Source: an optimization exercise on an open RTL-to-GDS flow (aim: small area and a short achievable clock period). Production flows keep margins and buffers that such runs may drop.
At most, simulation tests tie the RTL to the original design; equivalence was not proved.
The series may have gaps, and a smaller design here may also do less where the tests do not look.
Function not checked in runs 5 and 6: the RTL went through the layout flow alone.
No activity file was given, so power comes from the tool's default toggle rates.

==> design/flow/design.v <==
module mips(
	input clk,
	input rst,
	output [31:0] imem_addr,
	input [31:0] imem_data,
	output [17:0] dmem_addr,
	output [31:0] dmem_wdata,
	output dmem_we,
	output dmem_re,
	input [31:0] dmem_rdata,
	output wb_en,
	output [4:0] wb_addr,
	output [31:0] wb_data);
	wire [5:0] op = imem_data[31:26];
	wire [4:0] rs = imem_data[25:21];
	wire [4:0] rt = imem_data[20:16];
	wire [4:0] rd = imem_data[15:11];
	wire [5:0] fn = imem_data[5:0];
	wire [15:0] imm = imem_data[15:0];
	wire r_type = (op == 6'b000000);
	wire i_addi = (op == 6'b000010);
	wire i_subi = (op == 6'b000001);
	wire i_andi = (op == 6'b000100);
	wire i_ori  = (op == 6'b000101);
	wire i_slti = (op == 6'b000111);
	wire i_lw   = (op == 6'b001000);
	wire i_lb   = (op == 6'b001001);
	wire i_sw   = (op == 6'b010000);
	wire i_sb   = (op == 6'b010001);
	wire i_move = (op == 6'b100010);
	wire i_beq  = (op == 6'b100011);
	wire i_bne  = (op == 6'b100111);
	wire f_add = (fn == 6'b000010);
	wire f_sub = (fn == 6'b000011);
	wire f_or  = (fn == 6'b000101);
	wire f_slt = (fn == 6'b000111);
	wire f_and = ~(f_add | f_sub | f_or | f_slt);
	wire load  = i_lw | i_lb;
	wire store = i_sw | i_sb;
	wire reg_write = r_type | i_addi | i_subi | i_andi | i_ori | i_slti | load | i_move;
	wire [4:0] waddr = r_type ? rd : rt;
	wire s_sum = (r_type & (f_add | f_sub)) | i_addi | i_subi;
	wire s_or  = (r_type & f_or) | i_ori;
	wire s_and = (r_type & f_and) | i_andi;
	wire s_slt = (r_type & f_slt) | i_slti;
	wire sub, use_rt;
	ctl_fast u_ctl (.op(op), .fn0(fn[0]), .sub(sub), .use_rt(use_rt));
	reg [31:0] regs [1:31];
	wire [31:1] sa, sb;
	wire [31:0] ra_n, rb_n;
	rf_dec dec_a (.a(rs), .sel(sa));
	rf_dec dec_b (.a(rt), .sel(sb));
	genvar k, m;
	generate
		for (m = 0; m < 32; m = m + 1) begin : g_rd
			wire [31:1] col;
			for (k = 1; k < 32; k = k + 1) begin : g_col
				assign col[k] = regs[k][m];
			end
			rf_rdbit rd_a (.sel(sa), .d(col), .q_n(ra_n[m]));
			rf_rdbit rd_b (.sel(sb), .d(col), .q_n(rb_n[m]));
		end
	endgenerate
	wire [31:0] wdata;
	wire [17:0] sum;
	wire eq;
	alu_dp dp (
		.a_n(ra_n), .rb_n(rb_n), .imm(imm), .use_rt(use_rt), .sub(sub),
		.s_sum(s_sum), .s_or(s_or), .s_and(s_and), .s_slt(s_slt),
		.s_mv(i_move), .s_ld(load), .lb(i_lb), .rdata(dmem_rdata),
		.wdata(wdata), .sum(sum), .eq(eq));
	wire we = reg_write & ~rst & (waddr != 5'd0);
	generate
		for (k = 1; k < 32; k = k + 1) begin : g_reg
			always @(posedge clk)
				if (we && waddr == k)
					regs[k] <= wdata;
		end
	endgenerate
	reg [31:0] pc;
	wire [31:0] pc_next;
	wire taken = (i_beq & eq) | (i_bne & ~eq);   
	pc_step u_pc (.pc(pc), .imm(imm), .taken(taken), .pc_next(pc_next));
	always @(posedge clk)
		if (rst)
			pc <= 32'd0;
		else
			pc <= pc_next;
	assign imem_addr  = pc;
	assign dmem_addr  = sum[17:0];
	assign dmem_wdata = {i_sb ? 24'd0 : ~rb_n[31:8], ~rb_n[7:0]};
	assign dmem_we    = store & ~rst;
	assign dmem_re    = load;
	assign wb_en      = we;
	assign wb_addr    = waddr;
	assign wb_data    = wdata;
endmodule
module pc_step(
	input [31:0] pc,
	input [15:0] imm,
	input taken,
	output [31:0] pc_next);
	wire [15:0] lo1, lob, hi1;
	wire c1, cb, ch;
	pc_inc16 u_lo1 (.a(pc[15:0]), .y(lo1), .co(c1));
	pc_add16 u_lob (.a(pc[15:0]), .b(imm), .y(lob), .co(cb));
	pc_inc16 u_hi1 (.a(pc[31:16]), .y(hi1), .co(ch));
	wire up = taken ? cb : c1;
	assign pc_next = {up ? hi1 : pc[31:16], taken ? lob : lo1};
endmodule
module pc_inc16(
	input [15:0] a,
	output [15:0] y,
	output co);
	wire [16:0] c;
	assign c[0] = 1'b1;
	genvar i;
	generate
		for (i = 0; i < 16; i = i + 1) begin : g_ha
			pc_ha u (.a(a[i]), .b(c[i]), .s(y[i]), .co(c[i+1]));
		end
	endgenerate
	assign co = c[16];
endmodule
module pc_add16(
	input [15:0] a,
	input [15:0] b,
	output [15:0] y,
	output co);
	wire [16:0] c;
	assign c[0] = 1'b1;
	genvar i;
	generate
		for (i = 0; i < 16; i = i + 1) begin : g_fa
			pc_fa u (.a(a[i]), .b(b[i]), .ci(c[i]), .s(y[i]), .co(c[i+1]));
		end
	endgenerate
	assign co = c[16];
endmodule
module pc_ha(input a, input b, output s, output co);
	assign s = a ^ b;
	assign co = a & b;
endmodule
module pc_fa(input a, input b, input ci, output s, output co);
	assign s = a ^ b ^ ci;
	assign co = (a & b) | (a & ci) | (b & ci);
endmodule
module ctl_fast(
	input [5:0] op,
	input fn0,
	output sub,
	output use_rt);
	wire r_type = ~|op;
	assign sub = (op[0] & ~op[3] & ~op[4]) | (r_type & fn0);
	assign use_rt = op[5] | ~|op[4:0];
endmodule
module rf_dec(
	input [4:0] a,
	output [31:1] sel);
	genvar k;
	generate
		for (k = 1; k < 32; k = k + 1) begin : g_sel
			assign sel[k] = (a == k);
		end
	endgenerate
endmodule
module rf_rdbit(
	input [31:1] sel,
	input [31:1] d,
	output q_n);
	wire [10:0] t;
	genvar k;
	generate
		for (k = 0; k < 10; k = k + 1) begin : g_aoi
			rf_aoi222 u (.a0(sel[3*k+1]), .b0(d[3*k+1]), .a1(sel[3*k+2]), .b1(d[3*k+2]),
				.a2(sel[3*k+3]), .b2(d[3*k+3]), .y(t[k]));
		end
	endgenerate
	rf_nand2 u_n (.a(sel[31]), .b(d[31]), .y(t[10]));
	wire [2:0] u;
	rf_nand4 u_0 (.a(t[0]), .b(t[1]), .c(t[2]), .d(t[3]), .y(u[0]));
	rf_nand4 u_1 (.a(t[4]), .b(t[5]), .c(t[6]), .d(t[7]), .y(u[1]));
	rf_nand3 u_2 (.a(t[8]), .b(t[9]), .c(t[10]), .y(u[2]));
	rf_nor3 u_3 (.a(u[0]), .b(u[1]), .c(u[2]), .y(q_n));
endmodule
module rf_aoi222(input a0, input b0, input a1, input b1, input a2, input b2, output y);
	assign y = ~((a0 & b0) | (a1 & b1) | (a2 & b2));
endmodule
module rf_nand2(input a, input b, output y);
	assign y = ~(a & b);
endmodule
module rf_nand3(input a, input b, input c, output y);
	assign y = ~(a & b & c);
endmodule
module rf_nand4(input a, input b, input c, input d, output y);
	assign y = ~(a & b & c & d);
endmodule
module rf_nor3(input a, input b, input c, output y);
	assign y = ~(a | b | c);
endmodule
module rf_inv(input a, output y);
	assign y = ~a;
endmodule
module rf_nor2(input a, input b, output y);
	assign y = ~(a | b);
endmodule
module rf_aoi21(input a0, input a1, input b, output y);
	assign y = ~((a0 & a1) | b);
endmodule
module rf_oai21(input a0, input a1, input b, output y);
	assign y = ~((a0 | a1) & b);
endmodule
module alu_dp(
	input [31:0] a_n,
	input [31:0] rb_n,
	input [15:0] imm,
	input use_rt,
	input sub,
	input s_sum,
	input s_or,
	input s_and,
	input s_slt,
	input s_mv,
	input s_ld,
	input lb,
	input [31:0] rdata,
	output [31:0] wdata,
	output [17:0] sum,
	output eq);
	wire [31:0] k1 = {32{use_rt}} | {16'd0, imm};
	wire [31:0] k0 = {32{~use_rt}} & {16'd0, imm};
	wire [31:0] ai, bi, p, g;
	wire [32:1] c_n;
	wire eq_n;
	dp_xor32 u_ai (.a(a_n), .b({32{~sub}}), .y(ai));
	dp_mux32 u_bi (.s(rb_n), .d0(k1), .d1(k0), .y(bi));
	dp_xor32 u_p (.a(ai), .b(bi), .y(p));
	dp_and32 u_g (.a(ai), .b(bi), .y(g));
	dp_carry u_c (.p(p), .g(g), .c_n(c_n), .eq_n(eq_n));
	dp_wb u_wb (.a_n(a_n), .bi(bi), .p(p), .c_n(c_n), .sub(sub), .s_sum(s_sum), .s_or(s_or),
		.s_and(s_and), .s_slt(s_slt), .s_mv(s_mv), .s_ld(s_ld), .lb(lb),
		.rdata(rdata), .wdata(wdata), .sum(sum));
	assign eq = ~eq_n;
endmodule
module dp_mux32(
	input [31:0] s,
	input [31:0] d0,
	input [31:0] d1,
	output [31:0] y);
	assign y = (s & d1) | (~s & d0);
endmodule
module dp_xor32(
	input [31:0] a,
	input [31:0] b,
	output [31:0] y);
	assign y = a ^ b;
endmodule
module dp_and32(
	input [31:0] a,
	input [31:0] b,
	output [31:0] y);
	assign y = a & b;
endmodule
module dp_carry(
	input [31:0] p,
	input [31:0] g,
	output [32:1] c_n,
	output eq_n);
	wire [31:0] G [0:5];
	wire [31:0] P [0:5];
	assign G[0] = g;
	assign P[0] = p;
	genvar l, i;
	generate
		for (l = 0; l < 5; l = l + 1) begin : g_lvl
			for (i = 0; i < 32; i = i + 1) begin : g_bit
				if (i >= (1 << l)) begin : g_op
					if (l % 2 == 0) begin : g_aoi
						rf_aoi21 ug (.a0(P[l][i]), .a1(G[l][i - (1 << l)]), .b(G[l][i]), .y(G[l+1][i]));
					end else begin : g_oai
						rf_oai21 ug (.a0(P[l][i]), .a1(G[l][i - (1 << l)]), .b(G[l][i]), .y(G[l+1][i]));
					end
					if (i >= (2 << l) || i + 1 == (2 << l) || (i == 31 && l == 4)) begin : g_p
						if (l % 2 == 0) begin : g_nand
							rf_nand2 up (.a(P[l][i]), .b(P[l][i - (1 << l)]), .y(P[l+1][i]));
						end else begin : g_nor
							rf_nor2 up (.a(P[l][i]), .b(P[l][i - (1 << l)]), .y(P[l+1][i]));
						end
					end
				end else begin : g_pass
					rf_inv ug (.a(G[l][i]), .y(G[l+1][i]));
				end
			end
		end
	endgenerate
	assign c_n = G[5];
	assign eq_n = P[5][31];
endmodule
module dp_wb(
	input [31:0] a_n,
	input [31:0] bi,
	input [31:0] p,
	input [32:1] c_n,
	input sub,
	input s_sum,
	input s_or,
	input s_and,
	input s_slt,
	input s_mv,
	input s_ld,
	input lb,
	input [31:0] rdata,
	output [31:0] wdata,
	output [17:0] sum);
	wire s_add = s_sum & ~sub;
	wire s_sbr = s_sum & sub;
	wire [31:0] ld = {lb ? 24'd0 : rdata[31:8], rdata[7:0]};
	wire [31:0] a = ~a_n;
	wire [31:0] x_common = ({32{s_mv}} & a) | ({32{s_ld}} & ld) |
	                       ({32{s_or}} & (a | bi)) | ({32{s_and}} & (a & bi));
	wire [31:0] x0 = x_common | ({32{s_add}} & p) | ({32{s_sbr}} & ~p);
	wire [31:0] x1 = x_common | ({32{s_add}} & ~p) | ({32{s_sbr}} & p);
	wire [31:1] wsel;
	dp_mux31 u_w (.s(c_n[31:1]), .d0(x1[31:1]), .d1(x0[31:1]), .y(wsel));
	assign wdata = {wsel, s_slt ? ~c_n[32] : x0[0]};
	assign sum = {p[17:1] ^ ~c_n[17:1], p[0]};
endmodule
module dp_mux31(
	input [31:1] s,
	input [31:1] d0,
	input [31:1] d1,
	output [31:1] y);
	assign y = (s & d1) | (~s & d0);
endmodule
==> design/flow/flow/run.sh <==
#!/bin/bash
set -euo pipefail
bash standard.sh SETUP_SLACK_MARGIN=6 \
	"BUFFER_PORTS_ARGS=-buffer_cell sky130_fd_sc_hd__buf_2" \
	finish > flow_make.log 2>&1
==> design/flow/standard.sh <==
#!/bin/bash
# synth_recipe.tcl (not shown) runs the flow's synth.tcl, then flattens the netlist and writes it again
# the make line also repeats each setting of config.mk as NAME=value (left out here)
make -C /OpenROAD-flow-scripts/flow DESIGN_CONFIG=/design/flow/config.mk WORK_HOME=/design/flow/orfs CLKGATE_MAP_FILE= SYNTH_SCRIPT=/design/flow/synth_recipe.tcl "${@:-finish}"
==> design/flow/config.mk <==
export PLATFORM = sky130hd
export DESIGN_NAME = mips
export DESIGN_NICKNAME = mips
export VERILOG_FILES = /design/flow/design.v
export SDC_FILE = /design/flow/constraint.sdc
export NUM_CORES = 4
export LEC_CHECK = 0
export CAP_MARGIN = 20
export CORE_MARGIN = 2
export CORE_UTILIZATION = 50
export CTS_CLUSTER_DIAMETER = 80
export CTS_CLUSTER_SIZE = 20
export PLACE_DENSITY = 0.6
export SLEW_MARGIN = 20
export SYNTH_HIERARCHICAL = 1
export TNS_END_PERCENT = 5
==> design/flow/constraint.sdc <==
create_clock -name core_clock -period 16.0 [get_ports {clk}]
set_input_delay 3.2000 -clock core_clock [delete_from_list [all_inputs] [get_ports {clk}]]
set_output_delay 3.2000 -clock core_clock [all_outputs]
set_load 0.01 [all_outputs]
### The clock network, run 1

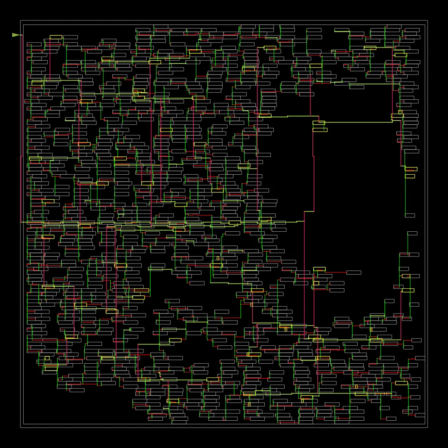
number of clock buffer instances in the layout: 68
sequential cell count: 1024
insertion delay to the later sink of the worst-skew pair: 750 ps

### Routed metal, one colour a layer, run 1

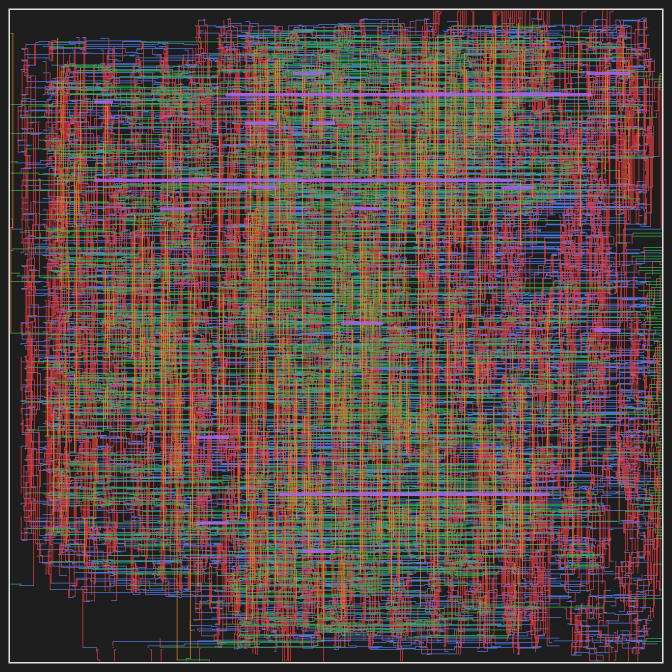
metal 1 -> blue  # wire length 73.0 mm
metal 2 -> red  # wire length 89.3 mm
metal 3 -> green  # wire length 43.5 mm
metal 5 -> purple  # wire length 692 um
metal 4 -> orange  # wire length 13100 um

### Sequential cells coloured by netlist name, run 1

Other cells in grey.
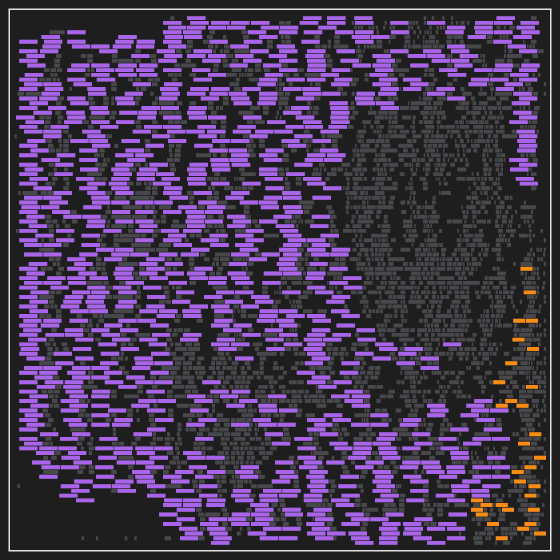
pc -> orange  # placed flops 32, where south-east
regs -> purple  # placed flops 992, where all over the die
Power Sequential: 0.00298 W
area occupied by registers: 0.03043 mm2
post-layout util: 60.80%
fraction of area in registers: 53.63%

==> metrics.yaml, run 1 <==
worst_setup_slack_final_ps: 5176
setup-violations-final: 0
numCtsBuffers: 59
critical_path_depth: 14
vdd_ir_drop_max_v: 0.0001030
grt_most_used_layer: "met2"
main_combinational_cell_family_by_area_after_synthesis: "compound AO/OA/AOI/OAI gates"
die_height_um: 310.7
run_status: "timing/DRC/antenna clean"
inverter_count: 46
clkSlewWorstSetupHoldPaths_ps: 80
globalplace.congestion: 1.018
hold_wc_path_type: "reg2reg"
holdWs_ps: 641.1
internal_power_contribution_w: 0.004135
wl_met2_um: 89300
multi_input_comb_area_mm2: 0.01873
critical-path-top-delay-family: "simple AND/OR/NAND/NOR gates"
dp.cells: 4618
largest_register: "regs"
routed-via-count: 39878
num-fill-cells: 7133
ys_dominant_reg_cell: "sky130_fd_sc_hd__edfxtp_1"
layout_top_registers: "regs x992, pc x32"
dp_worst_setup_slack_ps: 4144
initial_utilization_pct: 50.39
sw_frac_of_total_pct: 30.87
residual_drc_count: 0
n_all_buffers: 499
synth_compound_gate_area_share_pct: 17.85
crit_chain: "buf_8, nand2b_4, buf_4, nor2_4, buf_8, a222oi_1, nand4_1, nor3_4, mux2_4, xor2_2, xnor2_1, o211ai_1, mux2_4, buf_2"
ys_async_sr_fraction_pct: 0
layout.cells.most_common: "sky130_fd_sc_hd__edfxtp_1"
combinationalPowerShare_pct: 23.7
largest_register_ff_count: 992
hold_start: "pc[25]$_SDFF_PP0_"
timing.final.max_slew_violations: 0
die_area_mm2: 0.09652
timing.critical_path.slowest_stage_cell: "sky130_fd_sc_hd__o211ai_1"
crit_path_start_kind: "primary input"
post_synth_instance_area_mm2: 0.04703
yosys.area.top_type_share_pct: 63.34
pwr.group.clock_w: 0.00158
clk_root_buffer_cell: "sky130_fd_sc_hd__clkbuf_16"
tns_ps: 0
post-layout-total-power_w: 0.005982
--- run 2 (diff from run 1) ---
==> design/flow/flow/run.sh (replaced) <==
#!/bin/bash
set -euo pipefail
bash standard.sh SETUP_SLACK_MARGIN=7 \
	"BUFFER_PORTS_ARGS=-buffer_cell sky130_fd_sc_hd__buf_2" \
	finish > flow_make.log 2>&1
==> metrics.yaml, run 2 <==
sw_frac_of_total_pct: 30.63  # was 30.87%
internal_power_contribution_w: 0.004181  # was 0.004135 W
inverter_count: 46  # unchanged
pwr.group.clock_w: 0.00163  # was 0.00158 W
initial_utilization_pct: 50.39  # unchanged
run_status: "timing/DRC/antenna clean"  # unchanged
clk_root_buffer_cell: "sky130_fd_sc_hd__clkbuf_16"  # unchanged
wl_met2_um: 89920  # was 89300 um
ys_async_sr_fraction_pct: 0  # unchanged
grt_most_used_layer: "met2"  # unchanged
worst_setup_slack_final_ps: 5116  # was 5176 ps
seq_area_mm2: 0.03043  # unchanged
hold_start: "pc[16]$_SDFF_PP0_"  # was pc[25]$_SDFF_PP0_
largest_register_ff_count: 992  # unchanged
layout_top_registers: "regs x992, pc x32"  # unchanged
main_combinational_cell_family_by_area_after_synthesis: "compound AO/OA/AOI/OAI gates"  # unchanged
timing.rr.end: "pc[30]$_SDFF_PP0_"  # was pc[19]$_SDFF_PP0_
die_height_um: 310.7  # unchanged
largest_register: "regs"  # unchanged
die_area_mm2: 0.09652  # unchanged
layout.cells.most_common: "sky130_fd_sc_hd__edfxtp_1"  # unchanged
post_synth_instance_area_mm2: 0.04703  # unchanged
combinationalPowerShare_pct: 23.5  # was 23.7%
setup-violations-final: 0  # unchanged
routed-via-count: 39452  # was 39878
worst-r2r-setup-slack_ps: 8260  # was 8340 ps
multi_input_comb_area_mm2: 0.01892  # was 0.01873 mm2
synth_compound_gate_area_share_pct: 17.85  # unchanged
timing.final.max_slew_violations: 0  # unchanged
yosys_top_cell_by_area: "sky130_fd_sc_hd__edfxtp_1"  # unchanged
timing.critical_path.slowest_stage_cell: "sky130_fd_sc_hd__nand4_1"  # was sky130_fd_sc_hd__o211ai_1
vdd_ir_drop_max_v: 0.0001018  # was 0.0001030 V
r2r-start: "pc[0]$_SDFF_PP0_"  # unchanged
insertion_delay_to_the_later_sink_of_the_worst_skew_pair_ps: 750  # about the same
ys_dominant_reg_cell: "sky130_fd_sc_hd__edfxtp_1"  # unchanged
holdWs_ps: 623.4  # was 641.1 ps
residual_drc_count: 0  # unchanged
hold_wc_path_type: "reg2reg"  # unchanged
crit_path_start_kind: "primary input"  # unchanged
tns_ps: 0  # unchanged
yosys.area.top_type_share_pct: 63.34  # unchanged
globalplace.congestion: 1.051  # was 1.018
yosysUniqueCellTypes: 76  # unchanged
dp.cells: 4621  # was 4618
critical_path_depth: 18  # was 14
slew_headroom_pct: 21.38  # was 25.32%
number_of_clock_buffer_instances_in_the_layout: 73  # was 68
fp.dieW_um: 310.7  # unchanged
numSequentialCells: 1024  # unchanged
post-layout-total-power_w: 0.006027  # was 0.005982 W
n_all_buffers: 519  # was 499
num-fill-cells: 7029  # was 7133
crit_chain: "buf_12, nand2b_4, buf_4, nor2_4, buf_12, a222oi_1, nand4_1, nor3_4, buf_6, mux2_4, xor2_4, a21oi_4, o21ai_2, a21oi_2, o21ai_1, a21oi_2, mux2_4, buf_6"  # was buf_8, nand2b_4, buf_4, nor2_4, buf_8, a222oi_1, nand4_1, nor3_4, mux2_4, xor2_2, xnor2_1, o211ai_1, mux2_4, buf_2
dp_worst_setup_slack_ps: 4073  # was 4144 ps
grt_max_degree: 49  # unchanged
critical-path-top-delay-family: "simple AND/OR/NAND/NOR gates"  # unchanged
### The clock network, run 2

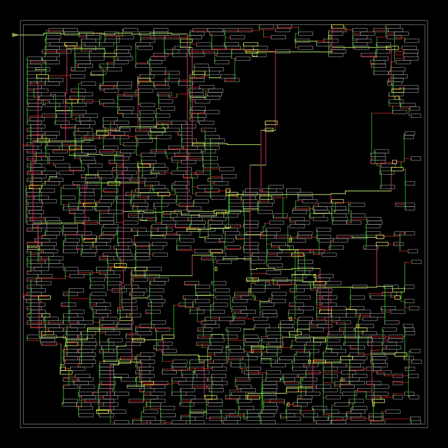
CTS Buf Count: 60
clk sinks: 1024
final worst clock skew: 54.53 ps

### Selected gate families, run 2

Bar = 100 um.
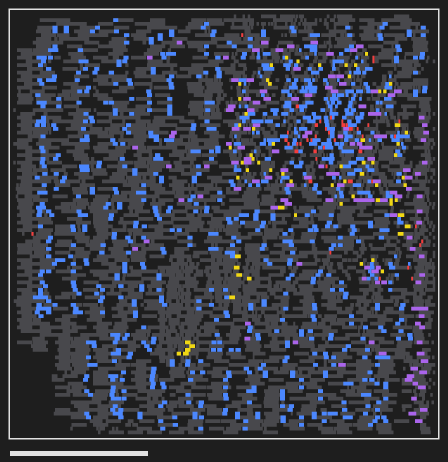
inv cells -> red  # cells 46, most used inv_1
and/or cells -> yellow  # cells 68, most used and2_1
aoi and oai cells -> blue  # cells 886, most used a222oi_1, where all over the die
mux cells -> purple  # cells 128, most used mux2_4

### Routed metal, one colour a layer, run 2

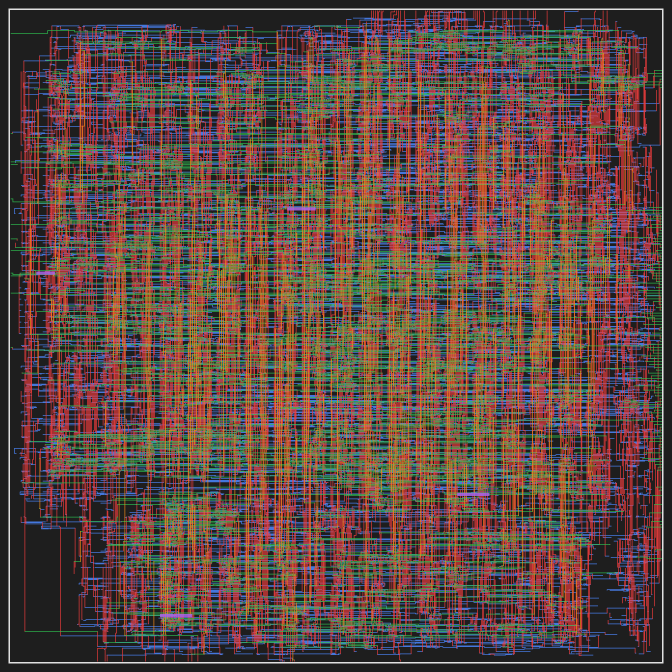
metal 4 -> orange  # wire length 18700 um
metal 5 -> purple  # wire length 46.9 um
metal 3 -> green  # wire length 37.8 mm
metal 1 -> blue  # wire length 70.8 mm
metal 2 -> red  # wire length 89.9 mm
routed len/inst: 43.89 um
All-Layer GR Usage: 43.00%

### Sequential cells coloured by netlist name, run 2

Other cells in grey.
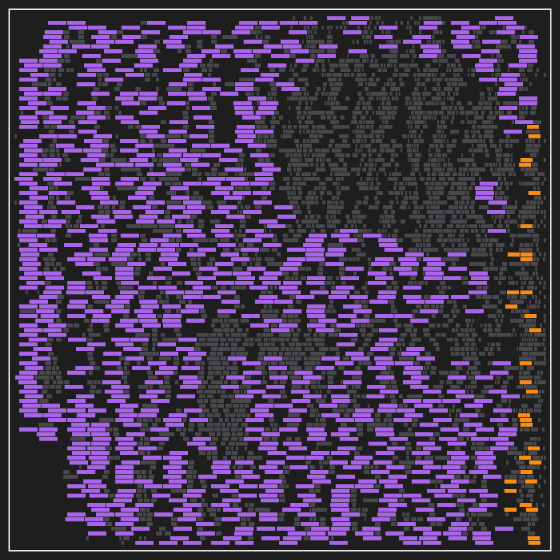
regs -> purple  # placed flops 992, where all over the die
pc -> orange  # placed flops 32, where a vertical strip on the right

--- run 3 (diff from run 2) ---
==> design/flow/run.sh (new file) <==
#!/bin/bash
# synth_recipe.tcl (not shown) runs the flow's synth.tcl, then flattens the netlist and writes it again
# the make line also repeats each setting of config.mk as NAME=value (left out here)
make -C /OpenROAD-flow-scripts/flow DESIGN_CONFIG=/design/flow/config.mk WORK_HOME=/design/flow/orfs CLKGATE_MAP_FILE= SYNTH_SCRIPT=/design/flow/synth_recipe.tcl finish
--- a/design/flow/config.mk
+++ b/design/flow/config.mk
@@ -13,2 +13,3 @@
 export PLACE_DENSITY = 0.6
+export SETUP_SLACK_MARGIN = 5
 export SLEW_MARGIN = 20
removed: design/flow/flow/run.sh
removed: design/flow/standard.sh
==> metrics.yaml, run 3 <==
grt_max_degree: 35  # was 49
setup-violations-final: 0  # unchanged
synth_compound_gate_area_share_pct: 17.85  # unchanged
dp_worst_setup_slack_ps: 3121  # was 4073 ps
numSequentialCells: 1024  # unchanged
yosysUniqueCellTypes: 76  # unchanged
sw_frac_of_total_pct: 30.76  # was 30.63%
numCtsBuffers: 60  # unchanged
combinationalPowerShare_pct: 24.7  # was 23.5%
yosys.area.top_type_share_pct: 63.34  # unchanged
worst-r2r-setup-slack_ps: 7950  # was 8260 ps
dp.cells: 4634  # was 4621
run_status: "timing/DRC/antenna clean"  # unchanged
internal_power_contribution_w: 0.004198  # was 0.004181 W
fp.dieW_um: 310.7  # unchanged
power.sequential.total_w: 0.00298  # about the same
inverter_count: 46  # unchanged
vdd_ir_drop_max_v: 0.0001074  # was 0.0001018 V
die_height_um: 310.7  # unchanged
layout_top_registers: "regs x992, pc x32"  # unchanged
detail_route.wl_per_cell_um: 43.55  # was 43.89 um
clkSlewWorstSetupHoldPaths_ps: 80  # was 70 ps
grt_most_used_layer: "met2"  # unchanged
post_synth_instance_area_mm2: 0.04703  # unchanged
timing.final.max_slew_violations: 0  # unchanged
yosys_top_cell_by_area: "sky130_fd_sc_hd__edfxtp_1"  # unchanged
routed-via-count: 39157  # was 39452
hold_start: "pc[30]$_SDFF_PP0_"  # was pc[16]$_SDFF_PP0_
globalplace.congestion: 0.9955  # was 1.051
clk_root_buffer_cell: "sky130_fd_sc_hd__clkbuf_16"  # unchanged
post-layout-total-power_w: 0.006063  # was 0.006027 W
timing.rr.end: "pc[17]$_SDFF_PP0_"  # was pc[30]$_SDFF_PP0_
wl_met2_um: 86830  # was 89920 um
seq_area_mm2: 0.03043  # unchanged
insertion_delay_to_the_later_sink_of_the_worst_skew_pair_ps: 760  # was 750 ps
timing.critical_path.slowest_stage_cell: "sky130_fd_sc_hd__nand4_1"  # unchanged
grt_use_total_pct: 42.70  # was 43.00%
critical-path-top-delay-family: "simple AND/OR/NAND/NOR gates"  # unchanged
num-fill-cells: 7172  # was 7029
die_area_mm2: 0.09652  # unchanged
ys_async_sr_fraction_pct: 0  # unchanged
largest_register: "regs"  # unchanged
residual_drc_count: 0  # unchanged
ys_dominant_reg_cell: "sky130_fd_sc_hd__edfxtp_1"  # unchanged
n_all_buffers: 496  # was 519
multi_input_comb_area_mm2: 0.01856  # was 0.01892 mm2
slew_headroom_pct: 21.62  # was 21.38%
r2r-start: "pc[0]$_SDFF_PP0_"  # unchanged
main_combinational_cell_family_by_area_after_synthesis: "compound AO/OA/AOI/OAI gates"  # unchanged
largest_register_ff_count: 992  # unchanged
worst_setup_slack_final_ps: 4765  # was 5116 ps
holdWs_ps: 640.4  # was 623.4 ps
### Sequential cells coloured by netlist name, run 3

Other cells in grey.
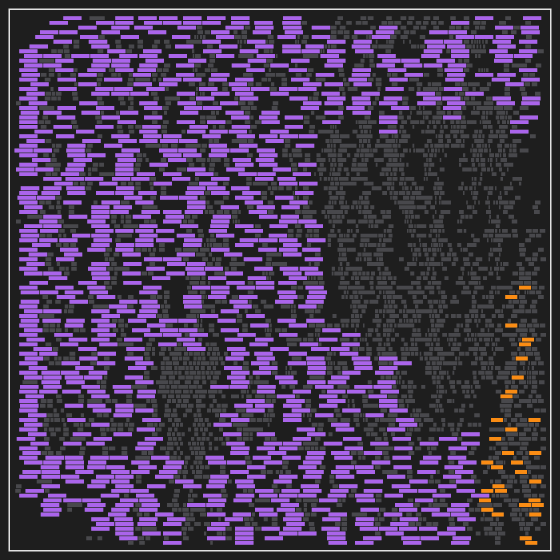
pc -> orange  # placed flops 32, where south-east
regs -> purple  # placed flops 992, where all over the die
fraction of area in registers: 53.42%
post-layout util: 61.03%

### Selected gate families, run 3

Bar = 100 um.
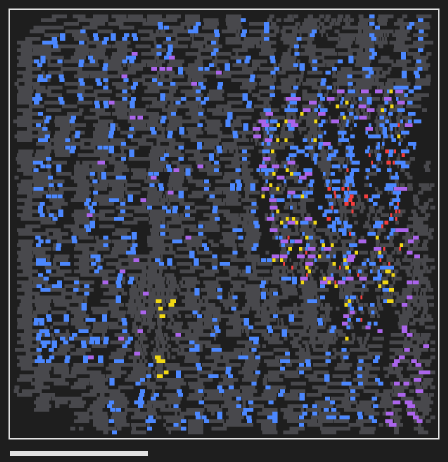
inv cells -> red  # cells 46, most used inv_1, where east
and/or cells -> yellow  # cells 68, most used and2_1
aoi and oai cells -> blue  # cells 886, most used a222oi_1, where all over the die
mux cells -> purple  # cells 130, most used mux2_4, where all over the die
most frequent standard cell in the layout excluding fill and tap cells: sky130_fd_sc_hd__edfxtp_1
non-filler cells, final: 4930
fraction of area in multi-input gates: 32.59%

### The clock network, run 3

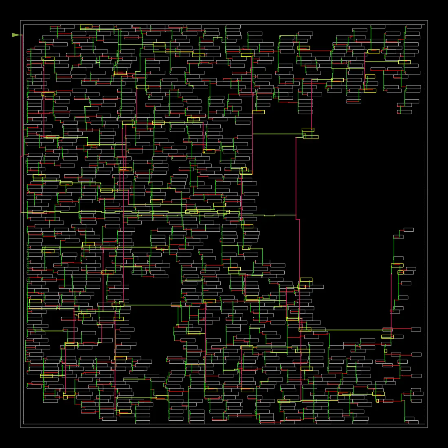
number of clock buffer instances in the layout: 61
clock group power: 0.00159 W

### Zoomed window, run 3

Window x 53 to 103, y 53 to 103 um. Cells in grey, sequential cells in the stronger grey; small squares are vias.
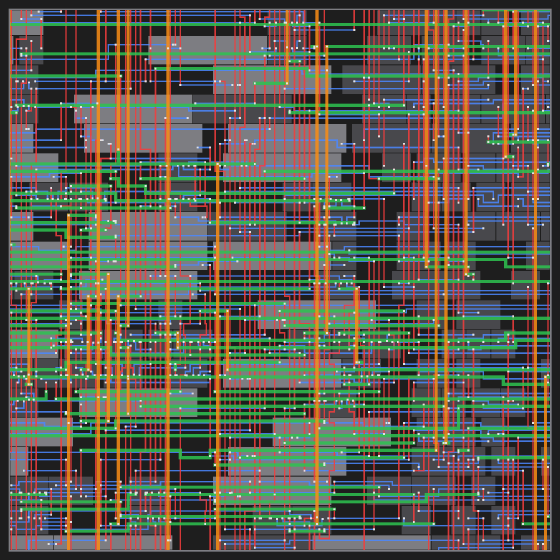
metal 1 -> blue
metal 3 -> green
metal 4 -> orange
metal 2 -> red
netlist names of flops here include = regs (19)
sequential cells in the window = 19
cells with their middle in the window = 123
most frequent = a222oi_1 (30), buf_4 (21), edfxtp_1 (19)

--- run 4 (diff from run 3) ---
==> design/flow/flow/run.sh (new file) <==
#!/bin/bash
set -euo pipefail
bash standard.sh SETUP_SLACK_MARGIN=6 \
	"BUFFER_PORTS_ARGS=-buffer_cell sky130_fd_sc_hd__buf_2" \
	finish > flow_make.log 2>&1
==> design/flow/standard.sh (new file) <==
#!/bin/bash
# synth_recipe.tcl (not shown) runs the flow's synth.tcl, then flattens the netlist and writes it again
# the make line also repeats each setting of config.mk as NAME=value (left out here)
make -C /OpenROAD-flow-scripts/flow DESIGN_CONFIG=/design/flow/config.mk WORK_HOME=/design/flow/orfs CLKGATE_MAP_FILE= SYNTH_SCRIPT=/design/flow/synth_recipe.tcl "${@:-finish}"
--- a/design/flow/config.mk
+++ b/design/flow/config.mk
@@ -9,7 +9,6 @@
 export CORE_MARGIN = 2
-export CORE_UTILIZATION = 50
+export CORE_UTILIZATION = 60
 export CTS_CLUSTER_DIAMETER = 80
 export CTS_CLUSTER_SIZE = 20
-export PLACE_DENSITY = 0.6
-export SETUP_SLACK_MARGIN = 5
+export PLACE_DENSITY = 0.72
 export SLEW_MARGIN = 20
removed: design/flow/run.sh
==> metrics.yaml, run 4 <==
tns_ps: 0  # unchanged
inverter_count: 46  # unchanged
r2r-start: "pc[0]$_SDFF_PP0_"  # unchanged
yosys_top_cell_by_area: "sky130_fd_sc_hd__edfxtp_1"  # unchanged
timing.critical_path.slowest_stage_cell: "sky130_fd_sc_hd__nand4_1"  # unchanged
timing.final.max_slew_violations: 0  # unchanged
num-fill-cells: 4941  # was 7172
worst_setup_slack_final_ps: 5221  # was 4765 ps
multi_input_comb_area_mm2: 0.01859  # was 0.01856 mm2
largest_register_ff_count: 992  # unchanged
seq_area_mm2: 0.03043  # unchanged
grt_use_total_pct: 48.58  # was 42.70%
die_area_mm2: 0.08063  # was 0.09652 mm2
dp.cells: 4398  # was 4634
hold_start: "pc[30]$_SDFF_PP0_"  # unchanged
combinationalPowerShare_pct: 23.4  # was 24.7%
run_status: "timing/DRC/antenna clean"  # unchanged
initial_utilization_pct: 60.71  # was 50.39%
yosys.area.top_type_share_pct: 63.34  # unchanged
timing.rr.end: "pc[19]$_SDFF_PP0_"  # was pc[17]$_SDFF_PP0_
clk_root_buffer_cell: "sky130_fd_sc_hd__clkbuf_16"  # unchanged
die_height_um: 284.0  # was 310.7 um
final-instance-count-excl-fill: 4713  # was 4930
main_combinational_cell_family_by_area_after_synthesis: "compound AO/OA/AOI/OAI gates"  # unchanged
internal_power_contribution_w: 0.004145  # was 0.004198 W
globalplace.congestion: 0.9927  # was 0.9955
cts.sinks: 1024  # unchanged
hold_wc_path_type: "reg2reg"  # unchanged
yosysUniqueCellTypes: 76  # unchanged
fp.dieW_um: 284.0  # was 310.7 um
synth_compound_gate_area_share_pct: 17.85  # unchanged
n_all_buffers: 491  # was 496
setup-violations-final: 0  # unchanged
critical-path-top-delay-family: "simple AND/OR/NAND/NOR gates"  # unchanged
crit_path_start_kind: "primary input"  # unchanged
numSequentialCells: 1024  # unchanged
dp_worst_setup_slack_ps: 4599  # was 3121 ps
layout.cells.most_common: "sky130_fd_sc_hd__edfxtp_1"  # unchanged
worst-r2r-setup-slack_ps: 8300  # was 7950 ps
power.sequential.total_w: 0.00298  # about the same
clkSlewWorstSetupHoldPaths_ps: 80  # about the same
residual_drc_count: 0  # unchanged
vdd_ir_drop_max_v: 0.0001137  # was 0.0001074 V
crit_chain: "buf_12, nand2b_4, buf_4, nor2_4, clkbuf_16, a222oi_1, nand4_1, nor3_4, mux2_4, and2_1, a21oi_2, o21ai_2, a21oi_2, o21ai_4, inv_4, mux2_4, buf_2"  # was clkbuf_4, nand2b_4, buf_4, nor2_4, buf_4, a222oi_1, nand4_1, nor3_2, mux2_4, xor2_4, buf_4, xnor2_1, nand2_1, nand3_1, mux2_4, clkdlybuf4s50_1
largest_register: "regs"  # unchanged
ys_dominant_reg_cell: "sky130_fd_sc_hd__edfxtp_1"  # unchanged
### Zoomed window, run 4

Window x 46 to 96, y 46 to 96 um. Cells in grey, sequential cells in the stronger grey; small squares are vias.
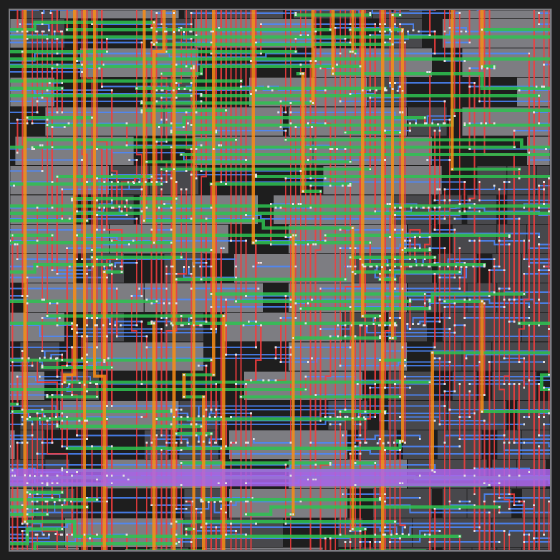
metal 2 -> red
metal 5 -> purple
metal 3 -> green
metal 4 -> orange
metal 1 -> blue
sequential cells in the window = 36
netlist names of flops here include = regs (36)
cells with their middle in the window = 113
most frequent = edfxtp_1 (36), a222oi_1 (30), buf_4 (15)

### Routed metal, one colour a layer, run 4

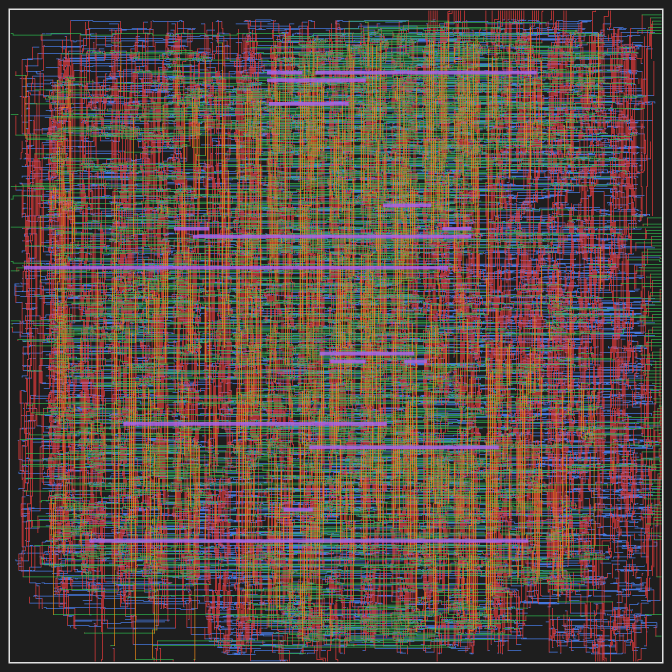
metal 4 -> orange  # wire length 16400 um
metal 5 -> purple  # wire length 986 um
metal 2 -> red  # wire length 81.5 mm
metal 1 -> blue  # wire length 60.7 mm
metal 3 -> green  # wire length 44.5 mm

### Sequential cells coloured by netlist name, run 4

Other cells in grey.
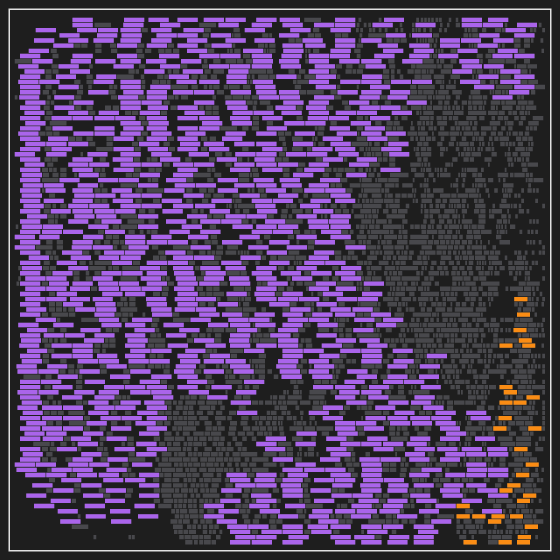
regs -> purple  # placed flops 992, where all over the die
pc -> orange  # placed flops 32, where south-east
fraction of area in registers: 54.22%
post-layout util: 72.44%

### The clock network, run 4

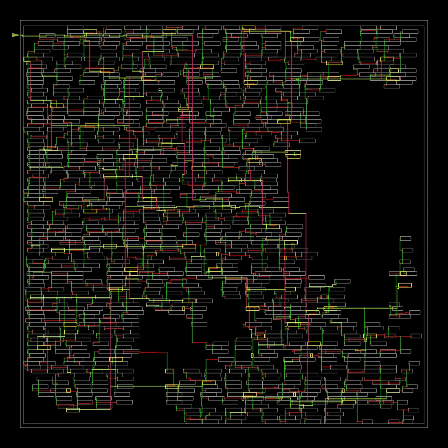
CTS Buf Count: 59
clock group power: 0.00157 W
insertion delay to the later sink of the worst-skew pair: 720 ps
final worst clock skew: 70.56 ps
number of clock buffer instances in the layout: 70

--- run 5 (diff from run 4) ---
==> design/flow/design.v (replaced) <==
module mips(
	input clk,
	input rst,
	output [31:0] imem_addr,
	input [31:0] imem_data,
	output [17:0] dmem_addr,
	output [31:0] dmem_wdata,
	output dmem_we,
	output dmem_re,
	input [31:0] dmem_rdata,
	output wb_en,
	output [4:0] wb_addr,
	output [31:0] wb_data);
	wire [5:0] op = imem_data[31:26];
	wire [4:0] rs = imem_data[25:21];
	wire [4:0] rt = imem_data[20:16];
	wire [4:0] rd = imem_data[15:11];
	wire [5:0] fn = imem_data[5:0];
	wire [31:0] zimm = {16'b0, imem_data[15:0]};
	wire r_type = (op == 6'b000000);
	wire i_addi = (op == 6'b000010);
	wire i_subi = (op == 6'b000001);
	wire i_andi = (op == 6'b000100);
	wire i_ori  = (op == 6'b000101);
	wire i_slti = (op == 6'b000111);
	wire i_lw   = (op == 6'b001000);
	wire i_lb   = (op == 6'b001001);
	wire i_sw   = (op == 6'b010000);
	wire i_sb   = (op == 6'b010001);
	wire i_move = (op == 6'b100010);
	wire i_beq  = (op == 6'b100011);
	wire i_bne  = (op == 6'b100111);
	wire f_add = (fn == 6'b000010);
	wire f_sub = (fn == 6'b000011);
	wire f_or  = (fn == 6'b000101);
	wire f_slt = (fn == 6'b000111);
	wire load  = i_lw | i_lb;
	wire store = i_sw | i_sb;
	wire reg_write = r_type | i_addi | i_subi | i_andi | i_ori | i_slti | load | i_move;
	wire [4:0] waddr = r_type ? rd : rt;
	wire do_sum = (r_type & (f_add | f_sub)) | i_addi | i_subi | load | store;
	wire do_slt = (r_type & f_slt) | i_slti;
	wire do_or  = (r_type & f_or) | i_ori;
	wire sub    = (r_type & (f_sub | f_slt)) | i_subi | i_slti | i_beq | i_bne;
	wire use_rt = op[5] | r_type;
	reg [31:0] regs [1:31];
	wire [31:1] sa, sb;
	wire [31:0] ra, rb;
	genvar k, m;
	generate
		for (k = 1; k < 32; k = k + 1) begin : g_sel
			assign sa[k] = (rs == k);
			assign sb[k] = (rt == k);
		end
		for (m = 0; m < 32; m = m + 1) begin : g_rd
			wire [31:1] col;
			for (k = 1; k < 32; k = k + 1) begin : g_col
				assign col[k] = regs[k][m];
			end
			rf_rdbit rd_a (.sel(sa), .d(col), .q(ra[m]));
			rf_rdbit rd_b (.sel(sb), .d(col), .q(rb[m]));
		end
	endgenerate
	wire [31:0] a  = ra;
	wire [31:0] b  = use_rt ? rb : zimm;
	wire [31:0] bx = b ^ {32{sub}};
	wire [32:0] sum = {1'b0, a} + {1'b0, bx} + {32'd0, sub};
	wire lt = ~sum[32];
	wire eq = (ra == rb);
	wire [31:0] alu = do_sum ? sum[31:0] :
	                  do_or  ? (a | b) :
	                  do_slt ? {31'd0, lt} :
	                           (a & b);
	wire [31:0] ldata = i_lb ? {24'd0, dmem_rdata[7:0]} : dmem_rdata;
	wire [31:0] wdata = i_move ? ra : load ? ldata : alu;
	wire we = reg_write & ~rst & (waddr != 5'd0);
	generate
		for (k = 1; k < 32; k = k + 1) begin : g_reg
			always @(posedge clk)
				if (we && waddr == k)
					regs[k] <= wdata;
		end
	endgenerate
	reg [31:0] pc;
	wire [31:0] pc1 = pc + 32'd1;
	wire [31:0] pcb = pc1 + zimm;
	wire taken = (i_beq & eq) | (i_bne & ~eq);
	always @(posedge clk)
		if (rst)
			pc <= 32'd0;
		else
			pc <= taken ? pcb : pc1;
	assign imem_addr  = pc;
	assign dmem_addr  = sum[17:0];
	assign dmem_wdata = i_sb ? {24'd0, rb[7:0]} : rb;
	assign dmem_we    = store & ~rst;
	assign dmem_re    = load;
	assign wb_en      = we;
	assign wb_addr    = waddr;
	assign wb_data    = wdata;
endmodule
module rf_rdbit(
	input [31:1] sel,
	input [31:1] d,
	output q);
	assign q = |(sel & d);
endmodule
==> design/flow/run.sh (new file) <==
#!/bin/bash
# synth_recipe.tcl (not shown) runs the flow's synth.tcl, then flattens the netlist and writes it again
# the make line also repeats each setting of config.mk as NAME=value (left out here)
make -C /OpenROAD-flow-scripts/flow DESIGN_CONFIG=/design/flow/config.mk WORK_HOME=/design/flow/orfs CLKGATE_MAP_FILE= SYNTH_SCRIPT=/design/flow/synth_recipe.tcl finish
--- a/design/flow/config.mk
+++ b/design/flow/config.mk
@@ -9,8 +9,5 @@
 export CORE_MARGIN = 2
-export CORE_UTILIZATION = 60
-export CTS_CLUSTER_DIAMETER = 80
-export CTS_CLUSTER_SIZE = 20
-export PLACE_DENSITY = 0.72
+export CORE_UTILIZATION = 40
+export SETUP_SLACK_MARGIN = 5
 export SLEW_MARGIN = 20
 export SYNTH_HIERARCHICAL = 1
-export TNS_END_PERCENT = 5
removed: design/flow/flow/run.sh
removed: design/flow/standard.sh
==> metrics.yaml, run 5 <==
run_status: "timing/DRC/antenna clean"  # unchanged
dp.cells: 5289  # was 4398
timing.final.max_slew_violations: 0  # unchanged
synth_compound_gate_area_share_pct: 21.29  # was 17.85%
crit_path_start_kind: "primary input"  # unchanged
die_height_um: 348.2  # was 284.0 um
detail_route.wl_per_cell_um: 37.72  # was 43.29 um
post-layout-total-power_w: 0.006899  # was 0.005945 W
setup-violations-final: 0  # unchanged
globalplace.congestion: 0.9796  # was 0.9927
yosys_top_cell_by_area: "sky130_fd_sc_hd__edfxtp_1"  # unchanged
slew_headroom_pct: 22.96  # was 28.67%
clk_root_buffer_cell: "sky130_fd_sc_hd__clkbuf_16"  # unchanged
yosys.area.top_type_share_pct: 62.84  # was 63.34%
hold_wc_path_type: "reg2reg"  # unchanged
inverter_count: 27  # was 46
holdWs_ps: 583.6  # was 638.3 ps
hold_start: "pc[0]$_SDFF_PP0_"  # was pc[30]$_SDFF_PP0_
layout.cells.most_common: "sky130_fd_sc_hd__edfxtp_1"  # unchanged
timing.rr.end: "regs[15][4]$_DFFE_PP_"  # was pc[19]$_SDFF_PP0_
worst_clock_skew_ps: 34.82  # was 70.56 ps
yosysUniqueCellTypes: 75  # was 76
fraction_of_area_in_multi_input_gates_pct: 31.04  # was 33.12%
cts.sinks: 1024  # unchanged
ys_async_sr_fraction_pct: 0  # unchanged
pwr.group.clock_w: 0.00242  # was 0.00157 W
post_synth_instance_area_mm2: 0.04740  # was 0.04703 mm2
grt_pass1_vias: 38602  # was 37878
layout_cells_sized_above_1_pct: 25.33  # was 30.97%
grt_max_degree: 45  # was 49
layout_top_registers: "regs x992, pc x32"  # unchanged
synth_enable_flop_cells: 992  # unchanged
critical-path-top-delay-family: "compound AO/OA/AOI/OAI gates"  # was simple AND/OR/NAND/NOR gates
residual_drc_count: 0  # unchanged
internal_power_contribution_w: 0.004983  # was 0.004145 W
critical_path_depth: 25  # was 17
tns_ps: 0  # unchanged
combinationalPowerShare_pct: 21.0  # was 23.4%
main_combinational_cell_family_by_area_after_synthesis: "compound AO/OA/AOI/OAI gates"  # unchanged
worst-r2r-setup-slack_ps: 10400  # was 8300 ps
num-fill-cells: 9637  # was 4941
insertion_delay_to_the_later_sink_of_the_worst_skew_pair_ps: 720  # about the same
largest_register_ff_count: 992  # unchanged
sw_frac_of_total_pct: 27.78  # was 30.27%
vdd_ir_drop_max_v: 0.00009073  # was 0.0001137 V
multi_input_comb_area_mm2: 0.01920  # was 0.01859 mm2
grt_most_used_layer: "met2"  # unchanged
seq_area_mm2: 0.03043  # unchanged
initial_utilization_pct: 40.25  # was 60.71%
wl_met2_um: 91040  # was 81460 um
ys_dominant_reg_cell: "sky130_fd_sc_hd__edfxtp_1"  # unchanged
dp_worst_setup_slack_ps: 1920  # was 4599 ps
fp.dieW_um: 348.2  # was 284.0 um
final-instance-count-excl-fill: 5802  # was 4713
clkSlewWorstSetupHoldPaths_ps: 60  # was 80 ps
worst_setup_slack_final_ps: 4307  # was 5221 ps
die_area_mm2: 0.1213  # was 0.08063 mm2
r2r-start: "regs[5][0]$_DFFE_PP_"  # was pc[0]$_SDFF_PP0_
### Zoomed window, run 5

Window x 62 to 112, y 62 to 112 um. Cells in grey, sequential cells in the stronger grey; small squares are vias.
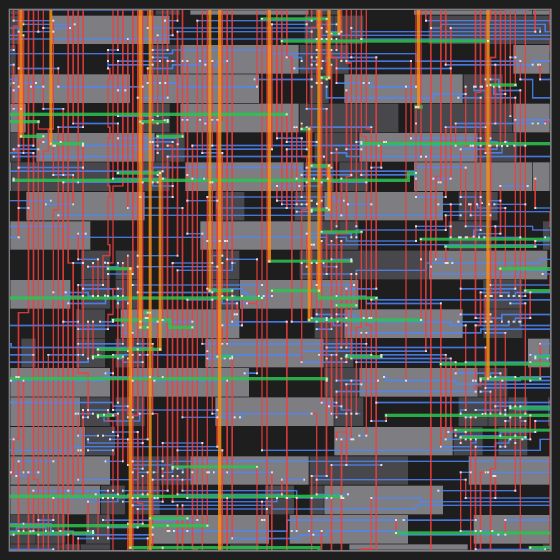
metal 4 -> orange
metal 2 -> red
metal 1 -> blue
metal 3 -> green
netlist names of flops here include = regs (35)
most frequent = edfxtp_1 (35), a22oi_1 (31)
cells with their middle in the window = 97
sequential cells in the window = 35

### The clock network, run 5

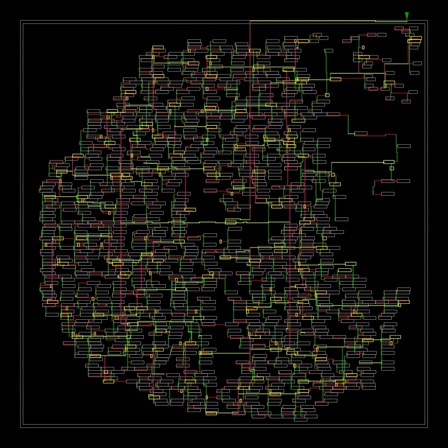
number of clock buffer instances in the layout: 136
CTS Buf Count: 106

### Routed metal, one colour a layer, run 5

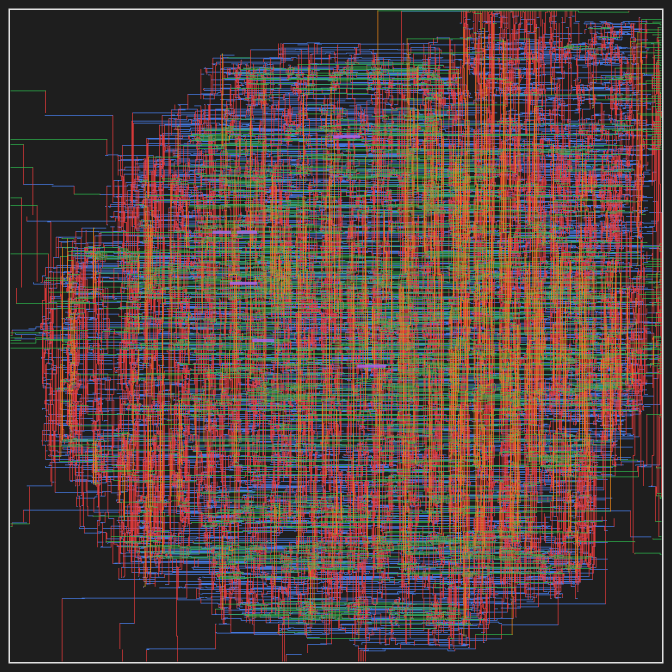
metal 1 -> blue  # wire length 76.7 mm
metal 3 -> green  # wire length 34.8 mm
metal 4 -> orange  # wire length 16300 um
metal 5 -> purple  # wire length 67.2 um
metal 2 -> red  # wire length 91.0 mm
via count: 41122
All-Layer GR Usage: 35.03%

### Sequential cells coloured by netlist name, run 5

Other cells in grey.
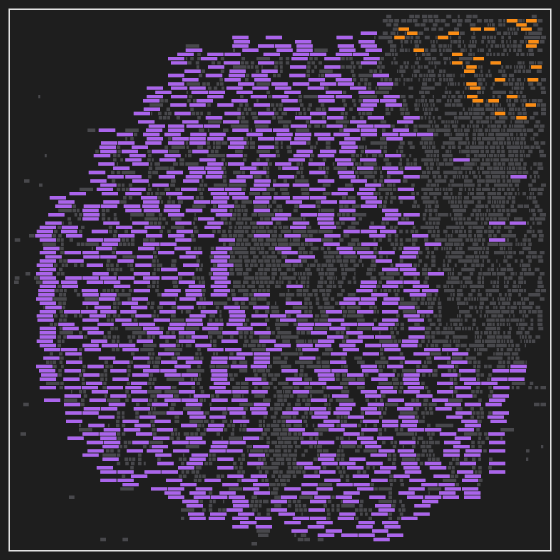
pc -> orange  # placed flops 32, where north-east
regs -> purple  # placed flops 992
Power Sequential: 0.00303 W
fraction of area in registers: 49.18%
post-layout util: 52.54%

--- run 6 (changed files replaced; the others as in run 5) ---
==> design/flow/design.v <==
module adder4bit (
output [3:0] sum,
output c_out,
input [3:0] a,
input [3:0] b,
input c_in);
	wire p0, p1, p2, p3;
	wire g0, g1, g2, g3;
	wire c1, c2, c3, c4;
	wire x1, x2, x3, x4;
	wire y1, y2, y3, z0, z1, z2;
	wire temp1, temp2, temp3, temp4, temp5;
	xor xor0 (p0, a[0], b[0]);
	xor xor1 (p1, a[1], b[1]);
	xor xor2 (p2, a[2], b[2]);
	xor xor3 (p3, a[3], b[3]);
	and and0 (g0, a[0], b[0]);
	and and1 (g1, a[1], b[1]);
	and and2 (g2, a[2], b[2]);
	and and3 (g3, a[3], b[3]);
	assign c0 = c_in;
	and and4 (x1, p0, c_in);  
	and and5 (x2, p1, x1);  
	and and6 (x3, p2, x2);  
	and and7 (x4, p3, x3);  
	and and8 (y1, p1, g0);  
	and and9 (y2, p2, y1);  
	and and10 (y3, p3, y2);  
	and and11 (z0, p2, g1);  
	and and12 (z1, p3, z0);  
	and and13 (z2, p3, g2);  
	or or1 (c1, g0, x1); 
	or or2 (temp, y1, x2);
	or or3 (c2, g1, temp);
	or or4 (temp1, y2, x3);
	or or5 (temp2, temp1, z0);
	or or6 (c3, g2, temp2);
	or or7 (temp3, y3, x4);
	or or8 (temp4, z1, temp3);
	or or9 (temp5, z2, temp4);
	or or10 (c4, g3, temp5);
	xor xor4 (sum[0], p0, c0);
	xor xor5 (sum[1], p1, c1);
	xor xor6 (sum[2], p2, c2);
	xor xor7 (sum[3], p3, c3);
	or or11 (c_out, c4, 0);
endmodule
module adder32bit (
output [31:0] sum, 
output c_out, 
input [31:0] a, 
input [31:0] b, 
input cin);
	wire c0, c1, c2, c3, c4, c5, c6;
	adder4bit fa1 (sum[3:0], c0, a[3:0], b[3:0], cin);
	adder4bit fa2 (sum[7:4], c1, a[7:4], b[7:4], c0);
	adder4bit fa3 (sum[11:8], c2, a[11:8], b[11:8], c1);
	adder4bit fa4 (sum[15:12], c3, a[15:12], b[15:12], c2);
	adder4bit fa5 (sum[19:16], c4, a[19:16], b[19:16], c3);
	adder4bit fa6 (sum[23:20], c5, a[23:20], b[23:20], c4);
	adder4bit fa7 (sum[27:24], c6, a[27:24], b[27:24], c5);
	adder4bit fa8 (sum[31:28], c_out, a[31:28], b[31:28], c6);
endmodule
module substract(output [31:0] diff, 
output borrow, 
input [31:0] a, 
input [31:0] b);
	wire [31:0] k;
	not not1 (k[0], b[0]);
	not not2 (k[1], b[1]);
	not not3 (k[2], b[2]);
	not not4 (k[3], b[3]);
	not not5 (k[4], b[4]);
	not not6 (k[5], b[5]);
	not not7 (k[6], b[6]);
	not not8 (k[7], b[7]);
	not not9 (k[8], b[8]);
	not not10 (k[9], b[9]);
	not not11 (k[10], b[10]);
	not not12 (k[11], b[11]);
	not not13 (k[12], b[12]);
	not not14 (k[13], b[13]);
	not not15 (k[14], b[14]);
	not not16 (k[15], b[15]);
	not not17 (k[16], b[16]);
	not not18 (k[17], b[17]);
	not not19 (k[18], b[18]);
	not not20 (k[19], b[19]);
	not not21 (k[20], b[20]);
	not not22 (k[21], b[21]);
	not not23 (k[22], b[22]);
	not not24 (k[23], b[23]);
	not not25 (k[24], b[24]);
	not not26 (k[25], b[25]);
	not not27 (k[26], b[26]);
	not not28 (k[27], b[27]);
	not not29 (k[28], b[28]);
	not not30 (k[29], b[29]);
	not not31 (k[30], b[30]);
	not not32 (k[31], b[31]);
	adder32bit sub_op (diff[31:0], borrow, a[31:0], k[31:0], 1'b1);
endmodule
module set_on_less_than(output [31:0] result, input [31:0] A, input [31:0] B);
  wire [31:0] diff;
  wire borrow;
  substract sub1 (diff[31:0], borrow, A[31:0], B[31:0]);
  not a0(result[0], borrow);
  not a1(result[1], 1'b1);
  not a2(result[2], 1'b1);
  not a3(result[3], 1'b1);
  not a4(result[4], 1'b1);
  not a5(result[5], 1'b1);
  not a6(result[6],1'b1);
  not a7(result[7], 1'b1);
  not a8(result[8], 1'b1);
  not a9(result[9], 1'b1);
  not a10(result[10], 1'b1);
  not a11(result[11], 1'b1);
  not a12(result[12], 1'b1);
  not a13(result[13], 1'b1);
  not a14(result[14], 1'b1);
  not a15(result[15], 1'b1);
  not a16(result[16], 1'b1);
  not a17(result[17],1'b1);
  not a18(result[18],1'b1);
  not a19(result[19], 1'b1);
  not a20(result[20], 1'b1);
  not a21(result[21], 1'b1);
  not a22(result[22], 1'b1);
  not a23(result[23], 1'b1);
  not a24(result[24], 1'b1);
  not a25(result[25],1'b1);
  not a26(result[26],1'b1);
  not a27(result[27], 1'b1);
  not a28(result[28],1'b1);
  not a29(result[29], 1'b1);
  not a30(result[30], 1'b1);
  not a31(result[31], 1'b1);
endmodule
module my_and_32bit (output [31:0] y, input [31:0] a, input [31:0] b);
 and and1 (y[0], a[0], b[0]);
 and and2 (y[1], a[1], b[1]);
 and and3 (y[2], a[2], b[2]);
 and and4 (y[3], a[3], b[3]);
 and and5 (y[4], a[4], b[4]);
 and and6 (y[5], a[5], b[5]);
 and and7 (y[6], a[6], b[6]);
 and and8 (y[7], a[7], b[7]);
 and and9 (y[8], a[8], b[8]);
 and and10 (y[9], a[9], b[9]);
 and and11 (y[10], a[10], b[10]);
 and and12 (y[11], a[11], b[11]);
 and and13 (y[12], a[12], b[12]);
 and and14 (y[13], a[13], b[13]);
 and and15 (y[14], a[14], b[14]);
 and and16 (y[15], a[15], b[15]);
 and and17 (y[16], a[16], b[16]);
 and and18 (y[17], a[17], b[17]);
 and and19 (y[18], a[18], b[18]);
 and and20 (y[19], a[19], b[19]);
 and and21 (y[20], a[20], b[20]);
 and and22 (y[21], a[21], b[21]);
 and and23 (y[22], a[22], b[22]);
 and and24 (y[23], a[23], b[23]);
 and and25 (y[24], a[24], b[24]);
 and and26 (y[25], a[25], b[25]);
 and and27 (y[26], a[26], b[26]);
 and and28 (y[27], a[27], b[27]);
 and and29 (y[28], a[28], b[28]);
 and and30 (y[29], a[29], b[29]);
 and and31 (y[30], a[30], b[30]);
 and and32 (y[31], a[31], b[31]);
endmodule 
module my_or_32bit (output [31:0] y, input [31:0] a, input [31:0] b);
	or or1 (y[0], a[0], b[0]);
	or or2 (y[1], a[1], b[1]);
	or or3 (y[2], a[2], b[2]);
	or or4 (y[3], a[3], b[3]);
	or or5 (y[4], a[4], b[4]);
	or or6 (y[5], a[5], b[5]);
	or or7 (y[6], a[6], b[6]);
	or or8 (y[7], a[7], b[7]);
	or or9 (y[8], a[8], b[8]);
	or or10 (y[9], a[9], b[9]);
	or or11 (y[10], a[10], b[10]);
	or or12 (y[11], a[11], b[11]);
	or or13 (y[12], a[12], b[12]);
	or or14 (y[13], a[13], b[13]);
	or or15 (y[14], a[14], b[14]);
	or or16 (y[15], a[15], b[15]);
	or or17 (y[16], a[16], b[16]);
	or or18 (y[17], a[17], b[17]);
	or or19 (y[18], a[18], b[18]);
	or or20 (y[19], a[19], b[19]);
	or or21 (y[20], a[20], b[20]);
	or or22 (y[21], a[21], b[21]);
	or or23 (y[22], a[22], b[22]);
	or or24 (y[23], a[23], b[23]);
	or or25 (y[24], a[24], b[24]);
	or or26 (y[25], a[25], b[25]);
	or or27 (y[26], a[26], b[26]);
	or or28 (y[27], a[27], b[27]);
	or or29 (y[28], a[28], b[28]);
	or or30 (y[29], a[29], b[29]);
	or or31 (y[30], a[30], b[30]);
	or or32 (y[31], a[31], b[31]);
endmodule
module mux8x1(input D0, D1, D2, D3, D4, D5, D6, S0, S1, S2, output out);
wire t0,t1,t2;
wire [15:0] d;
wire temp1,temp2,temp3,temp4,temp5,temp6,temp7,temp8;
wire or_temp1,or_temp2,or_temp3,or_temp4,or_temp5,or_temp6,or_temp7,or_temp8;
not not1(t0,S0);
not not2(t1,S1);
not not3(t2,S2);
and and0(d[0],D0,t0);
and and1(d[1],t1,t2);
and and2(temp1,d[0],d[1]);
and and3(d[2],D1,S0);
and and4(d[3],t1,t2);
and and5(temp2,d[2],d[3]);
and and6(d[4],D2,t0);
and and7(d[5],S1,t2);
and and8(temp3,d[4],d[5]);
and and9(d[6],D3,S0);
and and10(d[7],S1,t2);
and and11(temp4,d[6],d[7]);
and and12(d[8],D4,t0);
and and13(d[9],t1,S2);
and and14(temp5,d[8],d[9]);
and and15(d[10],D5,S0);
and and16(d[11],t1,S2);
and and17(temp6,d[10],d[11]);
and and18(d[12],D6,t0);
and and19(d[13],S1,S2);
and and20(temp7,d[12],d[13]);
and and21(d[14],1'b0,S0);
and and22(d[15],S1,S2);
and and23(temp8,d[14],d[15]);
or or1(or_temp1,temp1,temp2);
or or2(or_temp2,temp3,temp4);
or or3(or_temp3,temp5,temp6);
or or4(or_temp4,temp7,temp8);
or or5(or_temp5,or_temp1,or_temp2);
or or6(or_temp6,or_temp3,or_temp4);
or or7(out,or_temp5,or_temp6); 
endmodule
module mux32bit (input[31:0] and_result,or_result,xor_result,nor_result,slt_result,add_result,sub_result,
input[2:0] op_code,
output[31:0] out);
mux8x1 m0(and_result[0], or_result[0], xor_result[0], nor_result[0], slt_result[0], add_result[0], sub_result[0], op_code[0], op_code[1], op_code[2], out[0]);
mux8x1 m1(and_result[1], or_result[1], xor_result[1], nor_result[1], slt_result[1], add_result[1], sub_result[1], op_code[0], op_code[1], op_code[2], out[1]);
mux8x1 m2(and_result[2], or_result[2], xor_result[2], nor_result[2], slt_result[2], add_result[2], sub_result[2], op_code[0], op_code[1], op_code[2], out[2]);
mux8x1 m3(and_result[3], or_result[3], xor_result[3], nor_result[3], slt_result[3], add_result[3], sub_result[3], op_code[0], op_code[1], op_code[2], out[3]);
mux8x1 m4(and_result[4], or_result[4], xor_result[4], nor_result[4], slt_result[4], add_result[4], sub_result[4], op_code[0], op_code[1], op_code[2], out[4]);
mux8x1 m5(and_result[5], or_result[5], xor_result[5], nor_result[5], slt_result[5], add_result[5], sub_result[5], op_code[0], op_code[1], op_code[2], out[5]);
mux8x1 m6(and_result[6], or_result[6], xor_result[6], nor_result[6], slt_result[6], add_result[6], sub_result[6], op_code[0], op_code[1], op_code[2], out[6]);
mux8x1 m7(and_result[7], or_result[7], xor_result[7], nor_result[7], slt_result[7], add_result[7], sub_result[7], op_code[0], op_code[1], op_code[2], out[7]);
mux8x1 m8(and_result[8], or_result[8], xor_result[8], nor_result[8], slt_result[8], add_result[8], sub_result[8], op_code[0], op_code[1], op_code[2], out[8]);
mux8x1 m9(and_result[9], or_result[9], xor_result[9], nor_result[9], slt_result[9], add_result[9], sub_result[9], op_code[0], op_code[1], op_code[2], out[9]);
mux8x1 m10(and_result[10], or_result[10], xor_result[10], nor_result[10], slt_result[10], add_result[10], sub_result[10], op_code[0], op_code[1], op_code[2], out[10]);
mux8x1 m11(and_result[11], or_result[11], xor_result[11], nor_result[11], slt_result[11], add_result[11], sub_result[11], op_code[0], op_code[1], op_code[2], out[11]);
mux8x1 m12(and_result[12], or_result[12], xor_result[12], nor_result[12], slt_result[12], add_result[12], sub_result[12], op_code[0], op_code[1], op_code[2], out[12]);
mux8x1 m13(and_result[13], or_result[13], xor_result[13], nor_result[13], slt_result[13], add_result[13], sub_result[13], op_code[0], op_code[1], op_code[2], out[13]);
mux8x1 m14(and_result[14], or_result[14], xor_result[14], nor_result[14], slt_result[14], add_result[14], sub_result[14], op_code[0], op_code[1], op_code[2], out[14]);
mux8x1 m15(and_result[15], or_result[15], xor_result[15], nor_result[15], slt_result[15], add_result[15], sub_result[15], op_code[0], op_code[1], op_code[2], out[15]);
mux8x1 m16(and_result[16], or_result[16], xor_result[16], nor_result[16], slt_result[16], add_result[16], sub_result[16], op_code[0], op_code[1], op_code[2], out[16]);
mux8x1 m17(and_result[17], or_result[17], xor_result[17], nor_result[17], slt_result[17], add_result[17], sub_result[17], op_code[0], op_code[1], op_code[2], out[17]);
mux8x1 m18(and_result[18], or_result[18], xor_result[18], nor_result[18], slt_result[18], add_result[18], sub_result[18], op_code[0], op_code[1], op_code[2], out[18]);
mux8x1 m19(and_result[19], or_result[19], xor_result[19], nor_result[19], slt_result[19], add_result[19], sub_result[19], op_code[0], op_code[1], op_code[2], out[19]);
mux8x1 m20(and_result[20], or_result[20], xor_result[20], nor_result[20], slt_result[20], add_result[20], sub_result[20], op_code[0], op_code[1], op_code[2], out[20]);
mux8x1 m21(and_result[21], or_result[21], xor_result[21], nor_result[21], slt_result[21], add_result[21], sub_result[21], op_code[0], op_code[1], op_code[2], out[21]);
mux8x1 m22(and_result[22], or_result[22], xor_result[22], nor_result[22], slt_result[22], add_result[22], sub_result[22], op_code[0], op_code[1], op_code[2], out[22]);
mux8x1 m23(and_result[23], or_result[23], xor_result[23], nor_result[23], slt_result[23], add_result[23], sub_result[23], op_code[0], op_code[1], op_code[2], out[23]);
mux8x1 m24(and_result[24], or_result[24], xor_result[24], nor_result[24], slt_result[24], add_result[24], sub_result[24], op_code[0], op_code[1], op_code[2], out[24]);
mux8x1 m25(and_result[25], or_result[25], xor_result[25], nor_result[25], slt_result[25], add_result[25], sub_result[25], op_code[0], op_code[1], op_code[2], out[25]);
mux8x1 m26(and_result[26], or_result[26], xor_result[26], nor_result[26], slt_result[26], add_result[26], sub_result[26], op_code[0], op_code[1], op_code[2], out[26]);
mux8x1 m27(and_result[27], or_result[27], xor_result[27], nor_result[27], slt_result[27], add_result[27], sub_result[27], op_code[0], op_code[1], op_code[2], out[27]);
mux8x1 m28(and_result[28], or_result[28], xor_result[28], nor_result[28], slt_result[28], add_result[28], sub_result[28], op_code[0], op_code[1], op_code[2], out[28]);
mux8x1 m29(and_result[29], or_result[29], xor_result[29], nor_result[29], slt_result[29], add_result[29], sub_result[29], op_code[0], op_code[1], op_code[2], out[29]);
mux8x1 m30(and_result[30], or_result[30], xor_result[30], nor_result[30], slt_result[30], add_result[30], sub_result[30], op_code[0], op_code[1], op_code[2], out[30]);
mux8x1 m31(and_result[31], or_result[31], xor_result[31], nor_result[31], slt_result[31], add_result[31], sub_result[31], op_code[0], op_code[1], op_code[2], out[31]);
endmodule
module mux2bit(output Y, input D0, D1, S);
	wire T1, T2, Sbar;
	and (T1, D1, S);
	and (T2, D0, Sbar);
	not (Sbar, S);
	or (Y, T1, T2);
endmodule
module mux32x1(output [31:0] out, input [31:0] in1, in2, input ALUsrc);
	mux2bit m1(out[31], in1[31], in2[31], ALUsrc);
	mux2bit m2(out[30], in1[30], in2[30], ALUsrc);
	mux2bit m3(out[29], in1[29], in2[29], ALUsrc);
	mux2bit m4(out[28], in1[28], in2[28], ALUsrc);
	mux2bit m5(out[27], in1[27], in2[27], ALUsrc);
	mux2bit m6(out[26], in1[26], in2[26], ALUsrc);
	mux2bit m7(out[25], in1[25], in2[25], ALUsrc);
	mux2bit m8(out[24], in1[24], in2[24], ALUsrc);
	mux2bit m9(out[23], in1[23], in2[23], ALUsrc);
	mux2bit m10(out[22], in1[22], in2[22], ALUsrc);
	mux2bit m11(out[21], in1[21], in2[21], ALUsrc);
	mux2bit m12(out[20], in1[20], in2[20], ALUsrc);
	mux2bit m13(out[19], in1[19], in2[19], ALUsrc);
	mux2bit m14(out[18], in1[18], in2[18], ALUsrc);
	mux2bit m15(out[17], in1[17], in2[17], ALUsrc);
	mux2bit m16(out[16], in1[16], in2[16], ALUsrc);
	mux2bit m17(out[15], in1[15], in2[15], ALUsrc);
	mux2bit m18(out[14], in1[14], in2[14], ALUsrc);
	mux2bit m19(out[13], in1[13], in2[13], ALUsrc);
	mux2bit m20(out[12], in1[12], in2[12], ALUsrc);
	mux2bit m21(out[11], in1[11], in2[11], ALUsrc);
	mux2bit m22(out[10], in1[10], in2[10], ALUsrc);
	mux2bit m23(out[9], in1[9], in2[9], ALUsrc);
	mux2bit m24(out[8], in1[8], in2[8], ALUsrc);
	mux2bit m25(out[7], in1[7], in2[7], ALUsrc);
	mux2bit m26(out[6], in1[6], in2[6], ALUsrc);
	mux2bit m27(out[5], in1[5], in2[5], ALUsrc);
	mux2bit m28(out[4], in1[4], in2[4], ALUsrc);
	mux2bit m29(out[3], in1[3], in2[3], ALUsrc);
	mux2bit m30(out[2], in1[2], in2[2], ALUsrc);
	mux2bit m31(out[1], in1[1], in2[1], ALUsrc);
	mux2bit m32(out[0], in1[0], in2[0], ALUsrc);
endmodule
module sign_extend(
output [31:0] sign_ext_imm,
input [15:0] imm);
	and o1(sign_ext_imm[31], 1'b1, 1'b0);
	and o2(sign_ext_imm[30], 1'b1, 1'b0);
	and o3(sign_ext_imm[29], 1'b1, 1'b0);
	and o4(sign_ext_imm[28], 1'b1, 1'b0);
	and o5(sign_ext_imm[27], 1'b1, 1'b0);
	and o6(sign_ext_imm[26], 1'b1, 1'b0);
	and o7(sign_ext_imm[25], 1'b1, 1'b0);
	and o8(sign_ext_imm[24], 1'b1, 1'b0);
	and o9(sign_ext_imm[23], 1'b1, 1'b0);
	and o10(sign_ext_imm[22], 1'b1, 1'b0);
	and o11(sign_ext_imm[21], 1'b1, 1'b0);
	and o12(sign_ext_imm[20], 1'b1, 1'b0);
	and o13(sign_ext_imm[19], 1'b1, 1'b0);
	and o14(sign_ext_imm[18], 1'b1, 1'b0);
	and o15(sign_ext_imm[17], 1'b1, 1'b0);
	and o16(sign_ext_imm[16], 1'b1, 1'b0);
	or o17(sign_ext_imm[15],imm[15], 0);
	or o18(sign_ext_imm[14],imm[14], 0);
	or o19(sign_ext_imm[13],imm[13], 0);
	or o20(sign_ext_imm[12],imm[12], 0);
	or o21(sign_ext_imm[11],imm[11], 0);
	or o22(sign_ext_imm[10],imm[10], 0);
	or o23(sign_ext_imm[9],imm[9], 0);
	or o24(sign_ext_imm[8],imm[8], 0);
	or o25(sign_ext_imm[7],imm[7], 0);
	or o26(sign_ext_imm[6],imm[6], 0);
	or o27(sign_ext_imm[5],imm[5], 0);
	or o28(sign_ext_imm[4],imm[4], 0);
	or o29(sign_ext_imm[3],imm[3], 0);
	or o30(sign_ext_imm[2],imm[2], 0);
	or o31(sign_ext_imm[1],imm[1], 0);
	or o32(sign_ext_imm[0],imm[0], 0);
endmodule
module alu(
output [31:0] alu_result,
output zero_bit,
input [31:0] alu_src1,
input [31:0] alu_src2,
input [2:0] alu_ctr);
	wire [31:0] addResult, subResult, orResult, andResult, xorResult, nor_result;
	wire [31:0] sltResult;
	wire barrow, c_out;
	assign xorResult = alu_src1 ^ alu_src2;
	assign nor_result = ~(alu_src1 | alu_src2);
	my_and_32bit function1 (andResult, alu_src1, alu_src2);
	my_or_32bit function2 (orResult, alu_src1, alu_src2);
	adder32bit function5 (addResult, c_out, alu_src1, alu_src2, 1'b0);
	substract function6 (subResult, barrow, alu_src1, alu_src2);
	set_on_less_than function7 (sltResult, alu_src1, alu_src2); 
   mux32bit mux1(
	.and_result(andResult),
	.or_result(orResult),
	.xor_result(xorResult),
	.nor_result(nor_result),
	.slt_result(sltResult),
	.add_result(addResult),
	.sub_result(subResult),
	.op_code(alu_ctr),
	.out(alu_result));
	nor xor1(zero_bit,alu_result[0],alu_result[1],alu_result[2],alu_result[3],alu_result[4],alu_result[5],alu_result[6],alu_result[7],alu_result[8],alu_result[9]
  ,alu_result[10],alu_result[11],alu_result[12],alu_result[13],alu_result[14],alu_result[15],alu_result[16],alu_result[17],alu_result[18],alu_result[19],alu_result[20]
  ,alu_result[21],alu_result[22],alu_result[23],alu_result[24],alu_result[25],alu_result[26],alu_result[27],alu_result[28],alu_result[29],alu_result[30],alu_result[31]);
endmodule
module alu_control(
output [2:0] alu_ctr,
input [5:0] function_code,
input [2:0] ALUop);
	wire [2:0] ALUop_not;
	wire [5:0] func_not;
	wire rAnd, rAdd, rSub, rOr, rSlt;
	wire addi, andi, subi, ori, beg, bne, slti, lw, sw, lb, sb;
	wire rType, not_rType;
	not alu_op_not0(ALUop_not[0], ALUop[0]);
	not alu_op_not1(ALUop_not[1], ALUop[1]);
	not alu_op_not2(ALUop_not[2], ALUop[2]);
	not func_not0(func_not[0], function_code[0]);
	not func_not1(func_not[1], function_code[1]);
	not func_not2(func_not[2], function_code[2]);
	not func_not3(func_not[3], function_code[3]);
	not func_not4(func_not[4], function_code[4]);
	not func_not5(func_not[5], function_code[5]);
	and isrType(rType, ALUop[2], ALUop[1], ALUop[0]);
	not notrType (not_rType, rType);
	and is_r_and(rAnd, rType, func_not[5], func_not[4], func_not[3], function_code[2], func_not[1], func_not[0]);
	and is_r_add(rAdd, rType, func_not[5], func_not[4], func_not[3], func_not[2], function_code[1], func_not[0]);
	and is_r_sub(rSub, rType, func_not[5], func_not[4], func_not[3], func_not[2], function_code[1], function_code[0]);
	and is_r_or(rOr, rType, func_not[5], func_not[4], func_not[3], function_code[2], func_not[1], function_code[0]);
	and is_r_slt (rSlt, rType, func_not[5], func_not[4], func_not[3], function_code[2], function_code[1], function_code[0]);
	and is_andi(andi, not_rType, ALUop_not[2], ALUop_not[1], ALUop_not[0]);
	and is_ori(ori, not_rType, ALUop_not[2], ALUop_not[1], ALUop[0]);
	and is_slti(slti, not_rType, ALUop[2], ALUop_not[1], ALUop_not[0]);
	and is_addi(addi, not_rType, ALUop[2], ALUop_not[1], ALUop[0]);
	and is_lw(lw, not_rType, ALUop[2], ALUop_not[1], ALUop[0]);
	and is_sw(sw, lw, 1'b1);
	and is_lb(lb, not_rType, ALUop[2], ALUop_not[1], ALUop[0]);
	and is_sb(sb, not_rType, ALUop[2], ALUop_not[1], ALUop[0]);
	and is_subi(subi, not_rType, ALUop[2], ALUop[1], ALUop_not[0]);
	and is_beq(beq, not_rType, ALUop[2], ALUop[1], ALUop_not[0]);
	and is_bne(bne, beq, 1'b1);
or alu_ctr2(alu_ctr[2], slti, rSub, rAdd, addi, lw, sw, lb, sb, subi, rSlt, beq, bne, 1'b0);
or alu_ctr1(alu_ctr[1], subi, rSub, beq, bne, 1'b0);
or alu_ctr0(alu_ctr[0], ori, rOr, rAdd, addi, lw, sw, lb, sb, 1'b0);
endmodule
module control_unit(
output regDst,
output branch,
output memRead,
output memWrite,
output [2:0] ALUop, 
output ALUsrc,
output regWrite,
output jump,
output byteOperations,
output move, 
input [5:0] opcode);
	wire addi, subi, andi, ori,lw, sw, lb, sb, slti, beq, bnq;
	wire r_type, i_type, j_type;
	wire [5:0] opcode_not;
	not not5(opcode_not[5], opcode[5]);
	not not4(opcode_not[4], opcode[4]);
	not not3(opcode_not[3], opcode[3]);
	not not2(opcode_not[2], opcode[2]);
	not not1(opcode_not[1], opcode[1]);
	not not0(opcode_not[0], opcode[0]); 
	and is_r (r_type, opcode_not[5], opcode_not[4], opcode_not[3], opcode_not[2], opcode_not[1], opcode_not[0]);
	and is_addi (addi, opcode_not[5], opcode_not[4], opcode_not[3], opcode_not[2], opcode[1], opcode_not[0]);
	and is_subi (subi, opcode_not[5], opcode_not[4], opcode_not[3], opcode_not[2], opcode_not[1], opcode[0]);
	and is_andi (andi, opcode_not[5], opcode_not[4], opcode_not[3], opcode[2], opcode_not[1], opcode_not[0]);
	and is_ori (ori, opcode_not[5], opcode_not[4], opcode_not[3], opcode[2], opcode_not[1], opcode[0]);
	and is_lw (lw, opcode_not[5], opcode_not[4], opcode[3], opcode_not[2], opcode_not[1], opcode_not[0]);
	and is_sw (sw, opcode_not[5], opcode[4], opcode_not[3], opcode_not[2], opcode_not[1], opcode_not[0]);
	and is_lb (lb, opcode_not[5], opcode_not[4], opcode[3], opcode_not[2], opcode_not[1], opcode[0]);
	and is_sb (sb, opcode_not[5], opcode[4], opcode_not[3], opcode_not[2], opcode_not[1], opcode[0]);
	and is_slti (slti, opcode_not[5], opcode_not[4], opcode_not[3], opcode[2], opcode[1], opcode[0]);
	and is_beq (beq, opcode[5], opcode_not[4], opcode_not[3], opcode_not[2], opcode[1], opcode[0]);
	and is_bnq (bnq, opcode[5], opcode_not[4], opcode_not[3], opcode[2], opcode[1], opcode[0]);
	or is_i(i_type, addi, subi, andi, ori, lw, sw,lb, sb, slti, beq, bnq, 1'b0);
and is_move(move, opcode[5], opcode_not[4], opcode_not[3], opcode_not[2], opcode[1], opcode_not[0]);
and is_regDst(regDst, r_type, 1'b1);
or is_branch(branch, beq, 1'b0);
or is_mem_read(memRead, lw, lb, 1'b0);
or is_mem_write(memWrite, sw, sb, 1'b0);
or is_alu_src(ALUsrc, addi, subi, andi, ori, lw, sw, lb, sb, slti, 1'b0);
or is_reg_write(regWrite, r_type, addi, subi, andi, ori, lw, lb, slti, move, 1'b0);
and is_jump(jump, 1'b0, 1'b0);
or is_byteOperations(byteOperations, sb,lb, 1'b0);
or ALUop2(ALUop[2], slti, addi, lb, sb,lw, sw, r_type, subi, beq, bnq, 1'b0);
or ALUop1(ALUop[1], subi, beq, bnq, r_type, 1'b0);
or ALUop0(ALUop[0], ori, addi, lb, sb, lw, sw, r_type, 1'b0);
endmodule
module register_block(
output [31:0] read_data1,
output [31:0] read_data2,
input clk,
input [31:0] write_data,
input [4:0] read_reg1,
input [4:0] read_reg2,
input [4:0] write_reg,
input regWrite);
reg [31:0] registers [31:1];
	always @(posedge clk) begin
		if (regWrite && write_reg != 5'b0)
			registers[write_reg] <= write_data;
	end
	assign read_data1 = (read_reg1 == 5'b0) ? 32'b0 : registers[read_reg1];
	assign read_data2 = (read_reg2 == 5'b0) ? 32'b0 : registers[read_reg2];
endmodule
module mips(
	input clk,
	input rst,
	output [31:0] imem_addr,
	input [31:0] imem_data,
	output [17:0] dmem_addr,
	output [31:0] dmem_wdata,
	output dmem_we,
	output dmem_re,
	input [31:0] dmem_rdata,
	output wb_en,
	output [4:0] wb_addr,
	output [31:0] wb_data);
	wire [31:0] instruction;
	wire [5:0] opcode, functioncode, not_opcode;
	wire [4:0] rs, rt, rd, shamt;
	wire [17:0] address;
	wire [15:0] immediate_value;
	wire [31:0] sign_ext_imm;
	wire [2:0] ALUop;
	wire regDst, branch, memRead, memWrite, ALUsrc, regWrite, jump, byteOperations, move; 
	wire [4:0] writeRegister;
	wire [31:0] read_data1, read_data2, read_data_temp, write_data;
	wire [2:0] alu_ctr;
	wire [31:0] alu_result;
	wire zero_bit, notzerobit;
	wire cout, cout2;
	wire [31:0] mux_result;
	wire regWriteEn;
	wire [31:0] pc_sum, pc_sum2;
	wire [31:0] alu_src1, alu_src2;
	reg [31:0] pc;
	wire [31:0] new_pc;
	wire [31:0] move_result;
	wire bne;
	wire [31:0] sb_data, sb_or_read_data2, lb_data, lb_or_read_data;
	wire or_branch, zerobne, aa;
	assign instruction = imem_data;
	assign imem_addr = pc;
	or o1(opcode[5], instruction[31], 0);  
	or o2(opcode[4], instruction[30], 0);	
	or o3(opcode[3], instruction[29], 0);	
	or o4(opcode[2], instruction[28], 0);	
	or o5(opcode[1], instruction[27], 0);	
	or o6(opcode[0], instruction[26], 0);
	or o7(rs[4], instruction[25], 0); 
	or o8(rs[3], instruction[24], 0);	
	or o9(rs[2], instruction[23], 0);	
	or o10(rs[1], instruction[22], 0);	
	or o11(rs[0], instruction[21], 0);
	or o12(rt[4], instruction[20], 0); 
	or o13(rt[3], instruction[19], 0);	
	or o14(rt[2], instruction[18], 0);
	or o15(rt[1], instruction[17], 0);	
	or o16(rt[0], instruction[16], 0);
	or o17(rd[4], instruction[15], 0); 
	or o18(rd[3], instruction[14], 0);	
	or o19(rd[2], instruction[13], 0);	
	or o20(rd[1], instruction[12], 0);	
	or o21(rd[0], instruction[11], 0);	
	or o22(shamt[4], instruction[10], 0); 
	or o23(shamt[3], instruction[9], 0);	
	or o24(shamt[2], instruction[8], 0);	
	or o25(shamt[1], instruction[7], 0);	
	or o26(shamt[0], instruction[6], 0);	
	or o27(functioncode[5], instruction[5], 0); 
	or o28(functioncode[4], instruction[4], 0);	
	or o29(functioncode[3], instruction[3], 0);	
	or o30(functioncode[2], instruction[2], 0);	
	or o31(functioncode[1], instruction[1], 0);
	or o32(functioncode[0], instruction[0], 0);
	or o47(immediate_value[15], instruction[15]); 
	or o48(immediate_value[14], instruction[14]);	
	or o33(immediate_value[13], instruction[13]);	
	or o34(immediate_value[12], instruction[12]);
	or o35(immediate_value[11], instruction[11]);	
	or o36(immediate_value[10], instruction[10]);
	or o37(immediate_value[9], instruction[9]); 
	or o38(immediate_value[8], instruction[8]);	
	or o39(immediate_value[7], instruction[7]);	
	or o40(immediate_value[6], instruction[6]);
	or o41(immediate_value[5], instruction[5]);	
	or o42(immediate_value[4], instruction[4]);
	or o43(immediate_value[3], instruction[3]); 
	or o44(immediate_value[2], instruction[2]);	
	or o45(immediate_value[1], instruction[1]);	
	or o46(immediate_value[0], instruction[0]);
	not n1(not_opcode[0], opcode[0]);
	not n2(not_opcode[1], opcode[1]);
	not n3(not_opcode[2], opcode[2]);
	not n4(not_opcode[3], opcode[3]);
	not n5(not_opcode[4], opcode[4]);
	not n6(not_opcode[5], opcode[5]);
	and is_bne(bne, opcode[5], not_opcode[4], not_opcode[3], opcode[2], opcode[1], opcode[0]);
	sign_extend se(sign_ext_imm, immediate_value);
	control_unit ctrl(regDst, branch, memRead, memWrite, ALUop, ALUsrc, regWrite, jump, byteOperations, move, opcode);
	mux2bit m1(writeRegister[4], rt[4], rd[4], regDst);
	mux2bit m2(writeRegister[3], rt[3], rd[3], regDst);
	mux2bit m3(writeRegister[2], rt[2], rd[2], regDst);
	mux2bit m4(writeRegister[1], rt[1], rd[1], regDst);
	mux2bit m5(writeRegister[0], rt[0], rd[0], regDst);
	assign regWriteEn = regWrite & ~rst & (writeRegister != 5'b0);
	assign wb_en = regWriteEn;
	assign wb_addr = writeRegister;
	assign wb_data = move_result;
	register_block registerblck(read_data1, read_data2, clk, move_result, rs, rt, writeRegister, regWriteEn);
	mux32x1 m6(alu_src2, read_data2, sign_ext_imm, ALUsrc);  
	alu_control alu_ctrl(alu_ctr, functioncode, ALUop);	
	alu alu32(alu_result, zero_bit, read_data1, alu_src2, alu_ctr);
	and a1 (address[17], alu_result[17], 1'b1);
	and a2 (address[16], alu_result[16], 1'b1);
	and a3 (address[15], alu_result[15], 1'b1);
	and a4 (address[14], alu_result[14], 1'b1);
	and a5 (address[13], alu_result[13], 1'b1);
	and a6 (address[12], alu_result[12], 1'b1);
	and a7 (address[11], alu_result[11], 1'b1);
	and a8 (address[10], alu_result[10], 1'b1);
	and a9 (address[9], alu_result[9], 1'b1);
	and a10 (address[8], alu_result[8], 1'b1);
	and a11 (address[7], alu_result[7], 1'b1);
	and a12 (address[6], alu_result[6], 1'b1);
	and a13 (address[5], alu_result[5], 1'b1);
	and a14 (address[4], alu_result[4], 1'b1);
	and a15 (address[3], alu_result[3], 1'b1);
	and a16 (address[2], alu_result[2], 1'b1);
	and a17 (address[1], alu_result[1], 1'b1);
	and a18 (address[0], alu_result[0], 1'b1);
	assign sb_data[7:0] = read_data2[7:0];
	assign sb_data[31:8] = 24'b0;
	mux32x1 m8 (sb_or_read_data2, read_data2, sb_data, byteOperations);
	assign dmem_addr = address;
	assign dmem_wdata = sb_or_read_data2;
	assign dmem_we = memWrite & ~rst;
	assign dmem_re = memRead;
	assign read_data_temp = dmem_rdata;
	assign lb_data[7:0] = read_data_temp[7:0];
	assign lb_data[31:8] = 24'b0;
	mux32x1 m9(lb_or_read_data, read_data_temp, lb_data, byteOperations);
	mux32x1 m10(mux_result, alu_result, lb_or_read_data, memRead);
	adder32bit adder1(pc_sum, cout, 32'b1, pc, 1'b0);
	adder32bit adder2(pc_sum2, cout2, sign_ext_imm, pc_sum, 1'b0);
	and andddd(aa, zero_bit, branch);
	not not22(notzerobit, zero_bit);
	and anddd(zerobne, bne, notzerobit);
	or orb(or_branch, zerobne, aa);
	mux32x1 m11 (new_pc, pc_sum, pc_sum2, or_branch);
	mux32x1 m12 (move_result, mux_result, read_data1, move);
	always @(posedge clk) begin
		if (rst)
			pc <= 32'b0;
		else
			pc <= new_pc;
	end
endmodule
==> design/flow/config.mk <==
export PLATFORM = sky130hd
export DESIGN_NAME = mips
export DESIGN_NICKNAME = mips
export VERILOG_FILES = /design/flow/design.v
export SDC_FILE = /design/flow/constraint.sdc
export NUM_CORES = 4
export LEC_CHECK = 0
export CAP_MARGIN = 20
export CORE_MARGIN = 2
export CORE_UTILIZATION = 40
export SETUP_SLACK_MARGIN = 3
export SLEW_MARGIN = 20
==> metrics.yaml, run 6 <==
timing.final.max_slew_violations: 0  # unchanged
syn_area_per_cell_um2: 15.98  # was 13.65 um2
slew_headroom_pct: 2.461  # was 22.96%
fraction_of_area_in_multi_input_gates_pct: 36.09  # was 31.04%
setup-violations-final: 0  # unchanged
worst_setup_slack_final_ps: 846.7  # was 4307 ps
fp.dieW_um: 374.3  # was 348.2 um
internal_power_contribution_w: 0.004975  # was 0.004983 W
synth_enable_flop_cells: 992  # unchanged
globalplace.congestion: 0.9069  # was 0.9796
vdd_ir_drop_max_v: 0.00009330  # was 0.00009073 V
dominant_cell_by_count_in_the_synthesized_netlist: "sky130_fd_sc_hd__edfxtp_1"  # unchanged
critical_path_depth: 57  # was 25
hold_wc_path_type: "reg2reg"  # unchanged
seq_share_pct: 47.50  # was 49.18%
r2r-start: "registerblck.registers[24][1]$_DFFE_PP_"  # was regs[5][0]$_DFFE_PP_
residual_drc_count: 0  # unchanged
n_all_buffers: 497  # was 663
timing.critical_path.slowest_stage_cell: "sky130_fd_sc_hd__mux4_2"  # was sky130_fd_sc_hd__a222oi_1
initial_utilization_pct: 40.38  # was 40.25%
utilization_pct: 47.17  # was 52.54%
largest_register: "registerblck.registers"  # was regs
final-instance-count-excl-fill: 5545  # was 5802
grt_use_total_pct: 25.28  # was 35.03%
power.switching_w: 0.001841  # was 0.001917 W
num-fill-cells: 11604  # was 9637
tns_ps: 0  # unchanged
post_synth_instance_area_mm2: 0.05484  # was 0.04740 mm2
clk_root_buffer_cell: "sky130_fd_sc_hd__clkbuf_16"  # unchanged
clkSlewWorstSetupHoldPaths_ps: 70  # was 60 ps
synth_fa_ha_area_share_pct: 4.755  # was 1.351%
run_status: "timing/DRC/antenna clean"  # unchanged
layout_cells_sized_above_1_pct: 32.91  # was 25.33%
yosys.area.top_type_share_pct: 54.32  # was 62.84%
ys_async_sr_fraction_pct: 0  # unchanged
hold_depth: 2  # was 1
combinationalPowerShare_pct: 19.8  # was 21.0%
synth_compound_gate_area_share_pct: 6.081  # was 21.29%
insertion_delay_to_the_later_sink_of_the_worst_skew_pair_ps: 740  # was 720 ps
post-layout-total-power_w: 0.006817  # was 0.006899 W
wl_met2_um: 82790  # was 91040 um
dp_worst_setup_slack_ps: 143.5  # was 1920 ps
layout_top_registers: "registerblck.registers x992, pc x32"  # was regs x992, pc x32
main_combinational_cell_family_by_area_after_synthesis: "multiplexers"  # was compound AO/OA/AOI/OAI gates
grt_most_used_layer: "met2"  # unchanged
yosysUniqueCellTypes: 84  # was 75
seq_area_mm2: 0.03043  # unchanged
crit_path_start_kind: "primary input"  # unchanged
multi_input_comb_area_mm2: 0.02312  # was 0.01920 mm2
hold_start: "pc[0]$_SDFF_PP0_"  # unchanged
largest_register_ff_count: 992  # unchanged
timing.rr.end: "pc[12]$_SDFF_PP0_"  # was regs[15][4]$_DFFE_PP_
worst_path_most_repeated_cell: "sky130_fd_sc_hd__a21o_1"  # was sky130_fd_sc_hd__buf_6
grt_pass1_vias: 34532  # was 38602
rsz0062_at_grt: "true"  # unchanged
layout.cells.most_common: "sky130_fd_sc_hd__edfxtp_1"  # unchanged
die_height_um: 374.3  # was 348.2 um
critical-path-top-delay-family: "compound AO/OA/AOI/OAI gates"  # unchanged
sw_frac_of_total_pct: 27.01  # was 27.78%
worst-r2r-setup-slack_ps: 5920  # was 10400 ps
### Routed metal, one colour a layer, run 6

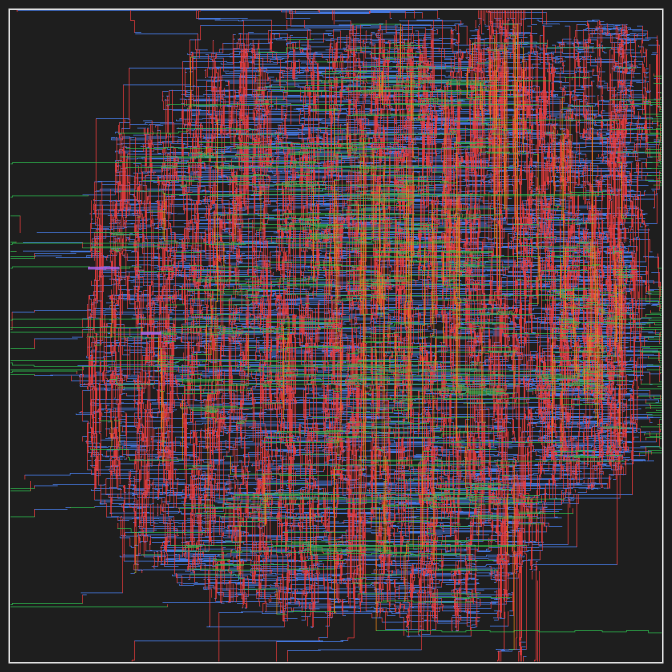
metal 1 -> blue  # wire length 71.2 mm
metal 5 -> purple  # wire length 26.7 um
metal 4 -> orange  # wire length 6780 um
metal 2 -> red  # wire length 82.8 mm
metal 3 -> green  # wire length 19100 um
post-detailed-routing wire length: 179900 um
via count: 34947
routed len/inst: 32.45 um

### Sequential cells coloured by netlist name, run 6

Other cells in grey.
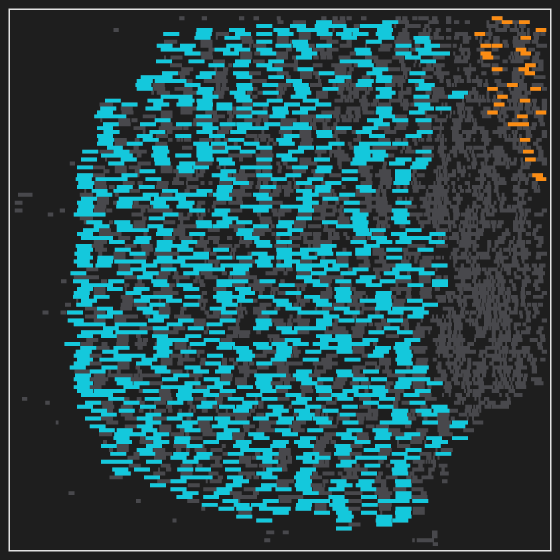
pc -> orange  # placed flops 32, where north-east
registerblck.registers -> cyan  # placed flops 992

### Zoomed window, run 6

Window x 69 to 119, y 69 to 119 um. Cells in grey, sequential cells in the stronger grey; small squares are vias.
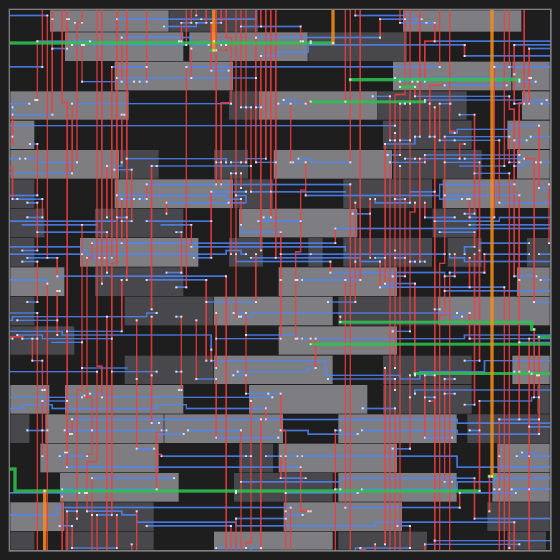
metal 1 -> blue
metal 4 -> orange
metal 2 -> red
metal 3 -> green
most frequent = edfxtp_1 (30), mux4_2 (16), clkbuf_16 (5)
cells with their middle in the window = 64
netlist names of flops here include = registerblck.registers (30)
sequential cells in the window = 30

### The clock network, run 6

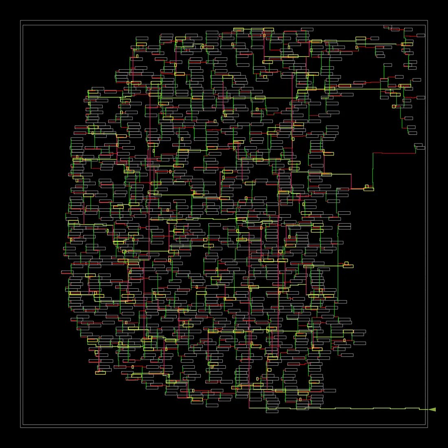
final worst clock skew: 47.37 ps
CTS Buf Count: 110
clock group power: 0.00240 W

-- separate check: timing with driven ports --
No port has a modelled driver above. Below, the same layouts with a new extraction and two added sets of constraints. Step 1 (the two cells are an assumption about what drives the block):
set clk [get_ports {clk}]
set_driving_cell -lib_cell sky130_fd_sc_hd__clkbuf_16 $clk
set_driving_cell -lib_cell sky130_fd_sc_hd__buf_2 [delete_from_list [all_inputs] $clk]
Step 2 moves the port delays by t, midway between the first and last clock arrival at a register: inputs arrive t later, outputs are due t later. That takes back most of the time a late clock gives input paths. Slacks: ideal / step 1 / step 2; pairs: ideal / step 1.
| run | t (ns) | setup WS [ns] | hold slack, ns | clock arrival spread, ns | worst slew at a driven data input, ns |
|---|---|---|---|---|---|
| run 1 | 0.789 | 5.176 / 5.100 / 5.100 | 0.641 / 0.641 / 0.641 | 0.059 / 0.060 | 0.10 |
| run 2 | 0.793 | 5.116 / 5.016 / 5.016 | 0.623 / 0.623 / 0.623 | 0.054 / 0.055 | 0.16 |
| run 3 | 0.778 | 4.765 / 4.729 / 4.403 | 0.640 / 0.640 / 0.640 | 0.104 / 0.103 | 0.07 |
| run 4 | 0.758 | 5.221 / 5.102 / 5.102 | 0.638 / 0.638 / 0.638 | 0.071 / 0.070 | 0.15 |
| run 5 | 0.784 | 4.307 / 4.148 / 4.148 | 0.584 / 0.584 / 0.584 | 0.035 / 0.035 | 0.21 |
| run 6 | 0.796 | 0.847 / 0.759 / 0.759 | 0.584 / 0.584 / 0.584 | 0.047 / 0.048 | 0.14 |
After both steps every run listed still meets setup and hold. The setup slack of run 3, which loses most, moves by -0.036 ns with the drivers and by -0.362 ns with both steps.
